From an optimization exercise on the open Yosys and OpenROAD flow, aimed at small area and a short achievable clock period; shortcuts taken in it are not production practice.
RTL that was checked went through simulation tests only; none was proved equivalent to the original.
Not every run is shown, and edits may drop behaviour that the tests do not exercise.
Only the layout flow was run in runs 2, 3 and 5 to 8; the RTL was not checked for function there.

run_1/closeup.png
Window x 107 to 157, y 54 to 104 microns. Cells in gray, sequential cells in the stronger gray; small squares are vias.
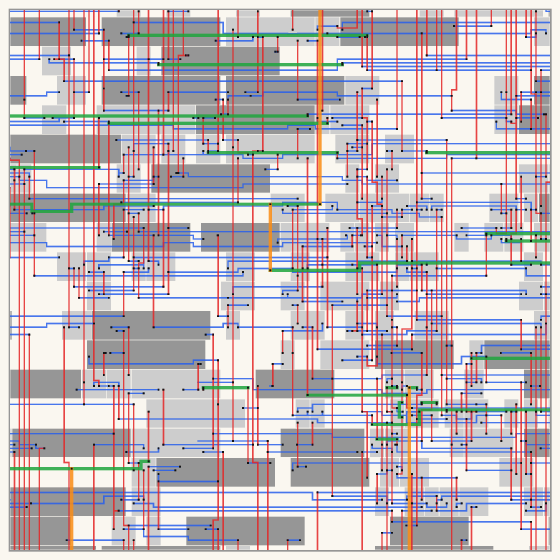
run_1/top_view.png
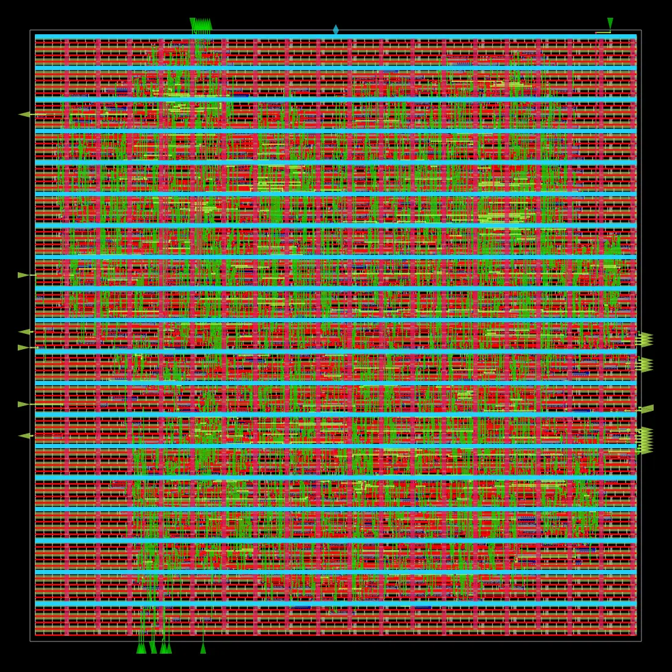
run_1/blocks.png
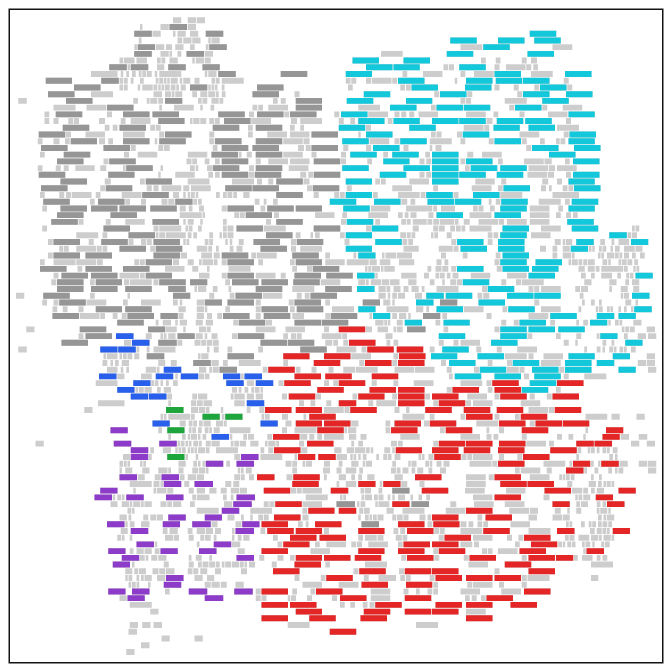
<file path="flow/config.mk">
export PLATFORM = sky130hd
export DESIGN_NAME = router_top
export DESIGN_NICKNAME = router_top
export VERILOG_FILES = /design/flow/design.v
export SDC_FILE = /design/flow/constraint.sdc
export NUM_CORES = 4
export LEC_CHECK = 0
export CAP_MARGIN = 20
export CORE_MARGIN = 2
export CORE_UTILIZATION = 40
export SLEW_MARGIN = 20
</file>
<file path="flow/constraint.sdc">
create_clock -name core_clock -period 5.0 [get_ports {clk}]
set_input_delay 1.0000 -clock core_clock [delete_from_list [all_inputs] [get_ports {clk}]]
set_output_delay 1.0000 -clock core_clock [all_outputs]
set_load 0.01 [all_outputs]
</file>
<file path="flow/design.v">
module fifo #(parameter D=16, W=9,A=4,T=7)
	(input clk,rstn,sftrst,we,re,lfd_state,
	input[W-2:0]data_in,
	output reg [W-2:0]data_out,
	output full,empty); 
reg[W-1:0] mem [0:D-1];
reg [A-1:0]wptr,rptr;
reg[T-1:0]temp;
integer i;
reg lfd;
always@(posedge clk)
begin
	if(!rstn)
		lfd<=0;
	else
		lfd<=lfd_state;
end
always@(posedge clk)
begin
	if(~rstn)
	begin
		for(i=0;i<D;i=i+1)
		begin
			mem[i]<=0;
		   wptr<=0;
		end	
	end
	else if(sftrst)
	begin
		for(i=0;i<D;i=i+1)
		begin
			mem[i]<=0; 
		end	
		wptr<=0;
	end
	else if(we && !full)
	begin
		mem[wptr]<={lfd,data_in};
		wptr<=wptr+1'b1;
	end
end
always@(posedge clk)
begin
	if(~rstn)
	begin
		data_out<=0;
		rptr<=0;
	end
	else if(sftrst)
	begin
		data_out<=8'b0;
		rptr<=0;
	end
   else if(temp == 0 && data_out!=0)
		data_out<=8'b0;
	else if(re && !empty)
	begin
		data_out<=mem[rptr[A-1:0]][7:0];
		rptr<=rptr+1'b1;
	end
end
always@(posedge clk)
begin
	if(~rstn)
	begin
		temp<=0;
	end
	else if(sftrst)
	begin
		temp<=0;
	end
   else if(re && ~empty)
       	       begin
	       	       if(mem[rptr[A-1:0]][W-1] == 1'b1)
						 temp<=mem[rptr[A-1:0]][7:2]+1'b1;
						 else 
						 begin
						 if(temp!= 0)
						 temp<=temp-1'b1;
						 else
						 temp<=temp; 
						 end
					 end
	       else
		       temp<=temp;
end
assign empty=(wptr==rptr);
assign full=(wptr+1==rptr);
endmodule 
module fsm(input clk,rstn,pkt_valid,parity_done,sft_rst_0,sft_rst_1,sft_rst_2,fifo_full,low_pkt_valid,empty_0,empty_1,empty_2,
	      input[1:0] data_in,
	      output detect_addr,ld_state,laf_state,full_state,we_reg,rst_int_reg,lfd_state,busy);
parameter DECODE_ADDRESS=3'b000,
	  LOAD_FRST_DATA=3'b001,
	  WAIT_TILL_EMPTY=3'b010,
	  LOAD_DATA=3'b011,
	  FIFO_FULL_STATE=3'b100,
	  LOAD_PARITY=3'b101,
	  LOAD_AFTER_FULL=3'b110,
	  CHECK_PARITY_ERROR=3'b111;
reg[2:0]s,ns;
reg[1:0]addr;
always@(posedge clk)
begin
	if(~rstn)
		s<= DECODE_ADDRESS;
	else if(sft_rst_0||sft_rst_1||sft_rst_2)
		s<= DECODE_ADDRESS;
	else 
		s<=ns;
end
always@(posedge clk)
begin
	if(~rstn)
		addr<=0;
	else
		addr<=data_in;
end
always@(*)
begin
	case(s)
		 DECODE_ADDRESS:
			 if((pkt_valid && data_in[1:0]==0 && empty_0)|
			   (pkt_valid && data_in[1:0]==1 && empty_1)|
			   (pkt_valid && data_in[1:0]==2 && empty_2))
			   ns=LOAD_FRST_DATA;
			 else if((pkt_valid && data_in[1:0]==0 && !empty_0)|
			   (pkt_valid && data_in[1:0]==1 && !empty_1)|
			   (pkt_valid && data_in[1:0]==2 && !empty_2))
			   ns= WAIT_TILL_EMPTY;
			 else
				 ns=DECODE_ADDRESS;
		LOAD_FRST_DATA:
			ns=LOAD_DATA;
		WAIT_TILL_EMPTY:
			 if((empty_0 && (addr==0))||
			   (empty_1 && (addr==1))||
			   (empty_2 && (addr==2)))
			   ns=LOAD_FRST_DATA;
			 else
				 ns=WAIT_TILL_EMPTY;
		 LOAD_DATA:
			if(fifo_full)
				ns=FIFO_FULL_STATE;
			else if(!fifo_full && !pkt_valid)
				ns=LOAD_PARITY;
			else
				ns= LOAD_DATA;
		FIFO_FULL_STATE: 
			if(!fifo_full)
				ns=LOAD_AFTER_FULL;
			else
				ns=FIFO_FULL_STATE;
		LOAD_PARITY:
			ns=CHECK_PARITY_ERROR;
		LOAD_AFTER_FULL:
			if(!parity_done && !low_pkt_valid)
				ns= LOAD_DATA;
			else if(!parity_done && low_pkt_valid)
				ns=LOAD_PARITY;
			else if(parity_done)
				ns=DECODE_ADDRESS;
			else 
				ns=LOAD_AFTER_FULL;
		CHECK_PARITY_ERROR:
			if(!fifo_full)
				ns= DECODE_ADDRESS;
			else if(fifo_full)
				ns=FIFO_FULL_STATE;
			else 
				ns=CHECK_PARITY_ERROR;
		default:
					ns= DECODE_ADDRESS;
	endcase
end
assign detect_addr=(s==DECODE_ADDRESS);
assign ld_state=(s==LOAD_DATA);
assign laf_state=(s==LOAD_AFTER_FULL);
assign full_state=(s==FIFO_FULL_STATE);
assign we_reg=(s==LOAD_DATA || s==LOAD_PARITY || s==LOAD_AFTER_FULL);
assign rst_int_reg=(s==CHECK_PARITY_ERROR);
assign lfd_state=(s==LOAD_FRST_DATA);
assign busy=(s== LOAD_FRST_DATA || s== WAIT_TILL_EMPTY || s== FIFO_FULL_STATE || s==LOAD_PARITY || s==LOAD_AFTER_FULL || s==CHECK_PARITY_ERROR);
endmodule
module register(input clk,rstn,pkt_valid,fifo_full,detect_addr,ld_state,laf_state,full_state,rst_int_reg,lfd_state,
		input [7:0] data_in,
		output reg parity_done,low_pkt_valid,err,
		output reg [7:0] data_out);
reg [7:0] header,fifo_full_st_byte,int_parity,pkt_parity;
always@(posedge clk)
begin
	if(!rstn)
		header<=0;
	else if(detect_addr && pkt_valid && data_in[1:0]!=2'd3)
		header<=data_in;
	else
		header<=header;
end
always@(posedge clk)
begin
	if(!rstn)
		fifo_full_st_byte<=0;
   else if(fifo_full)
		fifo_full_st_byte<=data_in;
	else
		fifo_full_st_byte<=fifo_full_st_byte;
end
always@(posedge clk)
begin
	if(!rstn)
		int_parity<=0;
	else if(detect_addr)
		int_parity<=0;
	else
	begin
		if(lfd_state)
			int_parity<=int_parity^header;
		else
		begin
			if(pkt_valid && ld_state && !full_state)
				int_parity<=int_parity ^ data_in;
			else
				int_parity<=int_parity;
		end
	end
end
always@(posedge clk)
begin
	if(!rstn)
		pkt_parity<=0;
	else if(detect_addr)
		pkt_parity<=0;
	else
	begin
		if(ld_state && !pkt_valid)
			pkt_parity<=data_in;
		else
			pkt_parity<=pkt_parity;
	end
end
always@(posedge clk)
begin
	if(!rstn)
		parity_done<=0;
		else if(detect_addr)
		parity_done <= 0;
	else if(laf_state && low_pkt_valid && !parity_done)
		parity_done<=1'b1;
	else if(ld_state && !fifo_full && !pkt_valid)
		parity_done<=1'b1;
end
always@(posedge clk)
begin
	if(!rstn || rst_int_reg)
		low_pkt_valid<=0;
	else if(ld_state && !pkt_valid)
		low_pkt_valid<=1;
end
always@(posedge clk)
begin
	if(!rstn)
		err<=0;
		else if(rst_int_reg)
		begin
	 if(pkt_parity !=int_parity)
			err<=1;
	else
			err<=0;  end
end
always@(posedge clk)
begin
	if(!rstn)
		data_out<=0;
	else if(detect_addr && pkt_valid && data_in[1:0]!=2'd3)
		data_out<=data_out;
	else if(lfd_state)
		data_out<=header;
	else if(ld_state && !fifo_full)
		data_out<=data_in;
	else if(ld_state && fifo_full)
		data_out<=data_out;
	else if(laf_state)
		data_out<=fifo_full_st_byte;
	else
		data_out<=data_out;
end
endmodule
module synchronizer(input clk,rstn,detect_addr,we_reg,re_0,re_1,re_2,empty_0,empty_1,empty_2,full_0,full_1,full_2,
			input[1:0]data_in,
			output vld_out_0,vld_out_1,vld_out_2,
			output reg sft_rst_0,sft_rst_1,sft_rst_2,fifo_full,
			output reg[2:0]we);
reg[1:0]addr;
reg[4:0]cnt_0,cnt_1,cnt_2;
always@(posedge clk)
begin
	if(~rstn)
		addr<=0;
	else if(detect_addr)
		addr<=data_in;
end
always@(*)
begin
	if(we_reg)
	begin
		case(addr)
			2'b00:we=3'b1;
			2'b01:we=3'b10;
			2'b10:we=3'b100;
			default:we=3'b0;
		endcase
	end
	else
		we=3'b0;
end
always@(*)
begin
	case(addr)
		2'b00:fifo_full=full_0;
		2'b01:fifo_full=full_1;
		2'b10:fifo_full=full_2;
		default:fifo_full=0;
	endcase
end
assign vld_out_0= ~empty_0;
assign vld_out_1= ~empty_1;
assign vld_out_2= ~empty_2;
always@(posedge clk)
begin
	if(~rstn)
	begin
		cnt_0<=5'b1;
		sft_rst_0<=0;
	end
	else if(~vld_out_0)
	begin
		cnt_0<=5'b1;
		sft_rst_0<=0;
	end
	else if(re_0)
	begin
		cnt_0<=5'b1;
		sft_rst_0<=0;
	end
	else
	begin
		if(cnt_0==5'd30)
		begin
			cnt_0<=5'b1;
			sft_rst_0<=1'b1;
		end
		else
		begin
			sft_rst_0<=0;
			cnt_0<=cnt_0+1'b1;
		end
	end
end
always@(posedge clk)
begin
	if(~rstn)
	begin
		cnt_1<=5'b1;
		sft_rst_1<=0;
	end
	else if(~vld_out_1)
	begin
		cnt_1<=5'b1;
		sft_rst_1<=0;
	end
	else if(re_1)
	begin
		cnt_1<=5'b1;
		sft_rst_1<=0;
	end
	else
	begin
		if(cnt_1==5'd30)
		begin
			cnt_1<=5'b1;
			sft_rst_1<=1'b1;
		end
		else
		begin
			sft_rst_1<=0;
			cnt_1<=cnt_1+1'b1;
		end
	end
end
always@(posedge clk)
begin
	if(~rstn)
	begin
		cnt_2<=5'b1;
		sft_rst_2<=0;
	end
	else if(~vld_out_2)
	begin
		cnt_2<=5'b1;
		sft_rst_2<=0;
	end
	else if(re_2)
	begin
		cnt_2<=5'b1;
		sft_rst_2<=0;
	end
	else
	begin
		if(cnt_2==5'd30)
		begin
			cnt_2<=5'b1;
			sft_rst_2<=1'b1;
		end
		else
		begin
			sft_rst_2<=0;
			cnt_2<=cnt_2+1'b1;
		end
	end
end
endmodule
module router_top(input clk,rstn,re_0,re_1,re_2,pkt_valid,
	      input[7:0]data_in,
	      output vld_out_0,vld_out_1,vld_out_2,err,busy,
	      output[7:0]data_out_0,data_out_1,data_out_2);
wire [2:0]wri_enb;
wire[7:0]reg_dout;
wire sft_rst_0,sft_rst_1,sft_rst_2,lfd_state,full_0,full_1,full_2,empty_0,empty_1,empty_2,fifo_full;
wire detect_addr,ld_state,laf_state,full_state,rst_int_reg,parity_done,low_pkt_valid;
wire we_reg;
fifo z0(clk,rstn,sft_rst_0,wri_enb[0],re_0,lfd_state,reg_dout,data_out_0,full_0,empty_0);
fifo z2(clk,rstn,sft_rst_1,wri_enb[1],re_1,lfd_state,reg_dout,data_out_1,full_1,empty_1);
fifo z3(clk,rstn,sft_rst_2,wri_enb[2],re_2,lfd_state,reg_dout,data_out_2,full_2,empty_2);
register z4(clk,rstn,pkt_valid,fifo_full,detect_addr,ld_state,laf_state,full_state,rst_int_reg,lfd_state,data_in,parity_done,low_pkt_valid,err,reg_dout);
synchronizer z5(clk,rstn,detect_addr,we_reg,re_0,re_1,re_2,empty_0,empty_1,empty_2,full_0,full_1,full_2,data_in[1:0],vld_out_0,vld_out_1,vld_out_2,
			sft_rst_0,sft_rst_1,sft_rst_2,fifo_full,wri_enb);
fsm z6(clk,rstn,pkt_valid,parity_done,sft_rst_0,sft_rst_1,sft_rst_2,fifo_full,low_pkt_valid,empty_0,empty_1,empty_2,data_in[1:0],detect_addr,ld_state,
		laf_state,full_state,we_reg,rst_int_reg,lfd_state,busy);
endmodule
</file>
<file path="flow/run.sh">
#!/bin/bash
# synth_recipe.tcl (not shown) runs the flow's synth.tcl, then flattens the netlist and writes it again
# the make line also repeats each setting of config.mk as NAME=value (left out here)
make -C /OpenROAD-flow-scripts/flow DESIGN_CONFIG=/design/flow/config.mk WORK_HOME=/design/flow/orfs CLKGATE_MAP_FILE= SYNTH_SCRIPT=/design/flow/synth_recipe.tcl finish
</file>
==> qor.csv, run 1 <==
metric;value;unit
status;finished clean;
critPathArrivalTime;4.10;ns
grt_pass1_wl;101400;microns
min_period_over_period;76.32;%
via_per_inst;5.432;
synth_compound_area_share;5.445;%
drive_above_1_share;14.88;%
routed_wl;65680;microns
drcViolationCount;0;
antenna_found_initial;1;
syn_area;27020;sq um
die_w;263.9;microns
synthMostInstantiatedCell;and2_1;
root_buffer;clkbuf_16;
vias;16570;
cp_max_fo;10;
ys_async_sr_fraction;0;%
wl_per_cell;21.53;microns
dp_cells;2936;
startpoint_type;flip-flop;
ys_ff_latch;582;
cts_tree;built;
critical_path_class;reg2reg;
gr-total-overflow;0;
avgSynthCellArea;13.01;sq um
critPathRequiredTime;5.28;ns
yosys-top-cells-count;and2_1, edfxtp_1, dfxtp_1;
synthAdderAreaFrac;1.389;%
htreeDepth;2;
synth_xor_area_share;2.463;%
cts.clk_slew.worst_paths;0.06;ns
min_path_type;reg2reg;
finClkSkew;0.01607;ns
post_cts_buffers;0;
yosysUniqueCellTypes;66;
syn-instance-count;2077;
synthFlopType;edfxtp_1;
yosysSeqAreaShare;59.12;%
dp_hpwl;43800;microns
dr.pass1.iters;5;
cp-end-kind;flip-flop;
rsz0062_at_grt;no;
antenna_cells;0;
synth_top_area_share;48.01;%
synth.area.mux_share;11.34;%
setup-tns-final;0;ns
cts_resized;0;
setup_viol;0;
gp_congestion;0.8224;
core-area;67040;sq um
final_antenna_net_count;0;
grt_pass1_vias;16810;
initial_core_util;40.31;%
drtIter0Drc;1522;
fin_crit;3.816;ns
postCtsHoldBufs;0;
max_slew_margin;24.41;%
-- closeup.png (at the start) --
| color | layer |
|---|---|
| green | M3 |
| red | M2 |
| blue | M1 |
| orange | M4 |
netlist names of flops here include: z2.mem (18), z2.rptr (3), z2.wptr (3)
sequential cells in the window: 26
cells with their middle in the window: 126
most frequent: edfxtp_1 (18), nor2_1 (17), buf_4 (13)

-- top_view.png (at the start) --
die height: 263.9 microns
final core occ: 45.58%

-- blocks.png (at the start) --
| color | scope | sequential cells |
|---|---|---|
| purple | z4 | 43 |
| cyan | z3 | 167 |
| green | z6 | 5 |
| red | z2 | 168 |
| blue | z5 | 20 |
not colored: 179
die area: 69650 sq um
Post-Layout Cell Count: 3050

run 1: worst paths after layout:
path | startpoint | end | slack [ns] | depth (start not counted)
worst max-delay path | z3.wptr[3] | z3.mem[1][3] | 1.18 | 7
worst max register to register | z3.wptr[3] | z3.mem[1][3] | 1.18 | 7
worst min register to register | z4.data_out[4] | z4.data_out[4] | 0.46 | 1
worst min-delay path | z4.data_out[4] | z4.data_out[4] | 0.46 | 1
run 1: cell usage in the layout (no fill, tap or decap), types with 30 or more instances in the layout:
cell / count
nand2_1: 107
and2_1: 439
a21oi_1: 52
mux4_2: 124
nor2_1: 131
nand2b_1: 35
buf_4: 69
nand3_1: 30
clkbuf_16: 64
edfxtp_1: 432
o21ai_0: 64
xor2_1: 36
xnor2_1: 40
ha_1: 30
clkdlybuf4s50_1: 42
dfxtp_1: 139
run 1: per-layer routing:
metal	GRT usage, %	share of wire, %
met1	26.55	45
met2	31.38	48
met5	0	0
met4	5.006	2.3
met3	2.629	4.6
run 1: stage by stage:
step / hold WS [ns] / worst slack, ns / util [%] / cell area, sq um
detailed placement: 0.4530 / 1.135 / 42.62 / 28570
CTS: 0.4676 / 1.123 / 45.57 / 30550
global route: 0.4723 / 0.8505 / 45.58 / 30560
finish: 0.4600 / 1.184 / 45.58 / 30560
floorplan: 0.4414 / 1.889 / - / 27020
global placement: 0.4474 / 1.204 / 42.62 / 28570
run 1: worst max-delay path: stages, from the launching register on:
cell and delay, ns:
dfxtp_1 0.71, nand2b_1 0.40, mux2i_1 0.13, o2111a_1 0.40
nor4b_4 0.86, nand3_4 0.23, nor3_4 0.32, nand2b_1 0.41
run 1: kinds of logic after synthesis:
kind of cell | Yosys count
buffers and inverters | 151
multiplexers | 151
AND/OR/NAND/NOR | 862
flip-flops | 582
AO/OA/AOI/OAI | 225
XOR/XNOR | 76
adder cells (fa/ha/maj) | 30
run 1: cell type report:
| class | instances | area [sq um] | area share, % |
|---|---|---|---|
| multi-input combinational | 1344 | 10440 | 34.18 |
| clock inverter | 30 | 251.5 | 0.8231 |
| timing repair buffer | 112 | 958.4 | 3.137 |
| tap | 873 | 1092 | 3.575 |
| clock buffer | 84 | 1727 | 5.651 |
| inverter | 25 | 93.84 | 0.3071 |
| sequential | 582 | 15990 | 52.33 |
run_1/clock_wires.png
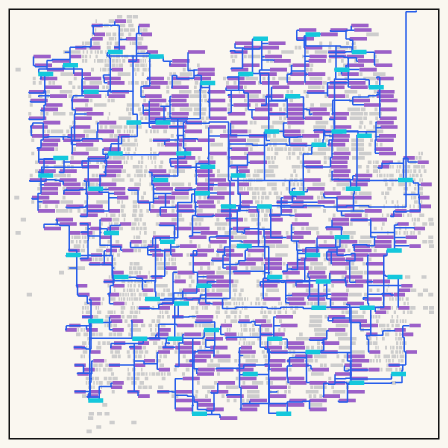

## Run 2: files that changed since run 1, shown whole
==> flow/design.v <==
module fifo(input clk, rstn, re, we_reg, sel, lfd,
	input [7:0] rdata,
	output vld, full, sft,
	output [7:0] dout);
	reg [134:0] mem;         
	reg [3:0]   idx;         
	reg [3:0]   wptr;        
	reg         nempty, nfull;
	reg [7:0]   data_out;
	reg [5:0]   cnt;         
	reg         cnt_zero;    
	reg [4:0]   tmo;         
	reg         sft_rst;
	reg [8:0] head;
	integer k;
	always @(*) begin
		head = 9'd0;
		for (k = 0; k < 15; k = k + 1)
			head = head | ({9{idx == k}} & mem[9*k +: 9]);
	end
	wire rd_try = re & nempty;
	wire clr = cnt_zero & (|data_out);
	wire rd = rd_try & ~clr & ~sft_rst;
	wire wr = we_reg & sel & ~nfull & ~sft_rst;
	always @(posedge clk)
		if (wr) mem <= {mem[125:0], lfd, rdata};
	always @(posedge clk) begin
		if (~rstn | sft_rst) begin
			idx <= 4'd15;
			wptr <= 4'd0;
			nempty <= 1'b0;
			nfull <= 1'b0;
		end else begin
			if (wr)
				wptr <= wptr + 4'd1;
			if (wr & ~rd) begin
				idx <= idx + 4'd1;
				nempty <= (idx != 4'd14);
				nfull <= (idx == 4'd13) & (wptr != 4'd14);
			end else if (rd & ~wr) begin
				idx <= idx - 4'd1;
				nempty <= (idx != 4'd0);
				nfull <= 1'b0;
			end else if (rd & wr) begin
				nfull <= (idx == 4'd14) & (wptr != 4'd14);
			end
		end
	end
	always @(posedge clk) begin
		if (~rstn | sft_rst)
			data_out <= 8'd0;
		else if (clr)
			data_out <= 8'd0;
		else if (rd_try)
			data_out <= head[7:0];
	end
	always @(posedge clk) begin
		if (~rstn | sft_rst) begin
			cnt <= 6'd0;
			cnt_zero <= 1'b1;
		end else if (rd_try) begin
			if (head[8]) begin
				cnt <= head[7:2];
				cnt_zero <= 1'b0;
			end else if (~cnt_zero) begin
				cnt <= cnt - 6'd1;
				cnt_zero <= (cnt == 6'd0);
			end
		end
	end
	always @(posedge clk) begin
		if (~rstn | ~nempty | re) begin
			tmo <= 5'd1;
			sft_rst <= 1'b0;
		end else if (tmo == 5'd30) begin
			tmo <= 5'd1;
			sft_rst <= 1'b1;
		end else begin
			tmo <= tmo + 5'd1;
			sft_rst <= 1'b0;
		end
	end
	assign vld = nempty;
	assign full = nfull;
	assign sft = sft_rst;
	assign dout = data_out;
endmodule
module router_top(input clk,rstn,re_0,re_1,re_2,pkt_valid,
	      input[7:0]data_in,
	      output vld_out_0,vld_out_1,vld_out_2,err,busy,
	      output[7:0]data_out_0,data_out_1,data_out_2);
reg st_da, st_lfd, st_wte, st_ld, st_ffs, st_lp, st_laf, st_cpe;
reg [1:0] addr_q;       
reg [1:0] dst;          
reg       lfd;          
reg [7:0] rdata;        
reg [7:0] fbyte;        
reg [7:0] par;          
reg       parity_done, low_pkt_valid, err_q;
wire [2:0] sft;
wire [2:0] vld;
wire [2:0] full;
wire fifo_full = (dst == 2'd0) ? full[0] : (dst == 2'd1) ? full[1] : (dst == 2'd2) ? full[2] : 1'b0;
wire we_reg = st_ld | st_lp | st_laf;
wire rst_all = ~rstn | (|sft);
wire hdr_ok = pkt_valid & ~(data_in[1] & data_in[0]);
wire hdr_empty = (data_in[1:0] == 2'd0) ? ~vld[0] : (data_in[1:0] == 2'd1) ? ~vld[1] : ~vld[2];
wire wait_empty = (addr_q == 2'd0) ? ~vld[0] : (addr_q == 2'd1) ? ~vld[1] : (addr_q == 2'd2) ? ~vld[2] : 1'b0;
always @(posedge clk) begin
	if (rst_all) begin
		st_da <= 1'b1; st_lfd <= 1'b0; st_wte <= 1'b0; st_ld <= 1'b0;
		st_ffs <= 1'b0; st_lp <= 1'b0; st_laf <= 1'b0; st_cpe <= 1'b0;
	end else begin
		st_da  <= (st_da & ~hdr_ok) | (st_laf & parity_done) | (st_cpe & ~fifo_full);
		st_lfd <= (st_da & hdr_ok & hdr_empty) | (st_wte & wait_empty);
		st_wte <= (st_da & hdr_ok & ~hdr_empty) | (st_wte & ~wait_empty);
		st_ld  <= st_lfd | (st_ld & ~fifo_full & pkt_valid) | (st_laf & ~parity_done & ~low_pkt_valid);
		st_ffs <= fifo_full & (st_ld | st_ffs | st_cpe);
		st_lp  <= (st_ld & ~fifo_full & ~pkt_valid) | (st_laf & ~parity_done & low_pkt_valid);
		st_laf <= st_ffs & ~fifo_full;
		st_cpe <= st_lp;
	end
end
assign busy = ~(st_da | st_ld);
always @(posedge clk) begin
	if (~rstn) begin
		addr_q <= 2'd0;
		dst <= 2'd0;
		lfd <= 1'b0;
	end else begin
		addr_q <= data_in[1:0];
		if (st_da) dst <= data_in[1:0];
		lfd <= st_lfd;
	end
end
always @(posedge clk) begin
	if (~rstn) begin
		rdata <= 8'd0;
		fbyte <= 8'd0;
		par <= 8'd0;
		parity_done <= 1'b0;
		low_pkt_valid <= 1'b0;
		err_q <= 1'b0;
	end else begin
		if (st_da | (st_ld & ~fifo_full))
			rdata <= data_in;
		else if (st_laf)
			rdata <= fbyte;
		if (fifo_full)
			fbyte <= data_in;
		if (st_da)
			par <= data_in;
		else if (st_ld)
			par <= par ^ data_in;
		if (st_da)
			parity_done <= 1'b0;
		else if ((st_laf & low_pkt_valid & ~parity_done) | (st_ld & ~fifo_full & ~pkt_valid))
			parity_done <= 1'b1;
		if (st_cpe)
			low_pkt_valid <= 1'b0;
		else if (st_ld & ~pkt_valid)
			low_pkt_valid <= 1'b1;
		if (st_cpe)
			err_q <= |par;
	end
end
assign err = err_q;
fifo q0(.clk(clk), .rstn(rstn), .re(re_0), .we_reg(we_reg), .sel(dst == 2'd0), .lfd(lfd),
	.rdata(rdata), .vld(vld[0]), .full(full[0]), .sft(sft[0]), .dout(data_out_0));
fifo q1(.clk(clk), .rstn(rstn), .re(re_1), .we_reg(we_reg), .sel(dst == 2'd1), .lfd(lfd),
	.rdata(rdata), .vld(vld[1]), .full(full[1]), .sft(sft[1]), .dout(data_out_1));
fifo q2(.clk(clk), .rstn(rstn), .re(re_2), .we_reg(we_reg), .sel(dst == 2'd2), .lfd(lfd),
	.rdata(rdata), .vld(vld[2]), .full(full[2]), .sft(sft[2]), .dout(data_out_2));
assign vld_out_0 = vld[0];
assign vld_out_1 = vld[1];
assign vld_out_2 = vld[2];
endmodule
==> flow/config.mk <==
export PLATFORM = sky130hd
export DESIGN_NAME = router_top
export DESIGN_NICKNAME = router_top
export VERILOG_FILES = /design/flow/design.v
export SDC_FILE = /design/flow/constraint.sdc
export NUM_CORES = 4
export LEC_CHECK = 0
export CAP_MARGIN = 20
export CORE_MARGIN = 2
export CORE_UTILIZATION = 40
export SETUP_SLACK_MARGIN = 3.0
export SLEW_MARGIN = 20
run_2/clock_wires.png
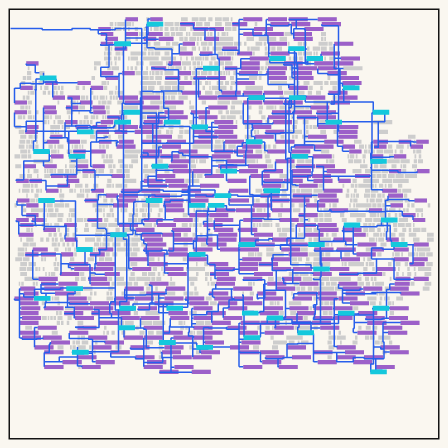
[blue] clock wires | length: 6930 microns
[purple] flip-flops | count: 538
[cyan] clock-net drivers | count: 54
flops lie: spread over the die
routed clock nets: 55

run_2/sizing.png
The bar under the picture is 50 microns long.
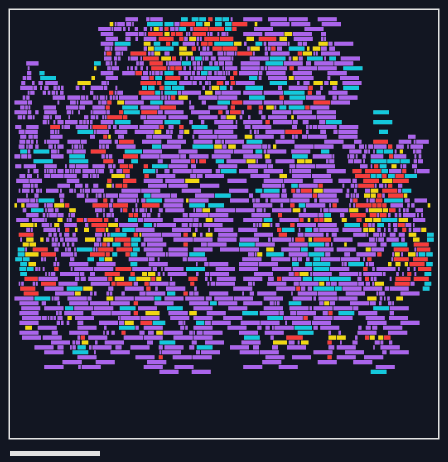
| color | size | cells | share | most used |
|---|---|---|---|---|
| red | x3 and x4 | 210 | 11% | buf_4 |
| purple | x1 and smaller | 1305 | 71% | edfxtp_1 |
| cyan | x6 and larger | 184 | 10% | buf_6 |
| yellow | x2 | 139 | 7.6% | a22oi_2 |
final worst setup slack: 2.736 ns
area delta synth->final: 27.20%
Repair and plain buffers: 225
fin area: 27790 sq um

run_2/top_view.png
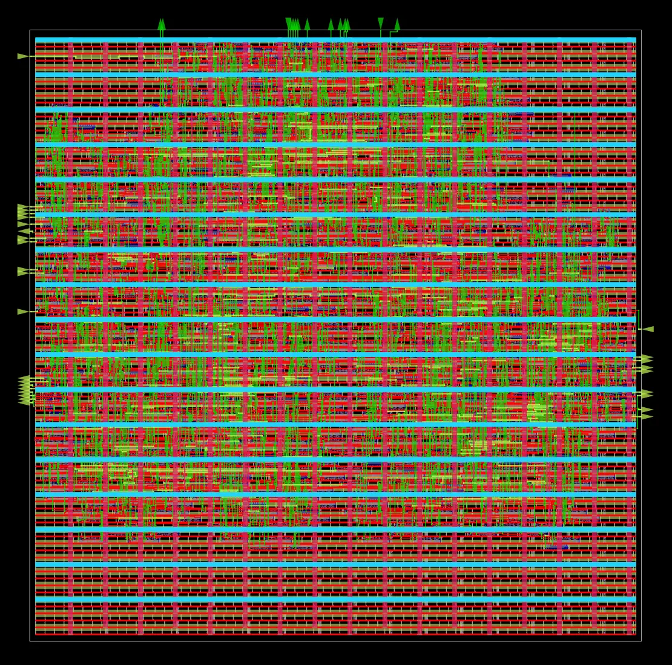
die area: 56510 sq um
Die Wd: 237.7 microns
Ports: 43
row cnt: 85

==> run 2 against run 1 <==
Worst setup slack improved by 1.6 ns. Sequential share of layout area grew 1.6 points. Global-route usage is 0.082 points lower. Core utilization up 6.0 points. Flip-flop and latch count down 44. Area after synthesis fell by 19%.
==> qor.csv, run 2 <==
metric;value;unit;change
gp_congestion;0.7976;;-3.0%
critical_path_buf_inv_count;2;;+2
synthMostInstantiatedCell;edfxtp_1;;
root_buffer;clkbuf_16;;
cts_buffer_depth;3;;
routed.top_layer;met4;;
final_util;51.54;%;+6.0 points
rsz0062_at_grt;yes;;
grt_pass1_wl;83340;microns;-18%
largestRegisters;q0.mem: 135 flops, q1.mem: 135 flops, q2.mem: 135 flops;;
drtIter0Drc;1386;;-8.9%
slew_viol_final;0;;
cp-end-kind;flip-flop;;
cts.sinks;538;;
antenna_found_initial;2;;+1
syn-instance-count;1620;;-22%
grt_max_degree;72;;
finClkSkew;0.02409;ns;+0.008017 ns
clk_latency;0.61;ns;
yosysTopAreaCell;edfxtp_1;;
cpPeakStageDelay;0.44;ns;-0.42 ns
antenna_cells;0;;unchanged
status;finished clean;;
worst_pin_slew;0.8167;ns;
critPathTopFamily;compound AO/OA/AOI/OAI gates;;
yosysUniqueCellTypes;78;;+18%
fmax;441.7;MHz;
synth_top_area_share;55.66;%;+7.7 points
dr_wl_met3;3744;microns;+23%
syn_area;21850;sq um;-19%
ys_ff_latch;538;;-7.6%
synthTopCellsByArea;edfxtp_1, dfxtp_1, ha_1;;
dr.pass1.iters;8;;+3
finalNonFillerCells;2534;;-17%
wl_met2;25140;microns;-20%
htreeDepth;2;;unchanged
cap_violations;0;;
via_per_inst;5.801;;+6.8%
final_antenna_net_count;0;;unchanged
fin_crit;2.264;ns;-1.552 ns
yosysWarningCount;2;;
routed_wl;55730;microns;-15%
drive_above_1_share;29.00;%;+14 points
wl_per_cell;21.99;microns;+2.1%
cp_max_fo;5;;-5
nets;1851;;
grt_use_total;18.96;%;
wl_met1;25320;microns;-15%
cp_cell_sequence;inv_6 > ha_4 > a222oi_1 > o211ai_1 > a2111oi_4 > buf_6 > mux2i_1 > o32ai_2;;
critical_path_class;reg2reg;;
cts.clk_slew.worst_paths;0.07;ns;about the same
grt_pass1_vias;14030;;-17%
cts_tree;built;;
startpoint_type;flip-flop;;
numCtsBuffers;54;;
dp_hpwl;27800;microns;-37%
yosysSeqAreaShare;67.85;%;+8.7 points
drcViolationCount;0;;unchanged
gr-total-overflow;0;;unchanged
nFillCells;4414;;
setup_viol;0;;unchanged
synth_edf_count;405;;
portBuffers;42;;
critPathRequiredTime;5.49;ns;+0.21 ns
hold_viol;0;;
dp_cells;2270;;-23%
initial_core_util;40.52;%;+0.21 points
min_path_type;reg2reg;;
slowest_stage;a2111oi_4;;
max_slew_margin;45.49;%;+21 points
ys_async_sr_fraction;0;%;unchanged
yosys-top-cells-count;edfxtp_1, dfxtp_1, nand2_1;;
min_period_over_period;45.28;%;-31 points
core-area;53920;sq um;-20%
seq_area;14970;sq um;-6.3%
final_cell_mix;edfxtp_1, nand2_1, buf_4;;
multi_input_area;7436;sq um;-29%
avgSynthCellArea;13.49;sq um;+3.7%
vias;14700;;-11%
synthFlopType;edfxtp_1;;
critPathArrivalTime;2.75;ns;-1.35 ns
mostFrequentLayoutCell;edfxtp_1;;
run 2: cell count changes after synthesis, sizes merged, moves of 31 or more:
cell	previous run	this run
a22oi	29	67
clkbuf	95	40
nor2	143	92
and2	440	8
a222oi	0	31
mux4	124	4
buf	31	68
run 2: cell families (layout without fill, tap and decap cells):
| logic type | Yosys count | after routing | synth area share, % |
|---|---|---|---|
| buffers and inverters | 139 | 355 | 2.938 |
| muxes | 51 | 51 | 2.663 |
| xor gates and xnor gates | 27 | 27 | 1.082 |
| AOI/OAI and AO/OA | 402 | 402 | 13.52 |
| DFF | 538 | 538 | 67.85 |
| adders and majority gates | 42 | 42 | 2.405 |
| and+or+nand+nor | 421 | 423 | 9.547 |
run 2: path summary, 6_finish.rpt:
path                                   end  slack [ns]        from  cells past startpoint
worst max-delay path             q1.cnt[0]        2.74   q1.idx[0]                      8
worst min-delay path            q0.mem[87]        0.44  q0.mem[78]                      0
worst max register to register   q1.cnt[0]        2.74   q1.idx[0]                      8
worst min register to register  q0.mem[87]        0.44  q0.mem[78]                      0
run 2: through the flow:
step	area, sq um	setup TNS, ns	worst slack [ns]	hold slack (ns)
global placement	23070	0	1.677	0.4246
CTS	26940	0	2.765	0.4418
finish	27790	0	2.736	0.4443
detailed placement	23070	0	1.594	0.4313
floorplan	22210	-144.58	-1.379	0.4180
global route	27790	0	2.681	0.4510
run 2: layout make-up:
| class | count | share of cell area, % |
|---|---|---|
| flip-flops and latches | 538 | 53.88 |
| clock buffers | 71 | 5.646 |
| multi-input cells | 945 | 26.76 |
| repair buffers | 225 | 8.847 |
| well taps | 696 | 3.134 |
| clock inverters | 28 | 1.207 |
| inverters | 31 | 0.5268 |
run 2: timing repair:
action,in CTS,in global routing
hold buffers,0,0
buffers inserted,109,41
endpoints found under the setup margin,533,96
cloned,13,2
resized for setup,340,140
pin swaps,64,82
run 2: worst register-to-register path, cell delays in order (launching register included):
cell	delay (ns)
dfxtp_4	0.40
inv_6	0.06
ha_4	0.18
a222oi_1	0.37
o211ai_1	0.18
a2111oi_4	0.45
buf_6	0.20
mux2i_1	0.22
o32ai_2	0.10
run 2: routing by layer:
layer  global-route usage [%]  up-vias
li1                         -     6647
met1                    27.50     7389
met2                    28.59      565
met3                    3.403       98
met4                    6.690        0
met5                        0        -
==> run 3: changes to the inputs <==
--- a/flow/config.mk
+++ b/flow/config.mk
@@ -10,3 +10,3 @@
 export CORE_UTILIZATION = 40
-export SETUP_SLACK_MARGIN = 3.0
+export SETUP_SLACK_MARGIN = 2.5
 export SLEW_MARGIN = 20
run_3/sizing.png
The bar under the picture is 50 microns long.
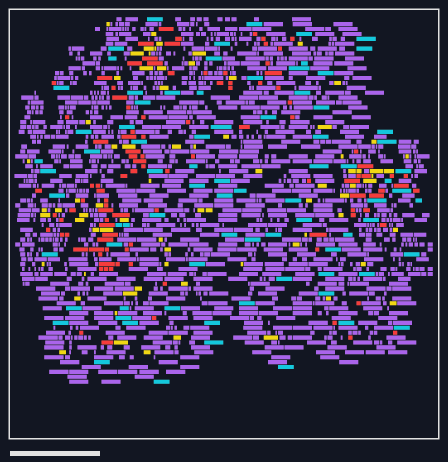
| color | size | cells | share | most used |
|---|---|---|---|---|
| red | x3 and x4 | 105 | 6.1% | buf_4 |
| purple | x1 and smaller | 1465 | 85% | edfxtp_1 |
| cyan | x6 and larger | 79 | 4.6% | clkbuf_16 |
| yellow | x2 | 74 | 4.3% | mux2_2 |
final worst setup slack: 2.542 ns
fin area: 25460 sq um
area delta synth->final: 16.52%
Repair and plain buffers: 108

run_3/closeup.png
Window x 94 to 144, y 46 to 96 microns. Cells in gray, sequential cells in the stronger gray; small squares are vias.
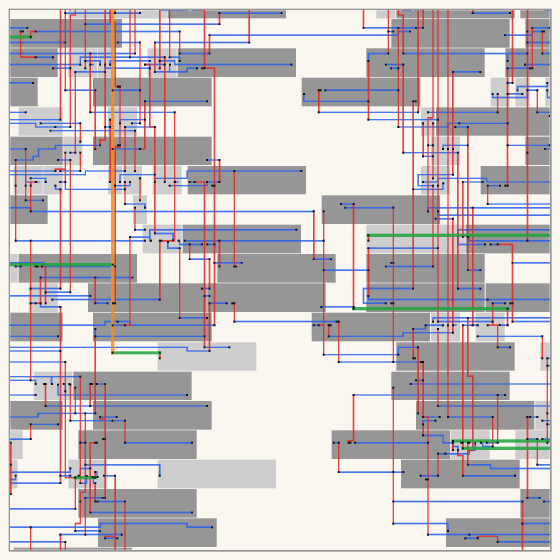
| color | layer |
|---|---|
| orange | M4 |
| red | M2 |
| green | M3 |
| blue | M1 |
most frequent: edfxtp_1 (33), a22oi_1 (10), nand2_1 (6)
netlist names of flops here include: q2.mem (18), q1.mem (15)
sequential cells in the window: 33
cells with their middle in the window: 63

run_3/top_view.png
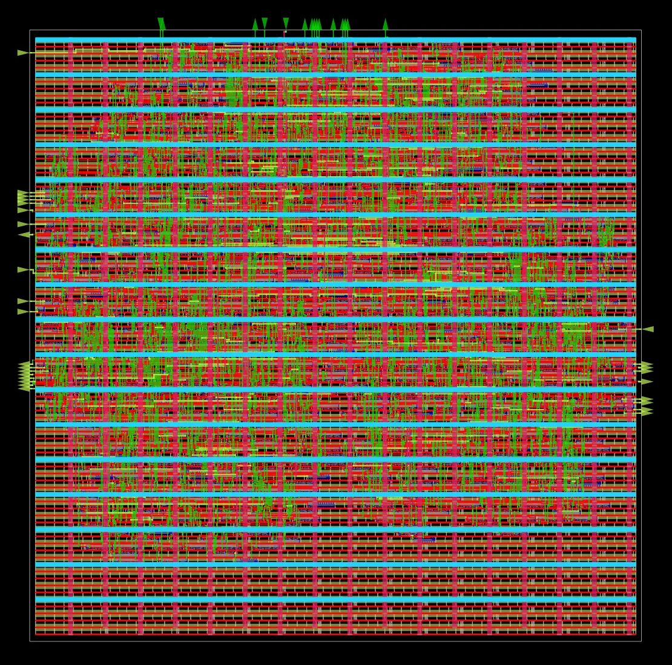
WL final: 49590 microns
final core occ: 47.21%
Post-Layout Cell Count: 2419
die height: 237.7 microns

==> run 3 against run 2 <==
Still clean. Area after synthesis unchanged. Clock skew down 0.0077 ns. First-iteration DRC count up 1.6%. Worst setup slack worse by 0.19 ns. Flip-flop and latch count unchanged. Final area down 8.4%. Largest cell class unchanged. Highest routed layer unchanged.
==> qor.csv, run 3 <==
metric;value;unit;change
yosysSeqAreaShare;67.85;%;unchanged
dr.pass1.iters;6;;-2
grt_use_total;17.13;%;-1.8 points
mostFrequentLayoutCell;edfxtp_1;;
gr-total-overflow;0;;unchanged
cp-end-kind;output pin;;
finalHoldWorstSlack;0.4351;ns;-0.009223 ns
postCtsHoldBufs;0;;unchanged
seq_area;14870;sq um;-0.67%
core-area;53920;sq um;unchanged
largestRegisters;q0.mem: 135 flops, q1.mem: 135 flops, q2.mem: 135 flops;;
initial_core_util;40.52;%;unchanged
clk_latency;0.61;ns;about the same
yosys-top-cells-count;edfxtp_1, dfxtp_1, nand2_1;;
dieArea;56510;sq um;unchanged
nets;1735;;-6.3%
root_buffer;clkbuf_16;;
portBuffers;42;;unchanged
final_cell_mix;edfxtp_1, nand2_1, dfxtp_1;;
yosysUniqueCellTypes;78;;unchanged
yosysTopAreaCell;edfxtp_1;;
status;finished clean;;
syn_area;21850;sq um;unchanged
drcViolationCount;0;;unchanged
critical_path_class;reg2out;;
cp_cell_sequence;buf_6 > dlygate4sd2_1;;
slowest_stage;dfxtp_1;;
cts.sinks;538;;unchanged
startpoint_type;flip-flop;;
synth_edf_count;405;;unchanged
grt_pass1_vias;13370;;-4.8%
min_path_type;reg2reg;;
gp_congestion;0.7871;;-1.3%
wl_per_cell;20.50;microns;-6.8%
grt_pass1_wl;76830;microns;-7.8%
critPathArrivalTime;1.46;ns;-1.29 ns
cts.clk_slew.worst_paths;0.06;ns;about the same
setup_viol;0;;unchanged
max_slew_margin;42.63;%;-2.9 points
vias;13850;;-5.8%
rsz0062_at_grt;yes;;
ys_async_sr_fraction;0;%;unchanged
synthTopCellsByArea;edfxtp_1, dfxtp_1, ha_1;;
synthMostInstantiatedCell;edfxtp_1;;
num_rows;85;;unchanged
ys_ff_latch;538;;unchanged
multi_input_area;6761;sq um;-9.1%
worst_pin_slew;0.8605;ns;+0.04382 ns
die_w;237.7;microns;unchanged
slew_viol_final;0;;unchanged
syn-instance-count;1620;;unchanged
dp_hpwl;28530;microns;+2.7%
cap_violations;0;;unchanged
via_per_inst;5.725;;-1.3%
critical_path_buf_inv_count;2;;unchanged
min_period_over_period;49.16;%;+3.9 points
fin_crit;2.458;ns;+0.1940 ns
cts_buffer_depth;3;;unchanged
yosysWarningCount;2;;unchanged
fmax;406.9;MHz;-7.9%
htreeDepth;2;;unchanged
cp_max_fo;6;;+1
synth_top_area_share;55.66;%;unchanged
cpPeakStageDelay;0.38;ns;-0.06 ns
antenna_found_initial;3;;+1
io_pins;43;;unchanged
grt_max_degree;136;;+89%
critPathTopFamily;buffers and inverters;;
syn_nets;1676;;
nFillCells;4662;;+5.6%
finClkSkew;0.01641;ns;-0.007677 ns
dp_cells;2278;;+0.35%
synthFlopType;edfxtp_1;;
critPathRequiredTime;4.00;ns;-1.49 ns
hold_viol;0;;unchanged
drive_above_1_share;14.97;%;-14 points
antenna_cells;0;;unchanged
final_antenna_net_count;0;;unchanged
cts_tree;built;;
drtIter0Drc;1408;;+1.6%
numCtsBuffers;55;;+1.9%
avgSynthCellArea;13.49;sq um;unchanged
-- run 3: path summary, 6_finish.rpt --
path              start    endpoint  slack (ns)  depth (start not counted)
max           q2.nempty   vld_out_2        2.54                          2
min          q2.mem[26]  q2.mem[35]        0.44                          0
max reg2reg   q2.idx[0]   q2.cnt[1]        2.58                          9
min reg2reg  q2.mem[26]  q2.mem[35]        0.44                          0
-- run 3: logic make-up after synthesis --
group	after synthesis	share of synthesized area [%]
buffers and inverters	139	2.938
AND/OR/NAND/NOR	421	9.547
multiplexers	51	2.663
XOR/XNOR	27	1.082
AO/OA/AOI/OAI	402	13.52
adder cells (fa/ha/maj)	42	2.405
flip-flops	538	67.85
-- run 3: per-layer routing --
layer  vias to the layer above  part of all wire, %  GRT usage (%)
met4                         0                  2.4          5.641
met5                         -                    0              0
met1                      6975                   47          25.32
li1                       6388                    -              -
met3                        88                  6.2          2.764
met2                       398                   44          25.70
-- run 3: stage by stage --
stage / area (sq um) / worst slack, ns / TNS [ns] / util [%]
2_1_floorplan: 21970 / -1.379 / -144.58 / -
4_1_cts: 25110 / 2.468 / 0 / 46.58
3_3_place_gp: 22930 / 1.252 / 0 / 42.52
3_5_place_dp: 22930 / 1.619 / 0 / 42.52
5_1_grt: 25460 / 2.469 / 0 / 47.21
6_report: 25460 / 2.542 / 0 / 47.21
-- run 3: timing repair --
item | CTS | global route
setup buffers | 10 | 25
pin swaps | 3 | 10
resized for setup | 92 | 36
endpoints found under the setup margin | 160 | 161
gates cloned | 4 | 1
-- run 3: area by class of cell --
class,instances,share of cell area [%]
Clock inverter,25,1.057
Sequential cell,538,58.43
Tap cell,696,3.421
Clock buffer,76,6.095
Multi-Input combinational cell,945,26.56
Timing Repair Buffer,108,3.922
Inverter,31,0.5161
-- run 3: worst reg2reg max path: stages (launching register included) --
cell	delay, ns
dfxtp_4	0.40
clkinvlp_4	0.18
ha_4	0.27
buf_4	0.22
a22o_1	0.22
a22oi_1	0.23
o21ai_2	0.14
or2_4	0.30
a311oi_1	0.25
o21ai_1	0.09
## Run 4: files that changed since run 3, shown whole
==> flow/design.v <==
module router_top(input clk,rstn,re_0,re_1,re_2,pkt_valid,
	      input[7:0]data_in,
	      output vld_out_0,vld_out_1,vld_out_2,err,busy,
	      output[7:0]data_out_0,data_out_1,data_out_2);
reg st_da, st_lfd, st_wte, st_ld, st_ffs, st_lp, st_laf, st_cpe;
reg [1:0] addr_q;       
reg [1:0] dst;          
reg       lfd;          
reg [7:0] rdata;        
reg [7:0] fbyte;        
reg [7:0] par;          
reg       parity_done, low_pkt_valid, err_q;
wire [2:0] sft;
wire [2:0] vld;
wire [2:0] full;
wire fifo_full = (dst == 2'd0) ? full[0] : (dst == 2'd1) ? full[1] : (dst == 2'd2) ? full[2] : 1'b0;
wire we_reg = st_ld | st_lp | st_laf;
wire rst_all = ~rstn | (|sft);
wire hdr_ok = pkt_valid & ~(data_in[1] & data_in[0]);
wire hdr_empty = (data_in[1:0] == 2'd0) ? ~vld[0] : (data_in[1:0] == 2'd1) ? ~vld[1] : ~vld[2];
wire wait_empty = (addr_q == 2'd0) ? ~vld[0] : (addr_q == 2'd1) ? ~vld[1] : (addr_q == 2'd2) ? ~vld[2] : 1'b0;
always @(posedge clk) begin
	if (rst_all) begin
		st_da <= 1'b1; st_lfd <= 1'b0; st_wte <= 1'b0; st_ld <= 1'b0;
		st_ffs <= 1'b0; st_lp <= 1'b0; st_laf <= 1'b0; st_cpe <= 1'b0;
	end else begin
		st_da  <= (st_da & ~hdr_ok) | (st_laf & parity_done) | (st_cpe & ~fifo_full);
		st_lfd <= (st_da & hdr_ok & hdr_empty) | (st_wte & wait_empty);
		st_wte <= (st_da & hdr_ok & ~hdr_empty) | (st_wte & ~wait_empty);
		st_ld  <= st_lfd | (st_ld & ~fifo_full & pkt_valid) | (st_laf & ~parity_done & ~low_pkt_valid);
		st_ffs <= fifo_full & (st_ld | st_ffs | st_cpe);
		st_lp  <= (st_ld & ~fifo_full & ~pkt_valid) | (st_laf & ~parity_done & low_pkt_valid);
		st_laf <= st_ffs & ~fifo_full;
		st_cpe <= st_lp;
	end
end
assign busy = ~(st_da | st_ld);
always @(posedge clk) begin
	if (~rstn) begin
		addr_q <= 2'd0;
		dst <= 2'd0;
		lfd <= 1'b0;
	end else begin
		addr_q <= data_in[1:0];
		if (st_da) dst <= data_in[1:0];
		lfd <= st_lfd;
	end
end
always @(posedge clk) begin
	if (~rstn) begin
		rdata <= 8'd0;
		fbyte <= 8'd0;
		par <= 8'd0;
		parity_done <= 1'b0;
		low_pkt_valid <= 1'b0;
		err_q <= 1'b0;
	end else begin
		if (st_da | (st_ld & ~fifo_full))
			rdata <= data_in;
		else if (st_laf)
			rdata <= fbyte;
		if (fifo_full)
			fbyte <= data_in;
		if (st_da)
			par <= data_in;
		else if (st_ld)
			par <= par ^ data_in;
		if (st_da)
			parity_done <= 1'b0;
		else if ((st_laf & low_pkt_valid & ~parity_done) | (st_ld & ~fifo_full & ~pkt_valid))
			parity_done <= 1'b1;
		if (st_cpe)
			low_pkt_valid <= 1'b0;
		else if (st_ld & ~pkt_valid)
			low_pkt_valid <= 1'b1;
		if (st_cpe)
			err_q <= |par;
	end
end
assign err = err_q;
wire [2:0] re = {re_2, re_1, re_0};
wire [7:0] dout [0:2];
genvar g;
generate for (g = 0; g < 3; g = g + 1) begin : q
	reg [134:0] mem;         
	reg [3:0]   idx;         
	reg [3:0]   wptr;        
	reg         nempty, nfull;
	reg [7:0]   data_out;
	reg [5:0]   cnt;         
	reg         cnt_zero;    
	reg [4:0]   tmo;         
	reg         sft_rst;
	reg [8:0] head;
	integer k;
	always @(*) begin
		head = mem[8:0];
		for (k = 1; k < 15; k = k + 1)
			if (idx == k) head = mem[9*k +: 9];
	end
	wire rd_try = re[g] & nempty;
	wire clr = cnt_zero & (|data_out);
	wire rd = rd_try & ~clr & ~sft_rst;
	wire wr = we_reg & (dst == g) & ~nfull & ~sft_rst;
	always @(posedge clk)
		if (wr) mem <= {mem[125:0], lfd, rdata};
	always @(posedge clk) begin
		if (~rstn | sft_rst) begin
			idx <= 4'd15;
			wptr <= 4'd0;
			nempty <= 1'b0;
			nfull <= 1'b0;
		end else begin
			if (wr)
				wptr <= wptr + 4'd1;
			if (wr & ~rd) begin
				idx <= idx + 4'd1;
				nempty <= (idx != 4'd14);
				nfull <= (idx == 4'd13) & (wptr != 4'd14);
			end else if (rd & ~wr) begin
				idx <= idx - 4'd1;
				nempty <= (idx != 4'd0);
				nfull <= 1'b0;
			end else if (rd & wr) begin
				nfull <= (idx == 4'd14) & (wptr != 4'd14);
			end
		end
	end
	always @(posedge clk) begin
		if (~rstn | sft_rst)
			data_out <= 8'd0;
		else if (clr)
			data_out <= 8'd0;
		else if (rd_try)
			data_out <= head[7:0];
	end
	always @(posedge clk) begin
		if (~rstn | sft_rst) begin
			cnt <= 6'd0;
			cnt_zero <= 1'b1;
		end else if (rd_try) begin
			if (head[8]) begin
				cnt <= head[7:2];
				cnt_zero <= 1'b0;
			end else if (~cnt_zero) begin
				cnt <= cnt - 6'd1;
				cnt_zero <= (cnt == 6'd0);
			end
		end
	end
	always @(posedge clk) begin
		if (~rstn | ~nempty | re[g]) begin
			tmo <= 5'd1;
			sft_rst <= 1'b0;
		end else if (tmo == 5'd30) begin
			tmo <= 5'd1;
			sft_rst <= 1'b1;
		end else begin
			tmo <= tmo + 5'd1;
			sft_rst <= 1'b0;
		end
	end
	assign vld[g] = nempty;
	assign full[g] = nfull;
	assign sft[g] = sft_rst;
	assign dout[g] = data_out;
end endgenerate
assign vld_out_0 = vld[0];
assign vld_out_1 = vld[1];
assign vld_out_2 = vld[2];
assign data_out_0 = dout[0];
assign data_out_1 = dout[1];
assign data_out_2 = dout[2];
endmodule
==> flow/config.mk <==
export PLATFORM = sky130hd
export DESIGN_NAME = router_top
export DESIGN_NICKNAME = router_top
export VERILOG_FILES = /design/flow/design.v
export SDC_FILE = /design/flow/constraint.sdc
export NUM_CORES = 4
export LEC_CHECK = 0
export CAP_MARGIN = 20
export CORE_MARGIN = 2
export CORE_UTILIZATION = 40
export SLEW_MARGIN = 20
run_4/top_view.png
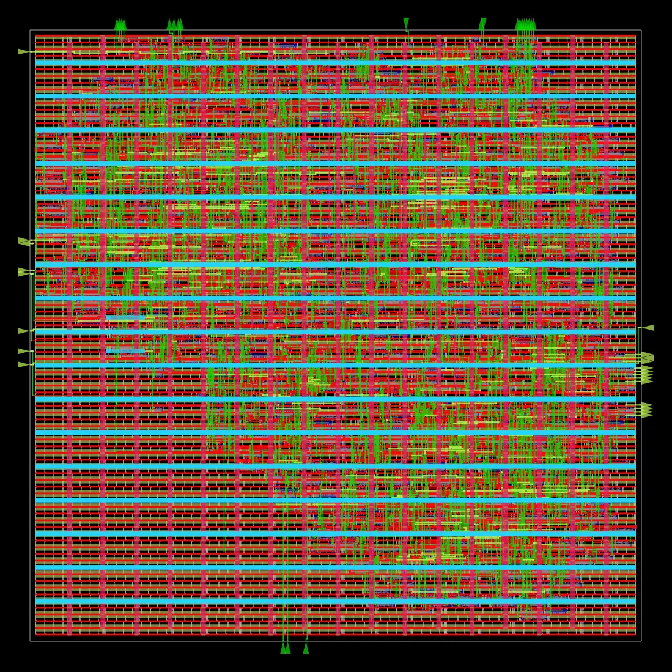
row cnt: 89
final core occ: 45.21%
die area: 61070 sq um

run_4/closeup.png
Window x 99 to 149, y 49 to 99 microns. Cells in gray, sequential cells in the stronger gray; small squares are vias.
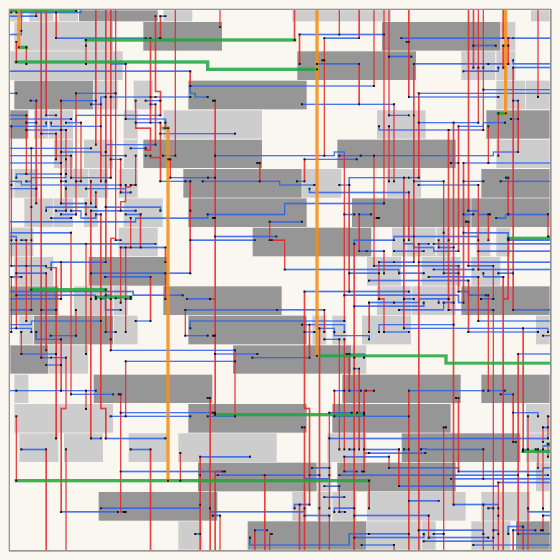
| color | layer |
|---|---|
| blue | M1 |
| red | M2 |
| orange | M4 |
| green | M3 |
sequential cells in the window: 31
most frequent: edfxtp_1 (26), nand2_1 (10), nor2_1 (7)
cells with their middle in the window: 100
netlist names of flops here include: q.mem (26), rdata (2)

==> run 4 against run 3 <==
First-iteration DRC count is 19% higher. Synthesized cell count increased by 22%. Die area is 8.1% higher. Clock skew is 0.030 ns higher. Final area grew 4.2%. Cell count rose by 15%. Core utilization is 2.0 points lower. Maximum frequency fell by 27%. Critical endpoint is now q[2].cnt[5]. Via count is 16% higher. Global-route usage grew 1.3 points. Critical path type is now reg2reg. Non-clock buffer count shrank 35. Area after synthesis grew 8.2%.
==> qor.csv, run 4 <==
metric;value;unit;change
clk_latency;0.63;ns;+0.02 ns
slew_viol_final;0;;unchanged
synthTopCellsByArea;edfxtp_1, dfxtp_1, nand2_1;;
grt_max_degree;136;;unchanged
hold_viol;0;;unchanged
post_cts_buffers;0;;-10
synthFlopType;edfxtp_1;;
mostFrequentLayoutCell;edfxtp_1;;
syn_area;23640;sq um;+8.2%
synth_edf_count;405;;unchanged
layout_setup_ws;1.648;ns;-0.8947 ns
worst_pin_slew;1.098;ns;+0.2372 ns
critical_path_class;reg2reg;;
grt_use_total;18.38;%;+1.3 points
hp-start;q[2].mem[48];;
root_buffer;clkbuf_16;;
yosysUniqueCellTypes;101;;+29%
critPathArrivalTime;3.87;ns;+2.41 ns
io_pins;43;;unchanged
dp_cells;2688;;+18%
fin_crit;3.352;ns;+0.8947 ns
dr.pass1.iters;7;;+1
yosys-top-cells-count;edfxtp_1, nand2_1, nor2_1;;
yosysTopAreaCell;edfxtp_1;;
gr-total-overflow;0;;unchanged
finClkSkew;0.04637;ns;+0.02996 ns
timing.rr.start;q[2].idx[0];;
core-area;58690;sq um;+8.8%
setup_viol;0;;unchanged
gp_congestion;0.8464;;+7.5%
cp_max_fo;29;;+23
finalNonFillerCells;2790;;+15%
final_antenna_net_count;0;;unchanged
cts_buffer_depth;3;;unchanged
postCtsHoldBufs;0;;unchanged
synth_top_area_share;51.44;%;-4.2 points
syn_nets;2028;;+21%
cts.sinks;538;;unchanged
ys_ff_latch;538;;unchanged
syn-instance-count;1975;;+22%
max_slew_margin;26.82;%;-16 points
portBuffers;42;;unchanged
status;finished clean;;
syn_to_final_growth;12.21;%;
rsz0062_at_grt;no;;
avgSynthCellArea;11.97;sq um;-11%
synthMostInstantiatedCell;edfxtp_1;;
drive_above_1_share;8.433;%;-6.5 points
cts_resized;0;;-100%
cap_violations;0;;unchanged
die_h;247.1;microns;+4.0%
htreeDepth;2;;unchanged
drcViolationCount;0;;unchanged
via_per_inst;5.767;;+0.73%
largestRegisters;q.mem: 405 flops, q.data_out: 24 flops, q.cnt: 18 flops;;
final_cell_mix;edfxtp_1, nand2_1, nor2_1;;
yosysSeqAreaShare;62.70;%;-5.1 points
numCtsBuffers;57;;+3.6%
ys_async_sr_fraction;0;%;unchanged
die_w;247.1;microns;+4.0%
run_4/ff_map.png
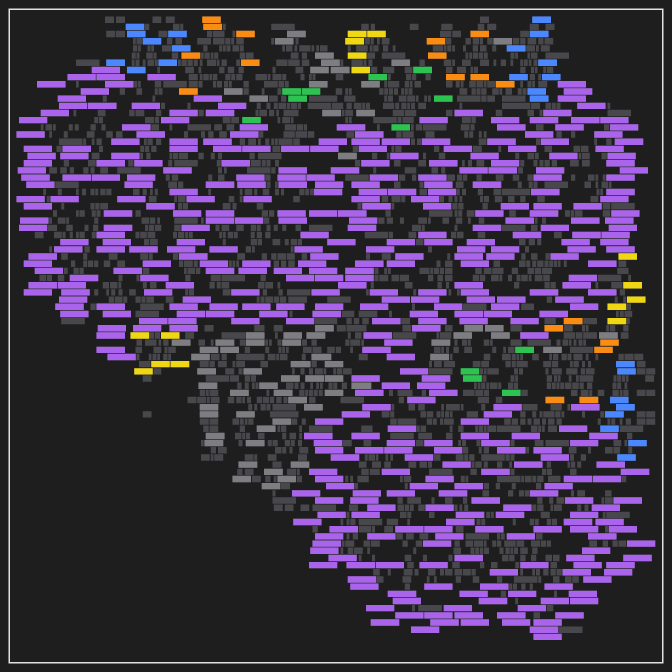
| color | netlist name | sequential cells |
|---|---|---|
| blue | q.data_out | 24 |
| orange | q.cnt | 18 |
| green | q.idx | 12 |
| purple | q.mem | 405 |
| yellow | q.tmo | 15 |
not colored: 64
register area: 14830 sq um
register fraction of the total cell area: 55.89%

run 4: layout make-up:
class,count,area [sq um],share of cell area (%)
Sequential cell,538,14830,55.89
Multi-Input combinational cell,1252,8035,30.29
Clock buffer,76,1549,5.839
Tap cell,773,967.2,3.646
Timing Repair Buffer,73,690.7,2.603
Clock inverter,25,261.5,0.9857
Inverter,52,195.2,0.7357
Antenna cell,1,2.502,0.009433
run 4: metrics by stage:
| step | area, sq um | hold WS (ns) |
|---|---|---|
| 2_1_floorplan | 23730 | 0.4168 |
| 3_3_place_gp | 24710 | 0.4232 |
| 3_5_place_dp | 24710 | 0.4296 |
| 4_1_cts | 26520 | 0.4135 |
| 5_1_grt | 26530 | 0.4367 |
| 6_report | 26530 | 0.4054 |
run 4: final timing paths:
path / end / slack, ns / cells past startpoint
setup / recovery: q[2].cnt[5] / 1.65 / 9
hold / removal: q[2].mem[57] / 0.41 / 0
setup reg to reg: q[2].cnt[5] / 1.65 / 9
hold reg to reg: q[2].mem[57] / 0.41 / 0
run 4: logic make-up after synthesis:
kind of cell / count (synthesis) / share of synthesized area [%]
adder cells (fa/ha/maj): 39 / 2.064
AO/OA/AOI/OAI: 538 / 15.75
multiplexers: 40 / 1.741
flip-flops: 538 / 62.70
AND/OR/NAND/NOR: 608 / 13.17
buffers and inverters: 185 / 3.577
XOR/XNOR: 27 / 1.000
run 4: worst max-delay path, cell delays in order, from the launching register on:
cell and delay, ns:
dfxtp_1 0.36, inv_1 0.12, ha_1 0.63, buf_12 0.27, or3b_4 0.48, and3_1 0.18, o32a_1 0.37, o21ai_1 0.40
mux2i_1 0.15, a221oi_1 0.29
run 4: per-layer routing:
| layer | share of wire (%) | up-vias | global-route usage [%] | wire, microns |
|---|---|---|---|---|
| met1 | 46 | 7920 | 26.14 | 26180 |
| met3 | 6.6 | 103 | 3.278 | 3776 |
| met5 | 0.047 | - | 0 | 27 |
| met2 | 45 | 567 | 28.47 | 25440 |
| met4 | 2.8 | 4 | 5.882 | 1584 |
| li1 | - | 7496 | - | - |
--- run 5 (changed files replaced; the others as in run 4) ---
==> flow/design.v <==
module fifo(input clk, rstn, re, we_reg, sel, lfd,
	input [7:0] rdata,
	output vld, vo, full, sft,
	output [7:0] dout);
	reg [134:0] mem;         
	reg [3:0]   idx;         
	reg [3:0]   wptr;        
	reg         nempty, nfull;
	reg         vld_q;       
	reg [7:0]   data_out;
	reg [5:0]   cnt;         
	reg         cnt_zero;    
	reg [4:0]   tmo;         
	reg         sft_rst;
	wire [3:0] lo = 4'b0001 << idx[1:0];
	wire [3:0] hi = 4'b0001 << idx[3:2];
	reg [8:0] head;
	integer k;
	always @(*) begin
		head = 9'd0;
		for (k = 0; k < 15; k = k + 1)
			head = head | ({9{lo[k % 4] & hi[k / 4]}} & mem[9*k +: 9]);
	end
	wire clr = cnt_zero & (|data_out);
	wire kill = ~rstn | sft_rst;
	wire wr = we_reg & sel & ~nfull & ~sft_rst;
	wire rd_ok = nempty & ~clr;
	always @(posedge clk)
		if (wr) mem <= {mem[125:0], lfd, rdata};
	wire [3:0] idx_nr = wr ? idx + 4'd1 : idx;
	wire       ne_nr  = wr ? (idx != 4'd14) : nempty;
	wire       nf_nr  = wr ? (idx == 4'd13) & (wptr != 4'd14) : nfull;
	wire [3:0] idx_r  = rd_ok ? (wr ? idx : idx - 4'd1) : idx_nr;
	wire       ne_r   = rd_ok ? (wr | (idx != 4'd0)) : ne_nr;
	wire       nf_r   = rd_ok ? (wr & (idx == 4'd14) & (wptr != 4'd14)) : nf_nr;
	always @(posedge clk) begin
		if (kill) begin
			idx <= 4'd15;
			wptr <= 4'd0;
			nempty <= 1'b0;
			vld_q <= 1'b0;
			nfull <= 1'b0;
		end else begin
			if (wr)
				wptr <= wptr + 4'd1;
			idx <= re ? idx_r : idx_nr;
			nempty <= re ? ne_r : ne_nr;
			vld_q <= re ? (rd_ok ? (wr | (idx != 4'd0)) : (wr ? (idx != 4'd14) : vld_q))
			            : (wr ? (idx != 4'd14) : vld_q);
			nfull <= re ? nf_r : nf_nr;
		end
	end
	always @(posedge clk) begin
		if (kill | clr)
			data_out <= 8'd0;
		else if (re & nempty)
			data_out <= head[7:0];
	end
	wire [5:0] cnt_h = head[8] ? head[7:2] : (cnt_zero ? cnt : cnt - 6'd1);
	wire       cz_h  = head[8] ? 1'b0 : (cnt_zero | (cnt == 6'd0));
	always @(posedge clk) begin
		if (kill) begin
			cnt <= 6'd0;
			cnt_zero <= 1'b1;
		end else if (re & nempty) begin
			cnt <= cnt_h;
			cnt_zero <= cz_h;
		end
	end
	always @(posedge clk) begin
		if (~rstn | ~nempty | re) begin
			tmo <= 5'd1;
			sft_rst <= 1'b0;
		end else if (tmo == 5'd30) begin
			tmo <= 5'd1;
			sft_rst <= 1'b1;
		end else begin
			tmo <= tmo + 5'd1;
			sft_rst <= 1'b0;
		end
	end
	assign vld = nempty;
	assign vo = vld_q;
	assign full = nfull;
	assign sft = sft_rst;
	assign dout = data_out;
endmodule
module router_top(input clk,rstn,re_0,re_1,re_2,pkt_valid,
	      input[7:0]data_in,
	      output vld_out_0,vld_out_1,vld_out_2,err,busy,
	      output[7:0]data_out_0,data_out_1,data_out_2);
reg st_da, st_lfd, st_wte, st_ld, st_ffs, st_lp, st_laf, st_cpe;
reg [1:0] addr_q;       
reg [1:0] dst;          
reg       lfd;          
reg [7:0] rdata;        
reg [7:0] fbyte;        
reg [7:0] par;          
reg       parity_done, low_pkt_valid, err_q;
wire [2:0] sft;
wire [2:0] vld;
wire [2:0] vo;
wire [2:0] full;
wire fifo_full = (dst == 2'd0) ? full[0] : (dst == 2'd1) ? full[1] : (dst == 2'd2) ? full[2] : 1'b0;
wire we_reg = st_ld | st_lp | st_laf;
wire rst_all = ~rstn | (|sft);
wire hdr_ok = pkt_valid & ~(data_in[1] & data_in[0]);
wire hdr_empty = (data_in[1:0] == 2'd0) ? ~vld[0] : (data_in[1:0] == 2'd1) ? ~vld[1] : ~vld[2];
wire wait_empty = (addr_q == 2'd0) ? ~vld[0] : (addr_q == 2'd1) ? ~vld[1] : (addr_q == 2'd2) ? ~vld[2] : 1'b0;
wire da_n  = (st_da & ~hdr_ok) | (st_laf & parity_done) | (st_cpe & ~fifo_full);
wire lfd_n = (st_da & hdr_ok & hdr_empty) | (st_wte & wait_empty);
wire wte_n = (st_da & hdr_ok & ~hdr_empty) | (st_wte & ~wait_empty);
wire ld_n  = st_lfd | (st_ld & ~fifo_full & pkt_valid) | (st_laf & ~parity_done & ~low_pkt_valid);
wire ffs_n = fifo_full & (st_ld | st_ffs | st_cpe);
wire lp_n  = (st_ld & ~fifo_full & ~pkt_valid) | (st_laf & ~parity_done & low_pkt_valid);
reg busy_q;              
always @(posedge clk) begin
	if (rst_all) begin
		st_da <= 1'b1; st_lfd <= 1'b0; st_wte <= 1'b0; st_ld <= 1'b0;
		st_ffs <= 1'b0; st_lp <= 1'b0; st_laf <= 1'b0; st_cpe <= 1'b0;
		busy_q <= 1'b0;
	end else begin
		st_da  <= da_n;
		st_lfd <= lfd_n;
		st_wte <= wte_n;
		st_ld  <= ld_n;
		st_ffs <= ffs_n;
		st_lp  <= lp_n;
		st_laf <= st_ffs & ~fifo_full;
		st_cpe <= st_lp;
		busy_q <= ~(da_n | ld_n);
	end
end
assign busy = busy_q;
always @(posedge clk) begin
	if (~rstn) begin
		addr_q <= 2'd0;
		dst <= 2'd0;
		lfd <= 1'b0;
	end else begin
		addr_q <= data_in[1:0];
		if (st_da) dst <= data_in[1:0];
		lfd <= st_lfd;
	end
end
always @(posedge clk) begin
	if (~rstn) begin
		rdata <= 8'd0;
		fbyte <= 8'd0;
		par <= 8'd0;
		parity_done <= 1'b0;
		low_pkt_valid <= 1'b0;
		err_q <= 1'b0;
	end else begin
		if (st_da | (st_ld & ~fifo_full))
			rdata <= data_in;
		else if (st_laf)
			rdata <= fbyte;
		if (fifo_full)
			fbyte <= data_in;
		if (st_da)
			par <= data_in;
		else if (st_ld)
			par <= par ^ data_in;
		if (st_da)
			parity_done <= 1'b0;
		else if ((st_laf & low_pkt_valid & ~parity_done) | (st_ld & ~fifo_full & ~pkt_valid))
			parity_done <= 1'b1;
		if (st_cpe)
			low_pkt_valid <= 1'b0;
		else if (st_ld & ~pkt_valid)
			low_pkt_valid <= 1'b1;
		if (st_cpe)
			err_q <= |par;
	end
end
assign err = err_q;
fifo q0(.clk(clk), .rstn(rstn), .re(re_0), .we_reg(we_reg), .sel(dst == 2'd0), .lfd(lfd),
	.rdata(rdata), .vld(vld[0]), .vo(vo[0]), .full(full[0]), .sft(sft[0]), .dout(data_out_0));
fifo q1(.clk(clk), .rstn(rstn), .re(re_1), .we_reg(we_reg), .sel(dst == 2'd1), .lfd(lfd),
	.rdata(rdata), .vld(vld[1]), .vo(vo[1]), .full(full[1]), .sft(sft[1]), .dout(data_out_1));
fifo q2(.clk(clk), .rstn(rstn), .re(re_2), .we_reg(we_reg), .sel(dst == 2'd2), .lfd(lfd),
	.rdata(rdata), .vld(vld[2]), .vo(vo[2]), .full(full[2]), .sft(sft[2]), .dout(data_out_2));
assign vld_out_0 = vo[0];
assign vld_out_1 = vo[1];
assign vld_out_2 = vo[2];
endmodule
==> flow/config.mk <==
export PLATFORM = sky130hd
export DESIGN_NAME = router_top
export DESIGN_NICKNAME = router_top
export VERILOG_FILES = /design/flow/design.v
export SDC_FILE = /design/flow/constraint.sdc
export NUM_CORES = 4
export LEC_CHECK = 0
export CAP_MARGIN = 20
export CORE_MARGIN = 2
export CORE_UTILIZATION = 60
export SETUP_SLACK_MARGIN = 3.0
export SLEW_MARGIN = 20
run_5/sizing.png
The bar under the picture is 50 microns long.
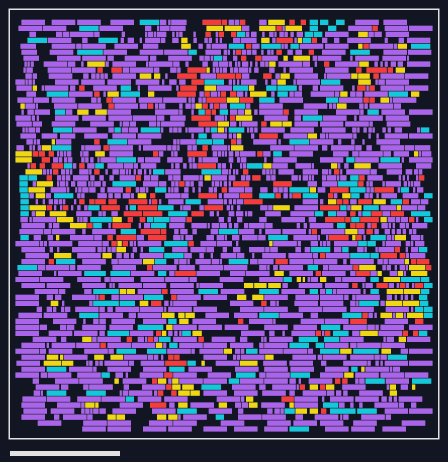
| color | size | cells | share | most used |
|---|---|---|---|---|
| red | x3 and x4 | 195 | 10% | buf_4 |
| cyan | x6 and larger | 187 | 10% | buf_6 |
| purple | x1 and smaller | 1325 | 71% | edfxtp_1 |
| yellow | x2 | 166 | 8.9% | dfxtp_2 |
fin area: 27560 sq um
final worst setup slack: 2.804 ns

run_5/ff_map.png
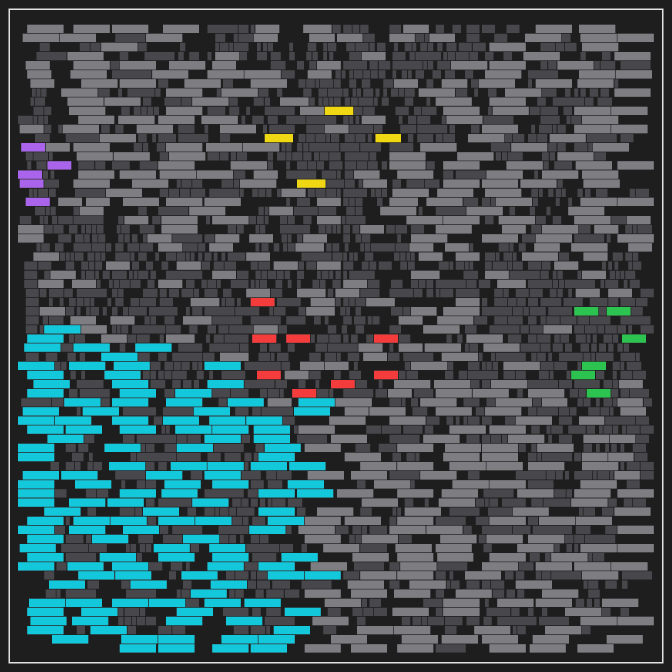
| color | netlist name | sequential cells |
|---|---|---|
| cyan | q1.mem | 135 |
| yellow | q0.idx | 4 |
| green | q2.cnt | 6 |
| red | fbyte | 8 |
| purple | q1.tmo | 5 |
not colored: 384
register fraction of the total cell area: 54.45%

run_5/closeup.png
Window x 72 to 122, y 33 to 83 microns. Cells in gray, sequential cells in the stronger gray; small squares are vias.
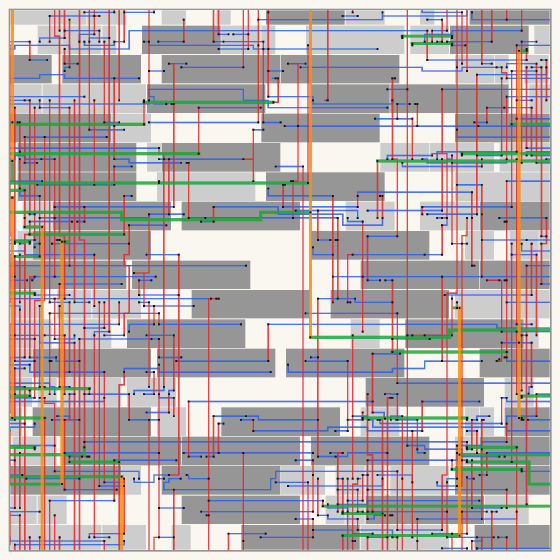
| color | layer |
|---|---|
| red | M2 |
| blue | M1 |
| green | M3 |
| orange | M4 |
most frequent: edfxtp_1 (43), nand2_1 (7), buf_4 (6)
netlist names of flops here include: q2.mem (28), q1.mem (15), rdata (3)
sequential cells in the window: 48
cells with their middle in the window: 114

==> run 5 against run 4 <==
Final area is 3.9% higher. Largest cell class unchanged. Cell count shrank 16%. Maximum frequency increased by 53%. Flip-flop and latch count grew 4. Core utilization is 32 points higher. Clock skew shrank 0.028 ns.
==> qor.csv, run 5 <==
metric;value;unit;change
cp_max_fo;5;;-83%
grt.busiest_layer;met2;;
nets;1874;;
grt_use_total;28.42;%;+10 points
yosys-top-cells-count;edfxtp_1, dfxtp_1, nand2_1;;
die_w;194.7;microns;-21%
startpoint_type;flip-flop;;
yosysTopAreaCell;edfxtp_1;;
finClkSkew;0.01825;ns;-0.02812 ns
yosysSeqAreaShare;68.34;%;+5.6 points
finalNonFillerCells;2334;;-16%
multi_input_area;7272;sq um;-9.5%
critical_path_class;reg2reg;;
antenna_found_initial;2;;
yosysWarningCount;2;;
htreeDepth;2;;unchanged
gp_congestion;0.8409;;-0.65%
drtIter0Drc;1864;;
dp_hpwl;28650;microns;
grtUsageMet2;42.51;%;+14 points
mostFrequentLayoutCell;edfxtp_1;;
wl_per_cell;23.63;microns;
syn_area;21810;sq um;-7.8%
io_pins;43;;unchanged
grtUsageMet1;41.61;%;+15 points
cts.clk_slew.worst_paths;0.07;ns;
largestRegisters;q0.mem: 135 flops, q1.mem: 135 flops, q2.mem: 135 flops;;
routed_wl;55140;microns;
dp_cells;2047;;-24%
yosysUniqueCellTypes;78;;-23%
drcViolationCount;0;;unchanged
dieArea;37890;sq um;-38%
synthMostInstantiatedCell;edfxtp_1;;
initial_core_util;61.17;%;
portBuffers;42;;unchanged
synth_top_area_share;55.76;%;+4.3 points
grtUsageMet3;6.542;%;+3.3 points
final_cell_mix;edfxtp_1, nand2_1, buf_4;;
rsz0062_at_grt;yes;;
num_rows;69;;-22%
reg2reg_slack;2.80;ns;+1.16 ns
dr.pass1.iters;5;;-2
final_antenna_net_count;0;;unchanged
root_buffer;clkbuf_16;;
antenna_cells;0;;-1
dp_worst_setup_slack;1.483;ns;
synthTopCellsByArea;edfxtp_1, dfxtp_1, a22oi_1;;
ys_ff_latch;542;;+0.74%
critPathArrivalTime;2.68;ns;-1.19 ns
core-area;35660;sq um;-39%
max_slew_margin;48.35;%;+22 points
die_h;194.7;microns;-21%
hold_viol;0;;unchanged
clk_latency;0.60;ns;-0.03 ns
seq_area;15000;sq um;+1.2%
numCtsBuffers;54;;-5.3%
setup-tns-final;0;ns;
avgSynthCellArea;13.45;sq um;+12%
cts_tree;built;;
via_per_inst;6.414;;+11%
syn-instance-count;1621;;-18%
gr-total-overflow;0;;unchanged
fmax;455.3;MHz;
worst_pin_slew;0.7737;ns;-0.3240 ns
fin_crit;2.196;ns;-1.156 ns
synth_edf_count;405;;unchanged
slew_viol_final;0;;unchanged
placed_area;22670;sq um;-8.3%
cts.sinks;542;;+0.74%
vias;14970;;
grt_pass1_vias;14340;;
drive_above_1_share;29.26;%;+21 points
nFillCells;2136;;
cp-end-kind;flip-flop;;
grt_pass1_wl;83240;microns;
syn_nets;1668;;-18%
critPathRequiredTime;5.49;ns;
setup_viol;0;;unchanged
cap_violations;0;;unchanged
status;finished clean;;
grt_max_degree;113;;-17%
cts_buffer_depth;3;;unchanged
min_period_over_period;43.93;%;
postCtsHoldBufs;0;;unchanged
synthFlopType;edfxtp_1;;
min_path_type;reg2reg;;
syn_to_final_growth;26.34;%;
ys_async_sr_fraction;0;%;unchanged
run 5: cell count changes after synthesis, moves of 26 or more:
| cell | previous run | this run |
|---|---|---|
| nand2_1 | 159 | 133 |
| a21oi_1 | 112 | 65 |
| o22ai_1 | 40 | 11 |
| o21ai_0 | 100 | 51 |
| a222oi_1 | 0 | 26 |
| clkbuf_1 | 60 | 34 |
| nor2_1 | 138 | 82 |
| a22oi_1 | 23 | 71 |
run 5: logic make-up (layout without fill, tap and decap cells):
kind of cell | after synthesis | after routing | synth area share (%)
muxes | 59 | 59 | 3.086
AOI/OAI and AO/OA | 395 | 395 | 13.20
buffers and inverters | 134 | 383 | 2.633
and+or+nand+nor | 424 | 427 | 9.466
xor gates and xnor gates | 30 | 30 | 1.205
adders and majority gates | 37 | 37 | 2.077
DFF | 542 | 542 | 68.34
run 5: final timing paths:
path | startpoint | endpoint | depth (start not counted)
max reg2reg | q1.idx[0] | q1.cnt[0] | 11
max | q1.idx[0] | q1.cnt[0] | 11
min | q2.mem[74] | q2.mem[83] | 0
min reg2reg | q2.mem[74] | q2.mem[83] | 0
run 5: area by class of cell:
class                   instances  share of cell area [%]
flip-flops and latches        542                   54.45
multi-input cells             948                   26.39
repair buffers                243                   9.903
clock buffers                  80                   5.708
well taps                     461                   2.093
inverters                      34                  0.6993
clock inverters                22                  0.6130
repair inverters                4                  0.1453
run 5: layer usage:
| metal | up-vias | part of all wire [%] |
|---|---|---|
| li1 | 6721 | - |
| met5 | - | 0.054 |
| met4 | 4 | 2.9 |
| met2 | 700 | 45 |
| met3 | 114 | 8.6 |
| met1 | 7431 | 43 |
run 5: timing repair:
item | CTS | global route
endpoints found under the setup margin | 536 | 275
resized for setup | 405 | 109
buffers inserted | 127 | 38
cloned | 16 | 4
pin swaps | 84 | 76
run 5: critical path, stage by stage, from the launching register on:
cell      delay [ns]
dfxtp_4         0.38
inv_6           0.07
ha_4            0.14
buf_12          0.12
buf_4           0.11
buf_6           0.11
nor2b_4         0.16
a21o_1          0.14
o22ai_1         0.10
a32oi_2         0.29
or3b_1          0.38
o311ai_1        0.09
run 5: metrics by stage:
| step | hold WS (ns) | utilization, % |
|---|---|---|
| 2_1_floorplan | 0.4168 | - |
| 3_3_place_gp | 0.4238 | 63.58 |
| 3_5_place_dp | 0.4308 | 63.58 |
| 4_1_cts | 0.4379 | 74.84 |
| 5_1_grt | 0.4493 | 77.28 |
| 6_report | 0.4374 | 77.28 |
==> run 6: changes to the inputs <==
--- a/flow/config.mk
+++ b/flow/config.mk
@@ -10,2 +10,4 @@
 export CORE_UTILIZATION = 60
+export CTS_CLUSTER_DIAMETER = 60
+export CTS_CLUSTER_SIZE = 30
 export SETUP_SLACK_MARGIN = 3.0
run_6/sizing.png
The bar under the picture is 50 microns long.
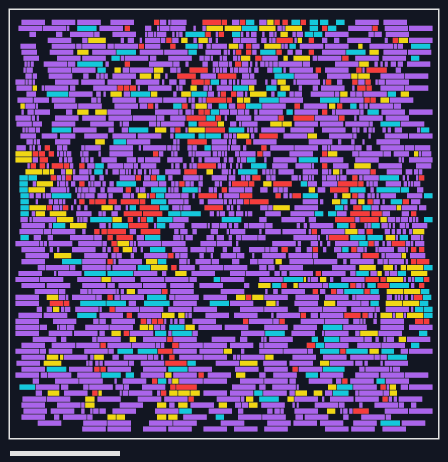
| color | size | cells | share | most used |
|---|---|---|---|---|
| red | x3 and x4 | 211 | 11% | buf_4 |
| cyan | x6 and larger | 174 | 9.4% | buf_6 |
| yellow | x2 | 163 | 8.8% | dfxtp_2 |
| purple | x1 and smaller | 1301 | 70% | edfxtp_1 |
fin area: 27100 sq um
Repair and plain buffers: 255
final worst setup slack: 2.806 ns
area delta synth->final: 24.28%

run_6/top_view.png
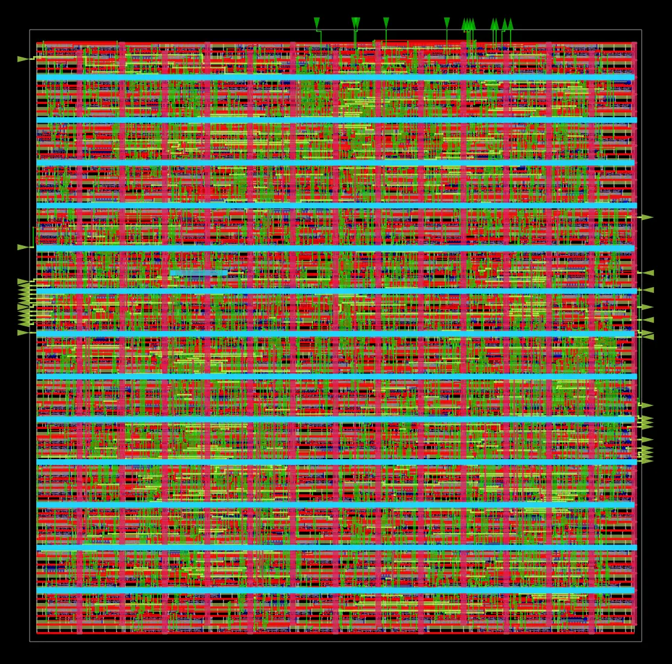
Post-Layout Cell Count: 2311
die area: 37890 sq um

==> run 6 against run 5 <==
Global-route usage shrank 0.56 points. Register-to-register slack about the same. Worst hold slack better by 0.0031 ns. Via count fell by 1.0%. Non-clock buffer count increased by 12. Clock-buffer cell count down 42. Synthesized cell count is the same. Clock skew barely moved. Area after synthesis unchanged. Critical path type unchanged.
==> qor.csv, run 6 <==
metric;value;unit;change
final_antenna_net_count;0;;unchanged
cpPeakStageDelay;0.38;ns;about the same
io_pins;43;;unchanged
antenna_found_initial;3;;+1
cap_violations;0;;unchanged
finClkSkew;0.01857;ns;+0.0003193 ns
routed_wl;53770;microns;-2.5%
core-area;35660;sq um;unchanged
yosys-top-cells-count;edfxtp_1, dfxtp_1, nand2_1;;
final_cell_mix;edfxtp_1, buf_4, nand2_1;;
setup_viol;0;;unchanged
synth_edf_count;405;;unchanged
nets;1870;;-0.21%
final_util;76.02;%;-1.3 points
status;finished clean;;
dp_worst_setup_slack;1.483;ns;unchanged
yosysSeqAreaShare;68.34;%;unchanged
critPathArrivalTime;2.66;ns;-0.02 ns
startpoint_type;flip-flop;;
cp-end-kind;flip-flop;;
cp_max_fo;5;;unchanged
yosysUniqueCellTypes;78;;unchanged
critical_path_buf_inv_count;3;;-1
postCtsHoldBufs;0;;unchanged
syn-instance-count;1621;;unchanged
drive_above_1_share;29.64;%;+0.38 points
ys_ff_latch;542;;unchanged
critPathTopFamily;compound AO/OA/AOI/OAI gates;;
critical_path_class;reg2reg;;
max_slew_margin;49.43;%;+1.1 points
synthTopCellsByArea;edfxtp_1, dfxtp_1, a22oi_1;;
worst_pin_slew;0.7575;ns;-0.01613 ns
ys_async_sr_fraction;0;%;unchanged
fmax;455.8;MHz;+0.11%
slowest_stage;dfxtp_4;;
gp_congestion;0.8409;;unchanged
num_rows;69;;unchanged
dr.pass1.iters;6;;+1
die_h;194.7;microns;unchanged
grt_pass1_wl;82190;microns;-1.3%
yosysTopAreaCell;edfxtp_1;;
cts.clk_slew.worst_paths;0.10;ns;+0.03 ns
nFillCells;2199;;+2.9%
htreeDepth;2;;unchanged
min_period_over_period;43.88;%;-0.047 points
critPathRequiredTime;5.47;ns;-0.02 ns
portBuffers;42;;unchanged
multi_input_area;7263;sq um;-0.12%
grt_use_total;27.85;%;-0.56 points
dp_cells;2047;;unchanged
avgSynthCellArea;13.45;sq um;unchanged
syn_nets;1668;;unchanged
synthFlopType;edfxtp_1;;
vias;14820;;-1.0%
grt_pass1_vias;14180;;-1.2%
drcViolationCount;0;;unchanged
gr-total-overflow;0;;unchanged
cp_cell_sequence;inv_6 > ha_4 > buf_12 > buf_4 > nor2b_2 > a21o_1 > o22ai_1 > a32oi_2 > or3b_1 > o311ai_1;;
initial_core_util;61.17;%;unchanged
cts.sinks;542;;unchanged
synth_top_area_share;55.76;%;unchanged
die_w;194.7;microns;unchanged
largestRegisters;q0.mem: 135 flops, q1.mem: 135 flops, q2.mem: 135 flops;;
mostFrequentLayoutCell;edfxtp_1;;
drtIter0Drc;1692;;-9.2%
grt_max_degree;113;;unchanged
hold_viol;0;;unchanged
seq_area;15000;sq um;about the same
fin_crit;2.194;ns;-0.002370 ns
setup-tns-final;0;ns;unchanged
slew_viol_final;0;;unchanged
wl_per_cell;23.27;microns;-1.5%
root_buffer;clkbuf_16;;
cts_tree;built;;
syn_area;21810;sq um;unchanged
clk_latency;0.57;ns;-0.03 ns
cts_buffer_depth;3;;unchanged
yosysWarningCount;2;;unchanged
min_path_type;reg2reg;;
via_per_inst;6.413;;about the same
synthMostInstantiatedCell;edfxtp_1;;
rsz0062_at_grt;yes;;
numCtsBuffers;37;;-31%
dp_hpwl;28650;microns;unchanged
run_6/closeup.png
Window x 72 to 122, y 33 to 83 microns. Cells in gray, sequential cells in the stronger gray; small squares are vias.
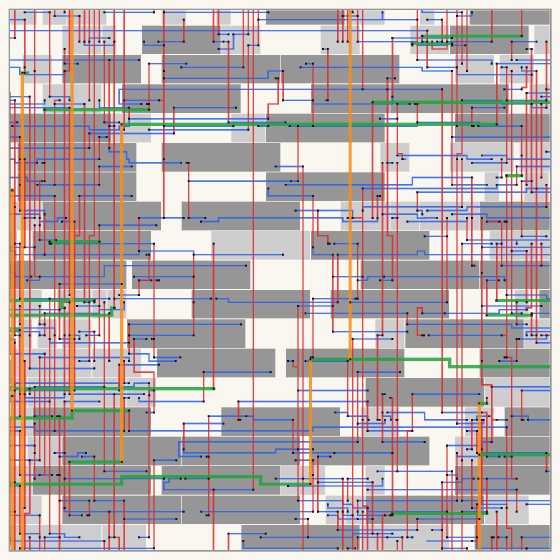
| color | layer |
|---|---|
| red | M2 |
| green | M3 |
| blue | M1 |
| orange | M4 |
netlist names of flops here include: q2.mem (28), q1.mem (15), rdata (3)
cells with their middle in the window: 109
most frequent: edfxtp_1 (43), nand2_1 (7), buf_4 (6)
sequential cells in the window: 48

[run 6: cell counts after synthesis]
Identical to the previous run, type by type.
[run 6: kinds of logic (layout without fill, tap and decap cells)]
family	count (synthesis)	after routing	synth area share, %
simple gates	424	427	9.466
flops	542	542	68.34
mux	59	59	3.086
buf+inv	134	359	2.633
fa+ha+maj	37	37	2.077
xor+xnor	30	30	1.205
compound gates	395	395	13.20
other cells	0	1	0
[run 6: per-stage QoR]
| stage | area [sq um] | hold slack [ns] |
|---|---|---|
| after CTS | 26190 | 0.4419 |
| final | 27100 | 0.4405 |
| after detailed placement | 22670 | 0.4308 |
| after floorplan | 22060 | 0.4168 |
| after global placement | 22670 | 0.4238 |
| after global routing | 27100 | 0.4460 |
[run 6: layer usage]
| metal | part of all wire, % | global-route usage (%) | vias to the layer above |
|---|---|---|---|
| li1 | - | - | 6696 |
| met1 | 44 | 41.96 | 7389 |
| met5 | 0.030 | 0 | - |
| met4 | 3.0 | 7.265 | 2 |
| met3 | 8.1 | 4.893 | 106 |
| met2 | 45 | 42.28 | 628 |
[run 6: final cells by class]
class | instances | share of cell area, %
Tap cell | 461 | 2.128
Multi-Input combinational cell | 948 | 26.80
Timing Repair Buffer | 255 | 10.15
Clock buffer | 38 | 3.430
Timing Repair inverter | 5 | 0.1800
Antenna cell | 1 | 0.009232
Inverter | 34 | 0.7201
Clock inverter | 27 | 1.246
Sequential cell | 542 | 55.34
[run 6: timing repair]
| item | CTS | global route |
|---|---|---|
| buffers inserted | 134 | 45 |
| gates resized for setup | 387 | 112 |
| pin swaps | 76 | 77 |
| endpoints found under the setup margin | 537 | 222 |
| cloned | 15 | 4 |
| endpoints found under the hold margin | 0 | 0 |
[run 6: worst paths after layout]
path | startpoint | endpoint | slack (ns) | cells past startpoint
min | q1.mem[97] | q1.mem[106] | 0.44 | 0
min reg2reg | q1.mem[97] | q1.mem[106] | 0.44 | 0
max reg2reg | q1.idx[0] | q1.cnt[0] | 2.81 | 10
max | q1.idx[0] | q1.cnt[0] | 2.81 | 10
==> run 7: changes to the inputs <==
--- a/flow/design.v
+++ b/flow/design.v
@@ -5,3 +5,3 @@
 	reg [134:0] mem;         
-	reg [3:0]   idx;         
+	reg [15:0]  pos;         
 	reg [3:0]   wptr;        
@@ -14,4 +14,2 @@
 	reg         sft_rst;
-	wire [3:0] lo = 4'b0001 << idx[1:0];
-	wire [3:0] hi = 4'b0001 << idx[3:2];
 	reg [8:0] head;
@@ -21,3 +19,3 @@
 		for (k = 0; k < 15; k = k + 1)
-			head = head | ({9{lo[k % 4] & hi[k / 4]}} & mem[9*k +: 9]);
+			head = head | ({9{pos[k]}} & mem[9*k +: 9]);
 	end
@@ -29,11 +27,13 @@
 		if (wr) mem <= {mem[125:0], lfd, rdata};
-	wire [3:0] idx_nr = wr ? idx + 4'd1 : idx;
-	wire       ne_nr  = wr ? (idx != 4'd14) : nempty;
-	wire       nf_nr  = wr ? (idx == 4'd13) & (wptr != 4'd14) : nfull;
-	wire [3:0] idx_r  = rd_ok ? (wr ? idx : idx - 4'd1) : idx_nr;
-	wire       ne_r   = rd_ok ? (wr | (idx != 4'd0)) : ne_nr;
-	wire       nf_r   = rd_ok ? (wr & (idx == 4'd14) & (wptr != 4'd14)) : nf_nr;
+	wire [15:0] up = {pos[14:0], pos[15]};
+	wire [15:0] dn = {pos[0], pos[15:1]};
+	wire [15:0] pos_nr = wr ? up : pos;
+	wire        ne_nr  = wr ? ~pos[14] : nempty;
+	wire        nf_nr  = wr ? pos[13] & (wptr != 4'd14) : nfull;
+	wire [15:0] pos_r  = rd_ok ? (wr ? pos : dn) : pos_nr;
+	wire        ne_r   = rd_ok ? (wr | ~pos[0]) : ne_nr;
+	wire        nf_r   = rd_ok ? (wr & pos[14] & (wptr != 4'd14)) : nf_nr;
 	always @(posedge clk) begin
 		if (kill) begin
-			idx <= 4'd15;
+			pos <= 16'h8000;
 			wptr <= 4'd0;
@@ -45,6 +45,6 @@
 				wptr <= wptr + 4'd1;
-			idx <= re ? idx_r : idx_nr;
+			pos <= re ? pos_r : pos_nr;
 			nempty <= re ? ne_r : ne_nr;
-			vld_q <= re ? (rd_ok ? (wr | (idx != 4'd0)) : (wr ? (idx != 4'd14) : vld_q))
-			            : (wr ? (idx != 4'd14) : vld_q);
+			vld_q <= re ? (rd_ok ? (wr | ~pos[0]) : (wr ? ~pos[14] : vld_q))
+			            : (wr ? ~pos[14] : vld_q);
 			nfull <= re ? nf_r : nf_nr;
--- a/flow/config.mk
+++ b/flow/config.mk
@@ -10,4 +10,2 @@
 export CORE_UTILIZATION = 60
-export CTS_CLUSTER_DIAMETER = 60
-export CTS_CLUSTER_SIZE = 30
 export SETUP_SLACK_MARGIN = 3.0
run_7/top_view.png
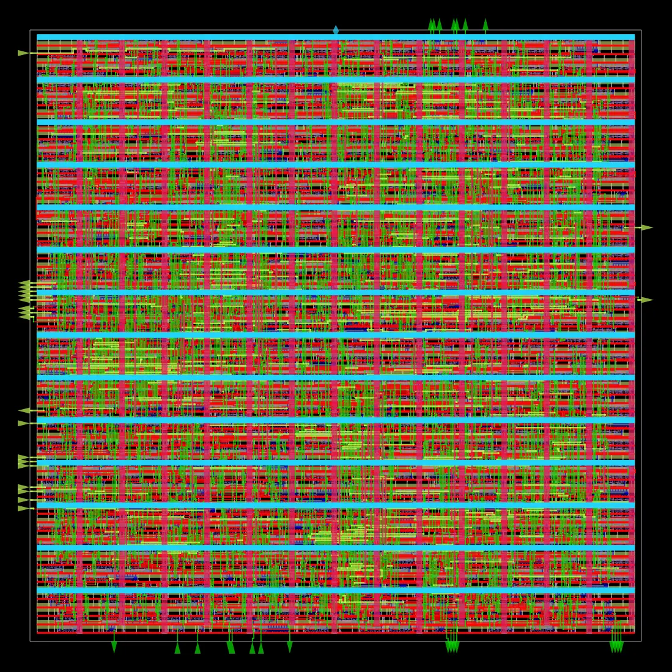
row cnt: 70
die area: 38180 sq um
Post-Layout Cell Count: 2185
WL final: 53990 microns

run_7/sizing.png
The bar under the picture is 50 microns long.
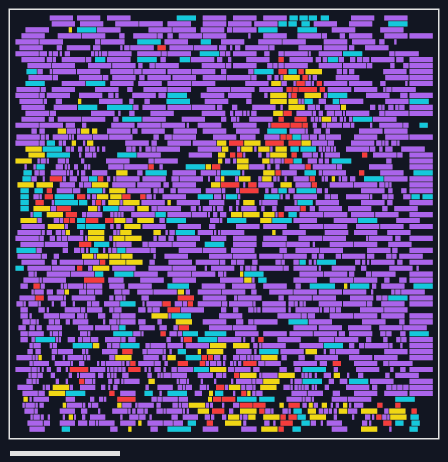
| color | size | cells | share | most used |
|---|---|---|---|---|
| yellow | x2 | 136 | 7.9% | dfxtp_2 |
| red | x3 and x4 | 102 | 5.9% | buf_4 |
| cyan | x6 and larger | 140 | 8.2% | clkbuf_16 |
| purple | x1 and smaller | 1339 | 78% | edfxtp_1 |
area delta synth->final: 18.68%
final worst setup slack: 2.843 ns
Repair and plain buffers: 126

==> run 7 against run 6 <==
Final area shrank 3.8%. Maximum frequency grew 1.7%.
==> qor.csv, run 7 <==
metric;value;unit;change
synthSimpleGateAreaFrac;9.569;%;+0.10 points
yosysWarningCount;2;;unchanged
syn_nets;1604;;-3.8%
fin_crit;2.157;ns;-0.03684 ns
cpPeakStageDelay;0.52;ns;+0.14 ns
gr-total-overflow;0;;unchanged
grt_use_total;27.71;%;-0.14 points
reg2reg_slack;2.84;ns;+0.04 ns
critPathArrivalTime;2.63;ns;-0.03 ns
gp_congestion;0.8949;;+6.4%
seq_area;15720;sq um;+4.8%
min_path_type;reg2reg;;
rsz0062_at_grt;yes;;
setup_viol;0;;unchanged
multi_input_area;6419;sq um;-12%
yosysTopAreaCell;edfxtp_1;;
avgSynthCellArea;13.98;sq um;+3.9%
slowest_stage;or4_4;;
cts_tree;built;;
grt_max_degree;75;;-34%
wl_per_cell;24.71;microns;+6.2%
grt_pass1_wl;80360;microns;-2.2%
critPathRequiredTime;5.47;ns;about the same
critical_path_class;reg2reg;;
grt_pass1_vias;13500;;-4.8%
nFillCells;2355;;+7.1%
worst_pin_slew;0.7560;ns;-0.001516 ns
synth.area.mux_share;1.668;%;-1.4 points
synth_top_area_share;55.33;%;-0.43 points
timing.rr.start;q0.data_out[1];;
dp_hpwl;30980;microns;+8.1%
syn_area;21980;sq um;+0.79%
startpoint_type;flip-flop;;
synth_xor_area_share;0.7172;%;-0.49 points
cts.sinks;578;;+6.6%
fmax;463.6;MHz;+1.7%
dp_worst_setup_slack;1.734;ns;+0.2505 ns
via_per_inst;6.626;;+3.3%
synthAdderAreaFrac;1.025;%;-1.1 points
drive_above_1_share;22.02;%;-7.6 points
min_period_over_period;43.14;%;-0.74 points
synth_edf_count;405;;unchanged
final_antenna_net_count;0;;unchanged
antenna_cells;0;;-1
worstRegToRegCells;7;;-3
hold_viol;0;;unchanged
max_slew_margin;49.53;%;+0.10 points
cts.clk_slew.worst_paths;0.06;ns;-0.04 ns
cp_cell_sequence;buf_6 > or4_4 > o21a_4 > or3_4 > buf_6 > nand4_1 > o221ai_1;;
nets;1701;;-9.0%
yosys-top-cells-count;edfxtp_1, dfxtp_1, a22oi_1;;
dr.pass1.iters;8;;+2
drtIter0Drc;1771;;+4.7%
numCtsBuffers;57;;+54%
portBuffers;42;;unchanged
slew_viol_final;0;;unchanged
yosysSeqAreaShare;71.08;%;+2.7 points
largestRegisters;q0.mem: 135 flops, q1.mem: 135 flops, q2.mem: 135 flops;;
ys_async_sr_fraction;0;%;unchanged
postCtsHoldBufs;0;;unchanged
root_buffer;clkbuf_16;;
yosysUniqueCellTypes;68;;-13%
synthTopCellsByArea;edfxtp_1, dfxtp_1, a22oi_1;;
min_path_cells;2;;+2
initial_core_util;60.48;%;-0.69 points
syn-instance-count;1572;;-3.0%
cp-end-kind;flip-flop;;
cts_buffer_depth;3;;unchanged
cp_max_fo;5;;unchanged
vias;14480;;-2.3%
core-area;36350;sq um;+1.9%
mostFrequentLayoutCell;edfxtp_1;;
synthFlopType;edfxtp_1;;
final_cell_mix;edfxtp_1, a22oi_1, dfxtp_1;;
drcViolationCount;0;;unchanged
status;finished clean;;
die_w;195.4;microns;+0.39%
r2r_end;q0.pos[0];;
antenna_found_initial;1;;-2
io_pins;43;;unchanged
dp_cells;2010;;-1.8%
synthMostInstantiatedCell;edfxtp_1;;
final_util;71.77;%;-4.2 points
htreeDepth;2;;unchanged
die_h;195.4;microns;+0.39%
setup-tns-final;0;ns;unchanged
critPathLaunch;q0.data_out[1];;
synth_compound_area_share;13.66;%;+0.47 points
cap_violations;0;;unchanged
ys_ff_latch;578;;+6.6%
setup.worst_path.end;q0.pos[0];;
synth_top_family_by_area;compound AO/OA/AOI/OAI gates;;
run_7/clock_wires.png
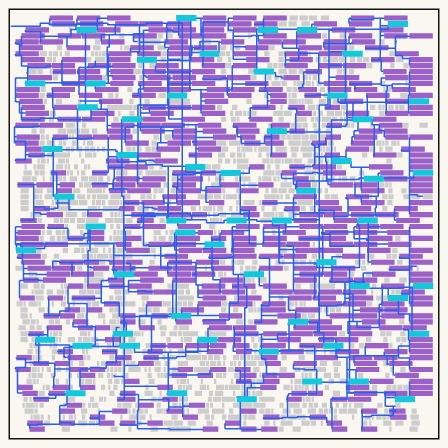
[blue] clock wires | length: 6530 microns
[cyan] clock-net drivers | count: 57
[purple] flip-flops | count: 578
flops lie: spread over the die
worst skew pair latency: 0.61 ns
clock skew: 0.01862 ns

==> run 7: cell types whose count changed after synthesis, sizes merged, moves of 22 or more <==
cell    previous run  this run
buf               66        15
clkbuf            34        80
a22oi             71       165
o221ai             3        46
nand4             13        37
dfxtp            137       173
a221oi            26         4
a21oi             67        23
o21ai             56        34
==> run 7: timing repair <==
| item | CTS | global route |
|---|---|---|
| pin swaps | 14 | 40 |
| setup buffers | 44 | 14 |
| cloned | 6 | 4 |
| endpoints found under the setup margin | 542 | 200 |
| gates resized for setup | 258 | 82 |
==> run 7: worst min-delay path by stage <==
stage / start / to / slack (ns)
2_1_floorplan: st_ffs / st_laf / 0.40
3_3_place_gp: st_ffs / st_laf / 0.41
3_5_place_dp: st_ffs / st_laf / 0.43
4_1_cts: st_ffs / st_laf / 0.44
5_1_grt: q0.mem[96] / q0.mem[105] / 0.46
6_report: st_ffs / st_laf / 0.44
==> run 7: cells by family after synthesis <==
| group | after synthesis |
|---|---|
| AND/OR/NAND/NOR | 421 |
| adder cells (fa/ha/maj) | 18 |
| flip-flops | 578 |
| multiplexers | 36 |
| AO/OA/AOI/OAI | 387 |
| XOR/XNOR | 18 |
| buffers and inverters | 114 |
==> run 7: metrics by stage <==
step / cell area [sq um] / hold slack, ns
final: 26090 / 0.4364
after global placement: 22830 / 0.4084
after detailed placement: 22830 / 0.4256
after CTS: 25590 / 0.4392
after floorplan: 22110 / 0.3997
after global routing: 26090 / 0.4564
==> run 7: area by class of cell <==
class	count	share of cell area, %
multi-input cells	885	24.61
clock buffers	80	6.067
repair inverters	2	0.07674
clock inverters	27	1.103
repair buffers	126	5.314
flip-flops and latches	578	60.25
inverters	19	0.3357
well taps	468	2.245
==> run 7: worst max-delay path: cells and delay by family, from the launching register on <==
family                 cells  cell delay, ns
and+or+nand+nor            3            1.07
DFF                        1            0.33
buffers and inverters      2            0.26
AOI/OAI and AO/OA          2            0.36
==> run 7: metal layers <==
metal  part of all wire, %  vias to the layer above  wire length [microns]  GRT usage [%]
met5                     0                        -                      0              0
met4                   3.2                        0                   1738          10.94
met3                   8.4                      116                   4517          4.715
met2                    46                      670                  24890          42.13
met1                    42                     7261                  22850          40.29
li1                      -                     6431                      -              -
run_7/ff_map.png
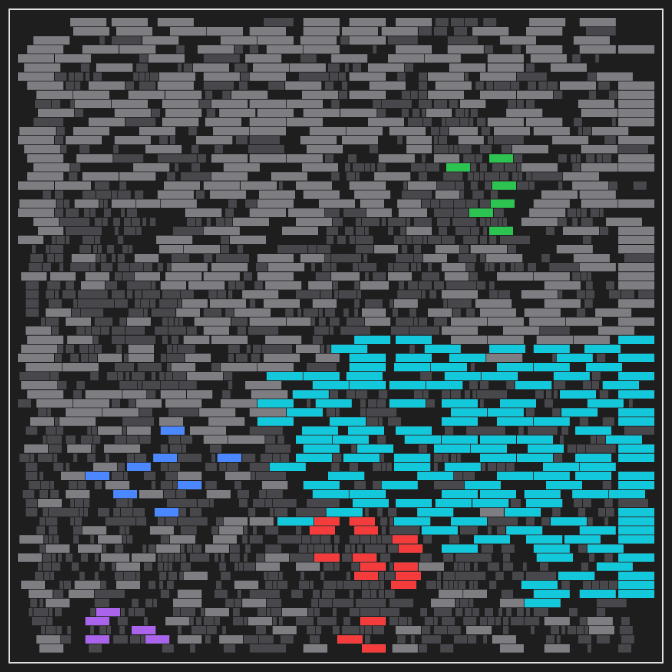

==> run 8: changes to the inputs <==
--- a/flow/config.mk
+++ b/flow/config.mk
@@ -7,6 +7,7 @@
 export LEC_CHECK = 0
-export CAP_MARGIN = 20
+export CAP_MARGIN = 0
 export CORE_MARGIN = 2
 export CORE_UTILIZATION = 60
+export CTS_BUF_LIST = sky130_fd_sc_hd__clkbuf_8
 export SETUP_SLACK_MARGIN = 3.0
-export SLEW_MARGIN = 20
+export SLEW_MARGIN = 0
run_8/ff_map.png
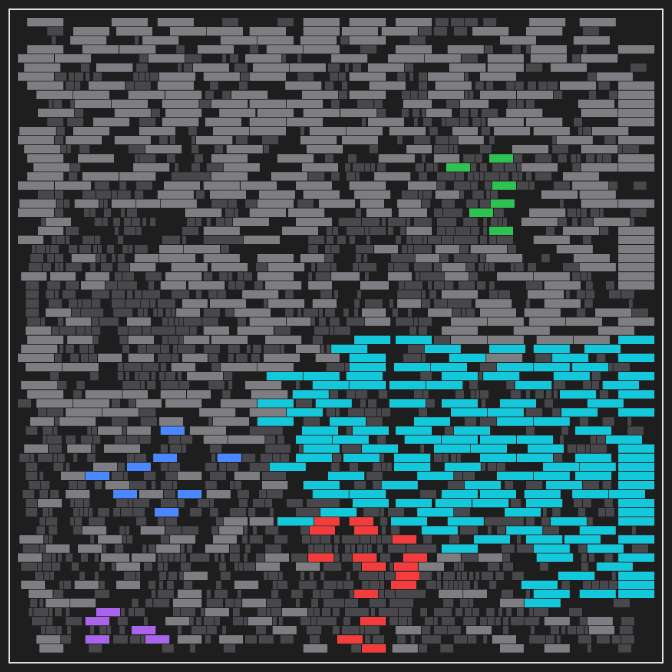
| color | netlist name | sequential cells |
|---|---|---|
| blue | fbyte | 8 |
| green | q2.cnt | 6 |
| cyan | q1.mem | 135 |
| red | q1.pos | 16 |
| purple | q1.tmo | 5 |
not colored: 408
final core occ: 71.04%
register area: 15710 sq um

run_8/closeup.png
Window x 73 to 123, y 34 to 84 microns. Cells in gray, sequential cells in the stronger gray; small squares are vias.
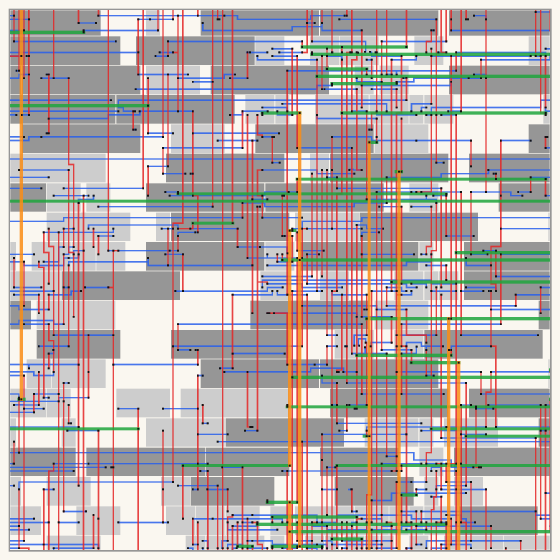
| color | layer |
|---|---|
| green | M3 |
| orange | M4 |
| blue | M1 |
| red | M2 |
sequential cells in the window: 42
most frequent: edfxtp_1 (35), a22oi_1 (13), nand2_1 (9)
netlist names of flops here include: q1.mem (32), q1.pos (5), q0.mem (3)
cells with their middle in the window: 122

==> run 8 against run 7 <==
Still clean on timing, DRC and antenna. Die area unchanged. Worst setup slack got worse by 0.012 ns. First-iteration DRC count decreased by 10%.
==> qor.csv, run 8 <==
metric;value;unit;change
finalHoldWorstSlack;0.4270;ns;-0.009418 ns
root_buffer;clkbuf_8;;
grt_use_total;28.02;%;+0.30 points
placed_area;22830;sq um;unchanged
die_w;195.4;microns;unchanged
largestRegisters;q0.mem: 135 flops, q1.mem: 135 flops, q2.mem: 135 flops;;
cp_max_fo;8;;+3
clk_latency;0.65;ns;+0.04 ns
reg2reg_slack;2.83;ns;about the same
r2r_end;q0.pos[9];;
timing.rr.start;q0.data_out[7];;
core-area;36350;sq um;unchanged
numCtsBuffers;92;;+61%
dp_hpwl;30980;microns;unchanged
grt_max_degree;75;;unchanged
num_rows;70;;unchanged
cap_violations;0;;unchanged
min_path_type;reg2reg;;
io_pins;43;;unchanged
status;finished clean;;
dr_wl_met3;4636;microns;+2.6%
fmax;461.1;MHz;-0.54%
yosysSeqAreaShare;71.08;%;unchanged
drive_above_1_share;21.87;%;-0.15 points
wl_met1;22780;microns;-0.28%
critical_path_class;reg2reg;;
critPathLaunch;q0.data_out[7];;
grt_pass1_vias;13860;;+2.7%
nets;1734;;+1.9%
ys_ff_latch;578;;unchanged
via_per_inst;6.454;;-2.6%
dr.pass1.iters;5;;-3
wl_per_cell;23.97;microns;-3.0%
worstRegToRegCells;7;;unchanged
gr-total-overflow;0;;unchanged
syn_nets;1604;;unchanged
synth_edf_count;405;;unchanged
fin_crit;2.169;ns;+0.01166 ns
htreeDepth;3;;+1
cts.clk_slew.worst_paths;0.06;ns;about the same
startpoint_type;flip-flop;;
setup-tns-final;0;ns;unchanged
synthFlopType;edfxtp_1;;
hold_viol;0;;unchanged
synth_compound_area_share;13.66;%;unchanged
setup.worst_path.end;q0.pos[9];;
final_antenna_net_count;0;;unchanged
synth_top_area_share;55.33;%;unchanged
yosysWarningCount;2;;unchanged
initial_core_util;60.48;%;unchanged
yosysUniqueCellTypes;68;;unchanged
worst_pin_slew;0.7698;ns;+0.01377 ns
final_cell_mix;edfxtp_1, a22oi_1, dfxtp_1;;
syn_to_final_growth;17.47;%;
synthAdderAreaFrac;1.025;%;unchanged
avgSynthCellArea;13.98;sq um;unchanged
syn-instance-count;1572;;unchanged
drcViolationCount;0;;unchanged
yosys-top-cells-count;edfxtp_1, dfxtp_1, a22oi_1;;
slew_viol_final;0;;unchanged
synthMostInstantiatedCell;edfxtp_1;;
min_period_over_period;43.38;%;+0.23 points
syn_area;21980;sq um;unchanged
synth_top_family_by_area;compound AO/OA/AOI/OAI gates;;
portBuffers;42;;unchanged
routed_wl;53850;microns;-0.26%
cts_tree;built;;
antenna_found_initial;1;;unchanged
synthSimpleGateAreaFrac;9.569;%;unchanged
critPathArrivalTime;2.67;ns;+0.04 ns
grt_pass1_wl;81060;microns;+0.87%
max_slew_margin;48.61;%;-0.92 points
synth_xor_area_share;0.7172;%;unchanged
ys_async_sr_fraction;0;%;unchanged
antenna_cells;0;;unchanged
dp_worst_setup_slack;1.734;ns;unchanged
vias;14500;;+0.17%
gp_congestion;0.8949;;unchanged
yosysTopAreaCell;edfxtp_1;;
cp-end-kind;flip-flop;;
synthTopCellsByArea;edfxtp_1, dfxtp_1, a22oi_1;;
synth.area.mux_share;1.668;%;unchanged
finClkSkew;0.02036;ns;+0.001740 ns
dieArea;38180;sq um;unchanged
min_path_cells;2;;unchanged
wl_met2;24540;microns;-1.4%
setup_viol;0;;unchanged
routed.top_layer;met4;;
layout_setup_ws;2.831;ns;-0.01166 ns
cts.sinks;578;;unchanged
critPathRequiredTime;5.50;ns;+0.03 ns
mostFrequentLayoutCell;edfxtp_1;;
rsz0062_at_grt;yes;;
drtIter0Drc;1590;;-10%
cts_buffer_depth;3;;unchanged
run_8/top_view.png
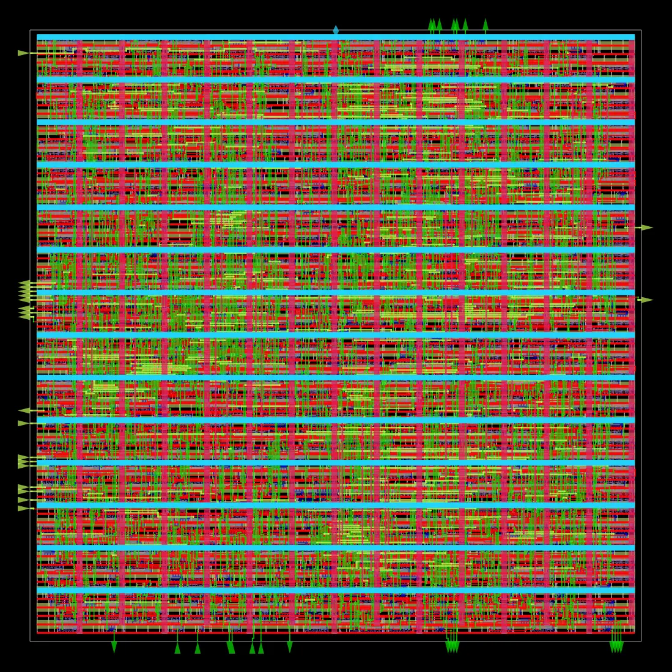
fin area: 25820 sq um
die height: 195.4 microns
Post-Layout Cell Count: 2247

==> run 8: cell counts after synthesis <==
No cell type changed its count.
==> run 8: logic make-up after synthesis <==
group | Yosys count
buffers and inverters | 114
multiplexers | 36
adder cells (fa/ha/maj) | 18
XOR/XNOR | 18
AO/OA/AOI/OAI | 387
AND/OR/NAND/NOR | 421
flip-flops | 578
==> run 8: layout make-up <==
cell class	instances	area, sq um
Fill cell	2435	10530
Tap cell	468	585.6
Clock buffer	101	1390
Inverter	19	87.58
Sequential cell	578	15710
Clock inverter	70	271.5
Multi-Input combinational cell	882	6356
Timing Repair inverter	2	25.02
Timing Repair Buffer	127	1391
==> run 8: worst max-delay path, stage by stage, from the launching register on <==
cell and delay [ns]:
dfxtp_2 0.34, buf_6 0.11, or4_4 0.51, o21a_4 0.23
or3_4 0.46, buf_6 0.18, nand4_1 0.09, o221ai_1 0.11
==> run 8: worst min path at each step <==
stage               startpoint    endpoint  slack [ns]
finish                  st_ffs      st_laf        0.43
global route        q0.mem[22]  q0.mem[31]        0.44
CTS                 q0.mem[40]  q0.mem[49]        0.42
detailed placement      st_ffs      st_laf        0.43
global placement        st_ffs      st_laf        0.41
floorplan               st_ffs      st_laf        0.40
==> run 8: routing by layer <==
| layer | vias up | track usage [%] |
|---|---|---|
| li1 | 6516 | - |
| met1 | 7187 | 40.18 |
| met2 | 673 | 41.75 |
| met3 | 127 | 5.423 |
| met4 | 0 | 13.09 |
| met5 | - | 0 |
==> run 8: stage by stage <==
stage          cells  util (%)
2_1_floorplan   1572         -
5_1_grt         2247     71.04
6_report        2247     71.04
3_5_place_dp    2010     62.82
4_1_cts         2224     69.58
3_3_place_gp    2010     62.82
==> run 8: timing repair <==
item | 4_1_cts | 5_1_grt
pin swaps | 11 | 32
cloned | 6 | 3
resized for setup | 259 | 70
hold buffers | 0 | 0
setup endpoints to repair | 540 | 265
buffers inserted | 37 | 20
run_8/sizing.png
The bar under the picture is 50 microns long.
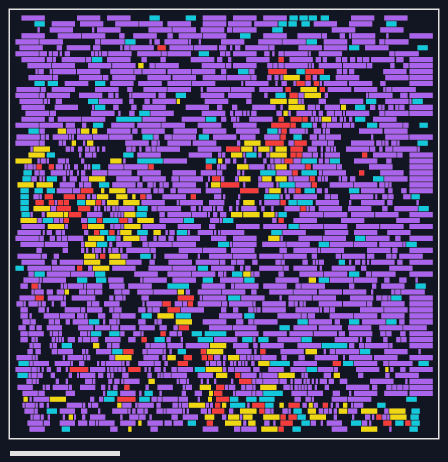

==> run 9: changes to the inputs <==
--- a/flow/design.v
+++ b/flow/design.v
@@ -14,2 +14,3 @@
 	reg         sft_rst;
+	reg         clr;         
 	reg [8:0] head;
@@ -21,3 +22,2 @@
 	end
-	wire clr = cnt_zero & (|data_out);
 	wire kill = ~rstn | sft_rst;
@@ -58,2 +58,4 @@
 	end
+	always @(posedge clk)
+		clr <= ~kill & ~clr & re & nempty & ~head[8] & (cnt_zero | (cnt == 6'd0)) & (|head[7:0]);
 	wire [5:0] cnt_h = head[8] ? head[7:2] : (cnt_zero ? cnt : cnt - 6'd1);
--- a/flow/config.mk
+++ b/flow/config.mk
@@ -10,3 +10,2 @@
 export CORE_UTILIZATION = 60
-export CTS_BUF_LIST = sky130_fd_sc_hd__clkbuf_8
 export SETUP_SLACK_MARGIN = 3.0
run_9/sizing.png
The bar under the picture is 50 microns long.
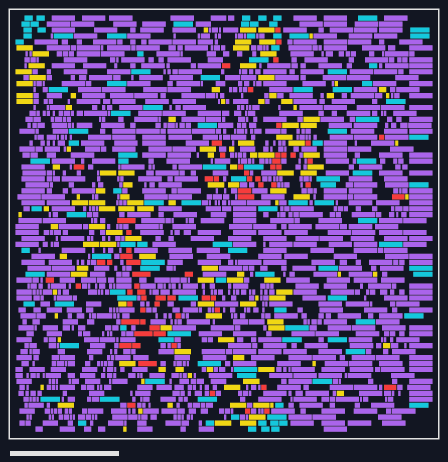
| color | size | cells | share | most used |
|---|---|---|---|---|
| cyan | x6 and larger | 117 | 6.9% | clkbuf_16 |
| purple | x1 and smaller | 1383 | 82% | edfxtp_1 |
| red | x3 and x4 | 69 | 4.1% | buf_4 |
| yellow | x2 | 127 | 7.5% | dfxtp_2 |
area delta synth->final: 15.87%
final worst setup slack: 2.920 ns
fin area: 25490 sq um

run_9/ff_map.png
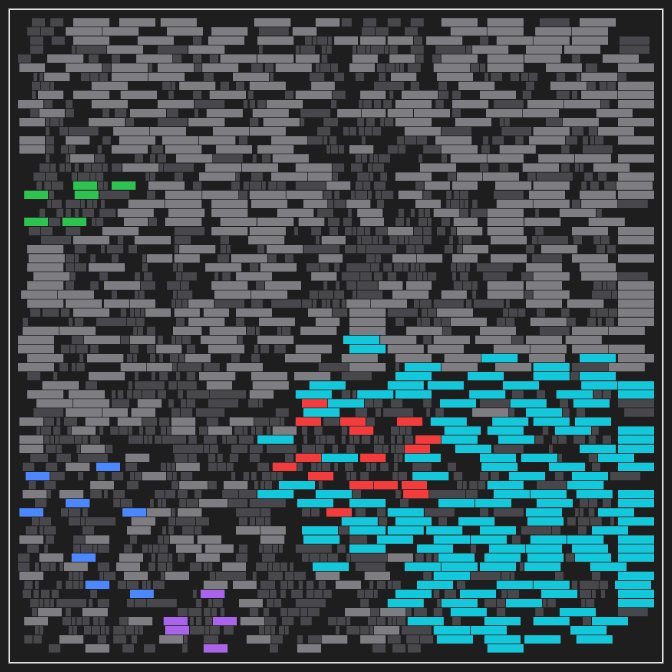
| color | netlist name | sequential cells |
|---|---|---|
| green | q2.cnt | 6 |
| blue | fbyte | 8 |
| purple | q1.tmo | 5 |
| cyan | q1.mem | 135 |
| red | q1.pos | 16 |
register fraction of the total cell area: 61.93%
final core occ: 70.13%
register area: 15790 sq um

==> run 9 against run 8 <==
Highest routed layer unchanged. Clock skew down 0.0046 ns. Area after synthesis barely moved. Core utilization down 0.91 points. Final area down 1.3%.
==> qor.csv, run 9 <==
metric;value;unit;change
finalNonFillerCells;2164;;-3.7%
slew_viol_final;0;;unchanged
min_period_over_period;41.60;%;-1.8 points
cp_max_fo;2;;-6
synthMostInstantiatedCell;edfxtp_1;;
mostFrequentLayoutCell;edfxtp_1;;
setup_viol;0;;unchanged
cts_tree;built;;
syn-instance-count;1591;;+1.2%
cp_cell_sequence;buf_6;;
nets;1679;;-3.2%
finalHoldWorstSlack;0.4235;ns;-0.003496 ns
grt_use_total;27.16;%;-0.85 points
antenna_found_initial;4;;+3
yosysWarningCount;2;;unchanged
critical_path_buf_inv_count;1;;-1
portBuffers;42;;unchanged
die_h;195.5;microns;about the same
gp_congestion;0.8477;;-5.3%
rsz0062_at_grt;yes;;
cp-end-kind;output pin;;
critPathRequiredTime;4.00;ns;-1.50 ns
routed_wl;51750;microns;-3.9%
yosys-top-cells-count;edfxtp_1, a22oi_1, dfxtp_1;;
fmax;480.8;MHz;+4.3%
synth_top_area_share;55.29;%;about the same
status;finished clean;;
yosysTopAreaCell;edfxtp_1;;
avgSynthCellArea;13.83;sq um;-1.1%
postCtsHoldBufs;0;;unchanged
max_slew_margin;50.55;%;+1.9 points
via_per_inst;6.505;;+0.78%
cts.clk_slew.worst_paths;0.06;ns;about the same
grt_pass1_vias;13400;;-3.3%
run_9/clock_wires.png
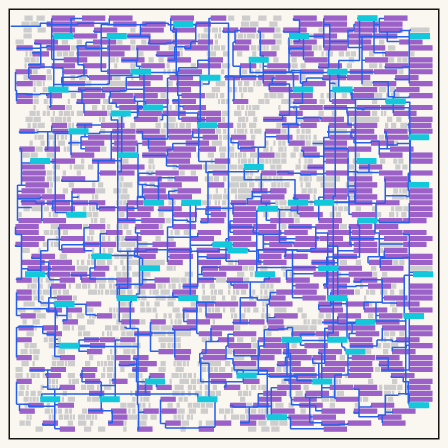
[blue] clock wires | length: 6600 microns
[cyan] clock-net drivers | count: 57
[purple] flip-flops | count: 581
flops lie: spread over the die
clock skew: 0.01572 ns

run 9: final cells by class:
type	instances	area (sq um)	area share, %
clock inverter	27	260.3	1.021
tap	468	585.6	2.297
sequential	581	15790	61.93
timing repair buffer	88	859.6	3.372
inverter	20	153.9	0.6038
clock buffer	81	1673	6.563
timing repair inverter	6	107.6	0.4221
multi-input combinational	893	6063	23.79
run 9: worst paths after layout:
kind                  start        end  slack (ns)  cells after the start
hold reg to reg      st_ffs     st_laf        0.42                      2
setup / recovery   q0.vld_q  vld_out_0        2.92                      1
hold / removal       st_ffs     st_laf        0.42                      2
setup reg to reg  q0.pos[7]     q0.clr        3.04                      5
run 9: cells by family (layout without fill, tap and decap cells):
logic type / Yosys count / after routing / synth area share (%)
buf+inv: 117 / 222 / 2.218
xor+xnor: 18 / 18 / 0.7167
fa+ha+maj: 18 / 18 / 1.024
flops: 581 / 581 / 71.30
compound gates: 422 / 422 / 13.93
mux: 38 / 38 / 1.746
simple gates: 397 / 397 / 9.061
run 9: per-layer routing:
layer | GRT usage [%] | wire length, microns | vias up
li1 | - | - | 6329
met3 | 4.974 | 4177 | 92
met4 | 9.528 | 1353 | 0
met5 | 0 | 0 | -
met2 | 42.38 | 24100 | 612
met1 | 38.78 | 22120 | 7043
run 9: worst reg2reg max path: cells and delay by family, from the launching register on:
kind | cells | cell delay, ns
simple gates | 3 | 0.66
flops | 1 | 0.52
compound gates | 2 | 0.67

==> notes/layouts.md <==
Pictures saved along the way, in no particular order.

Routed clock nets over the placement.
Plate I
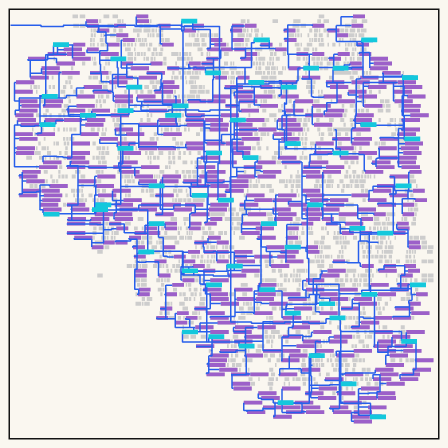
Plate II
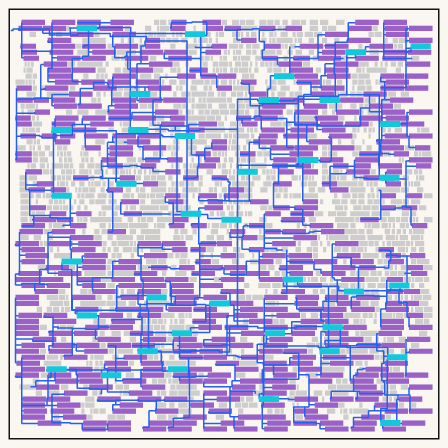
Plate III
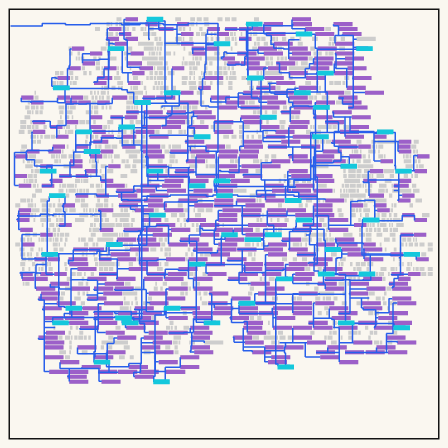
Plate IV
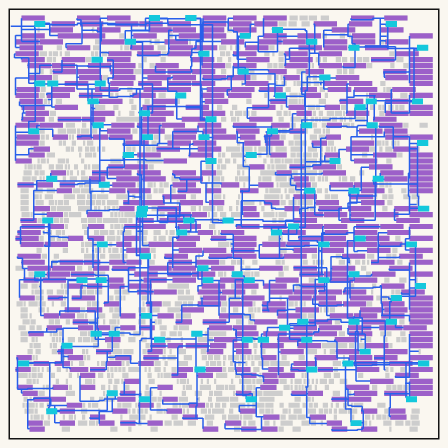
Plate III: run 3
Plate II: run 6
Plate IV: run 8
Plate I: run 4

Key to Plate IV:
[cyan] clock-net drivers | count: 92
[blue] clock wires | length: 7150 microns
[purple] flip-flops | count: 578
routed clock nets: 93
flops lie: spread over the die


==> notes/layouts.md <==
Pictures saved along the way, in no particular order.

Sequential cells grouped by signal name.
picture 1
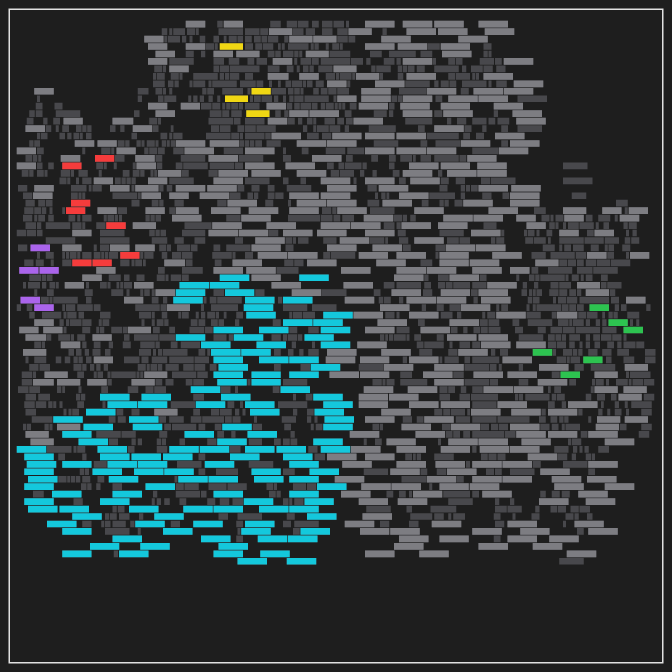
picture 2
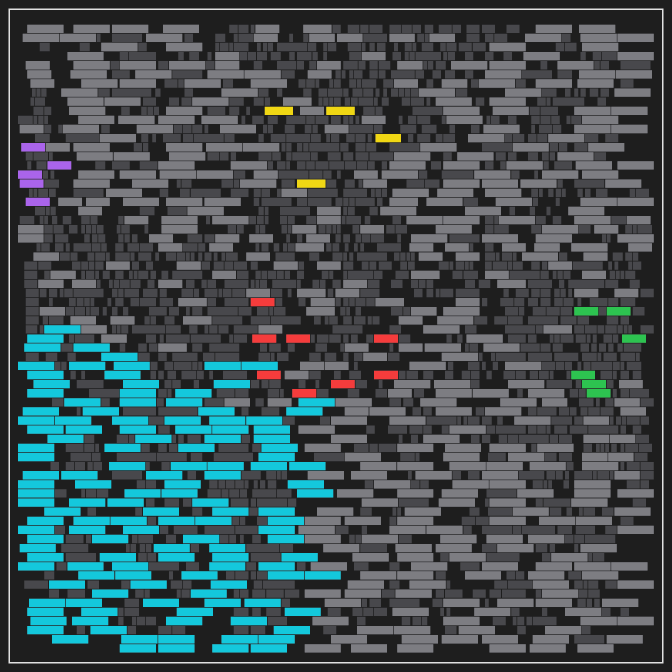
Picture 1 comes from run 2.
Picture 2 comes from run 6.

Key to picture 2:
| color | netlist name | sequential cells |
|---|---|---|
| cyan | q1.mem | 135 |
| yellow | q0.idx | 4 |
| purple | q1.tmo | 5 |
| green | q2.cnt | 6 |
| red | fbyte | 8 |

==> what the ideal ports hide <==
How much do the figures lean on ideal ports? The routed layouts below were timed once more, with nothing changed but the port constraints. Step 1 sets driving cells, clkbuf_16 on the clock port and buf_2 on the other inputs (assumed; they add their load-dependent delay and slew). Step 2 moves the port delays by t, midway between the first and last clock arrival at a register: inputs arrive t later, outputs are due t later. That takes back most of the time a late clock gives input paths. a / b / c = no drivers / after step 1 / after step 2; a / b = the first two.
| run | t, ns | setup slack, ns | worst setup path at the end | worst data-port slew with drivers (ns) |
|---|---|---|---|---|
| run 1 | 0.686 | 1.184 / 1.184 / 1.084 | input to register | 0.04 |
| run 2 | 0.655 | 2.736 / 2.736 / 2.322 | input to register | 0.03 |
| run 3 | 0.655 | 2.542 / 2.486 / 1.992 | input to register | 0.07 |
| run 4 | 0.661 | 1.648 / 1.648 / 1.439 | input to register | 0.12 |
| run 5 | 0.645 | 2.804 / 2.804 / 2.397 | input to register | 0.11 |
| run 6 | 0.609 | 2.806 / 2.806 / 2.452 | input to register | 0.11 |
| run 7 | 0.653 | 2.843 / 2.843 / 2.239 | input to register | 0.03 |
| run 8 | 0.684 | 2.831 / 2.817 / 2.227 | input to register | 0.03 |
| run 9 | 0.663 | 2.920 / 2.862 / 2.530 | input to register | 0.03 |
After both steps setup and hold are still met in every run listed.
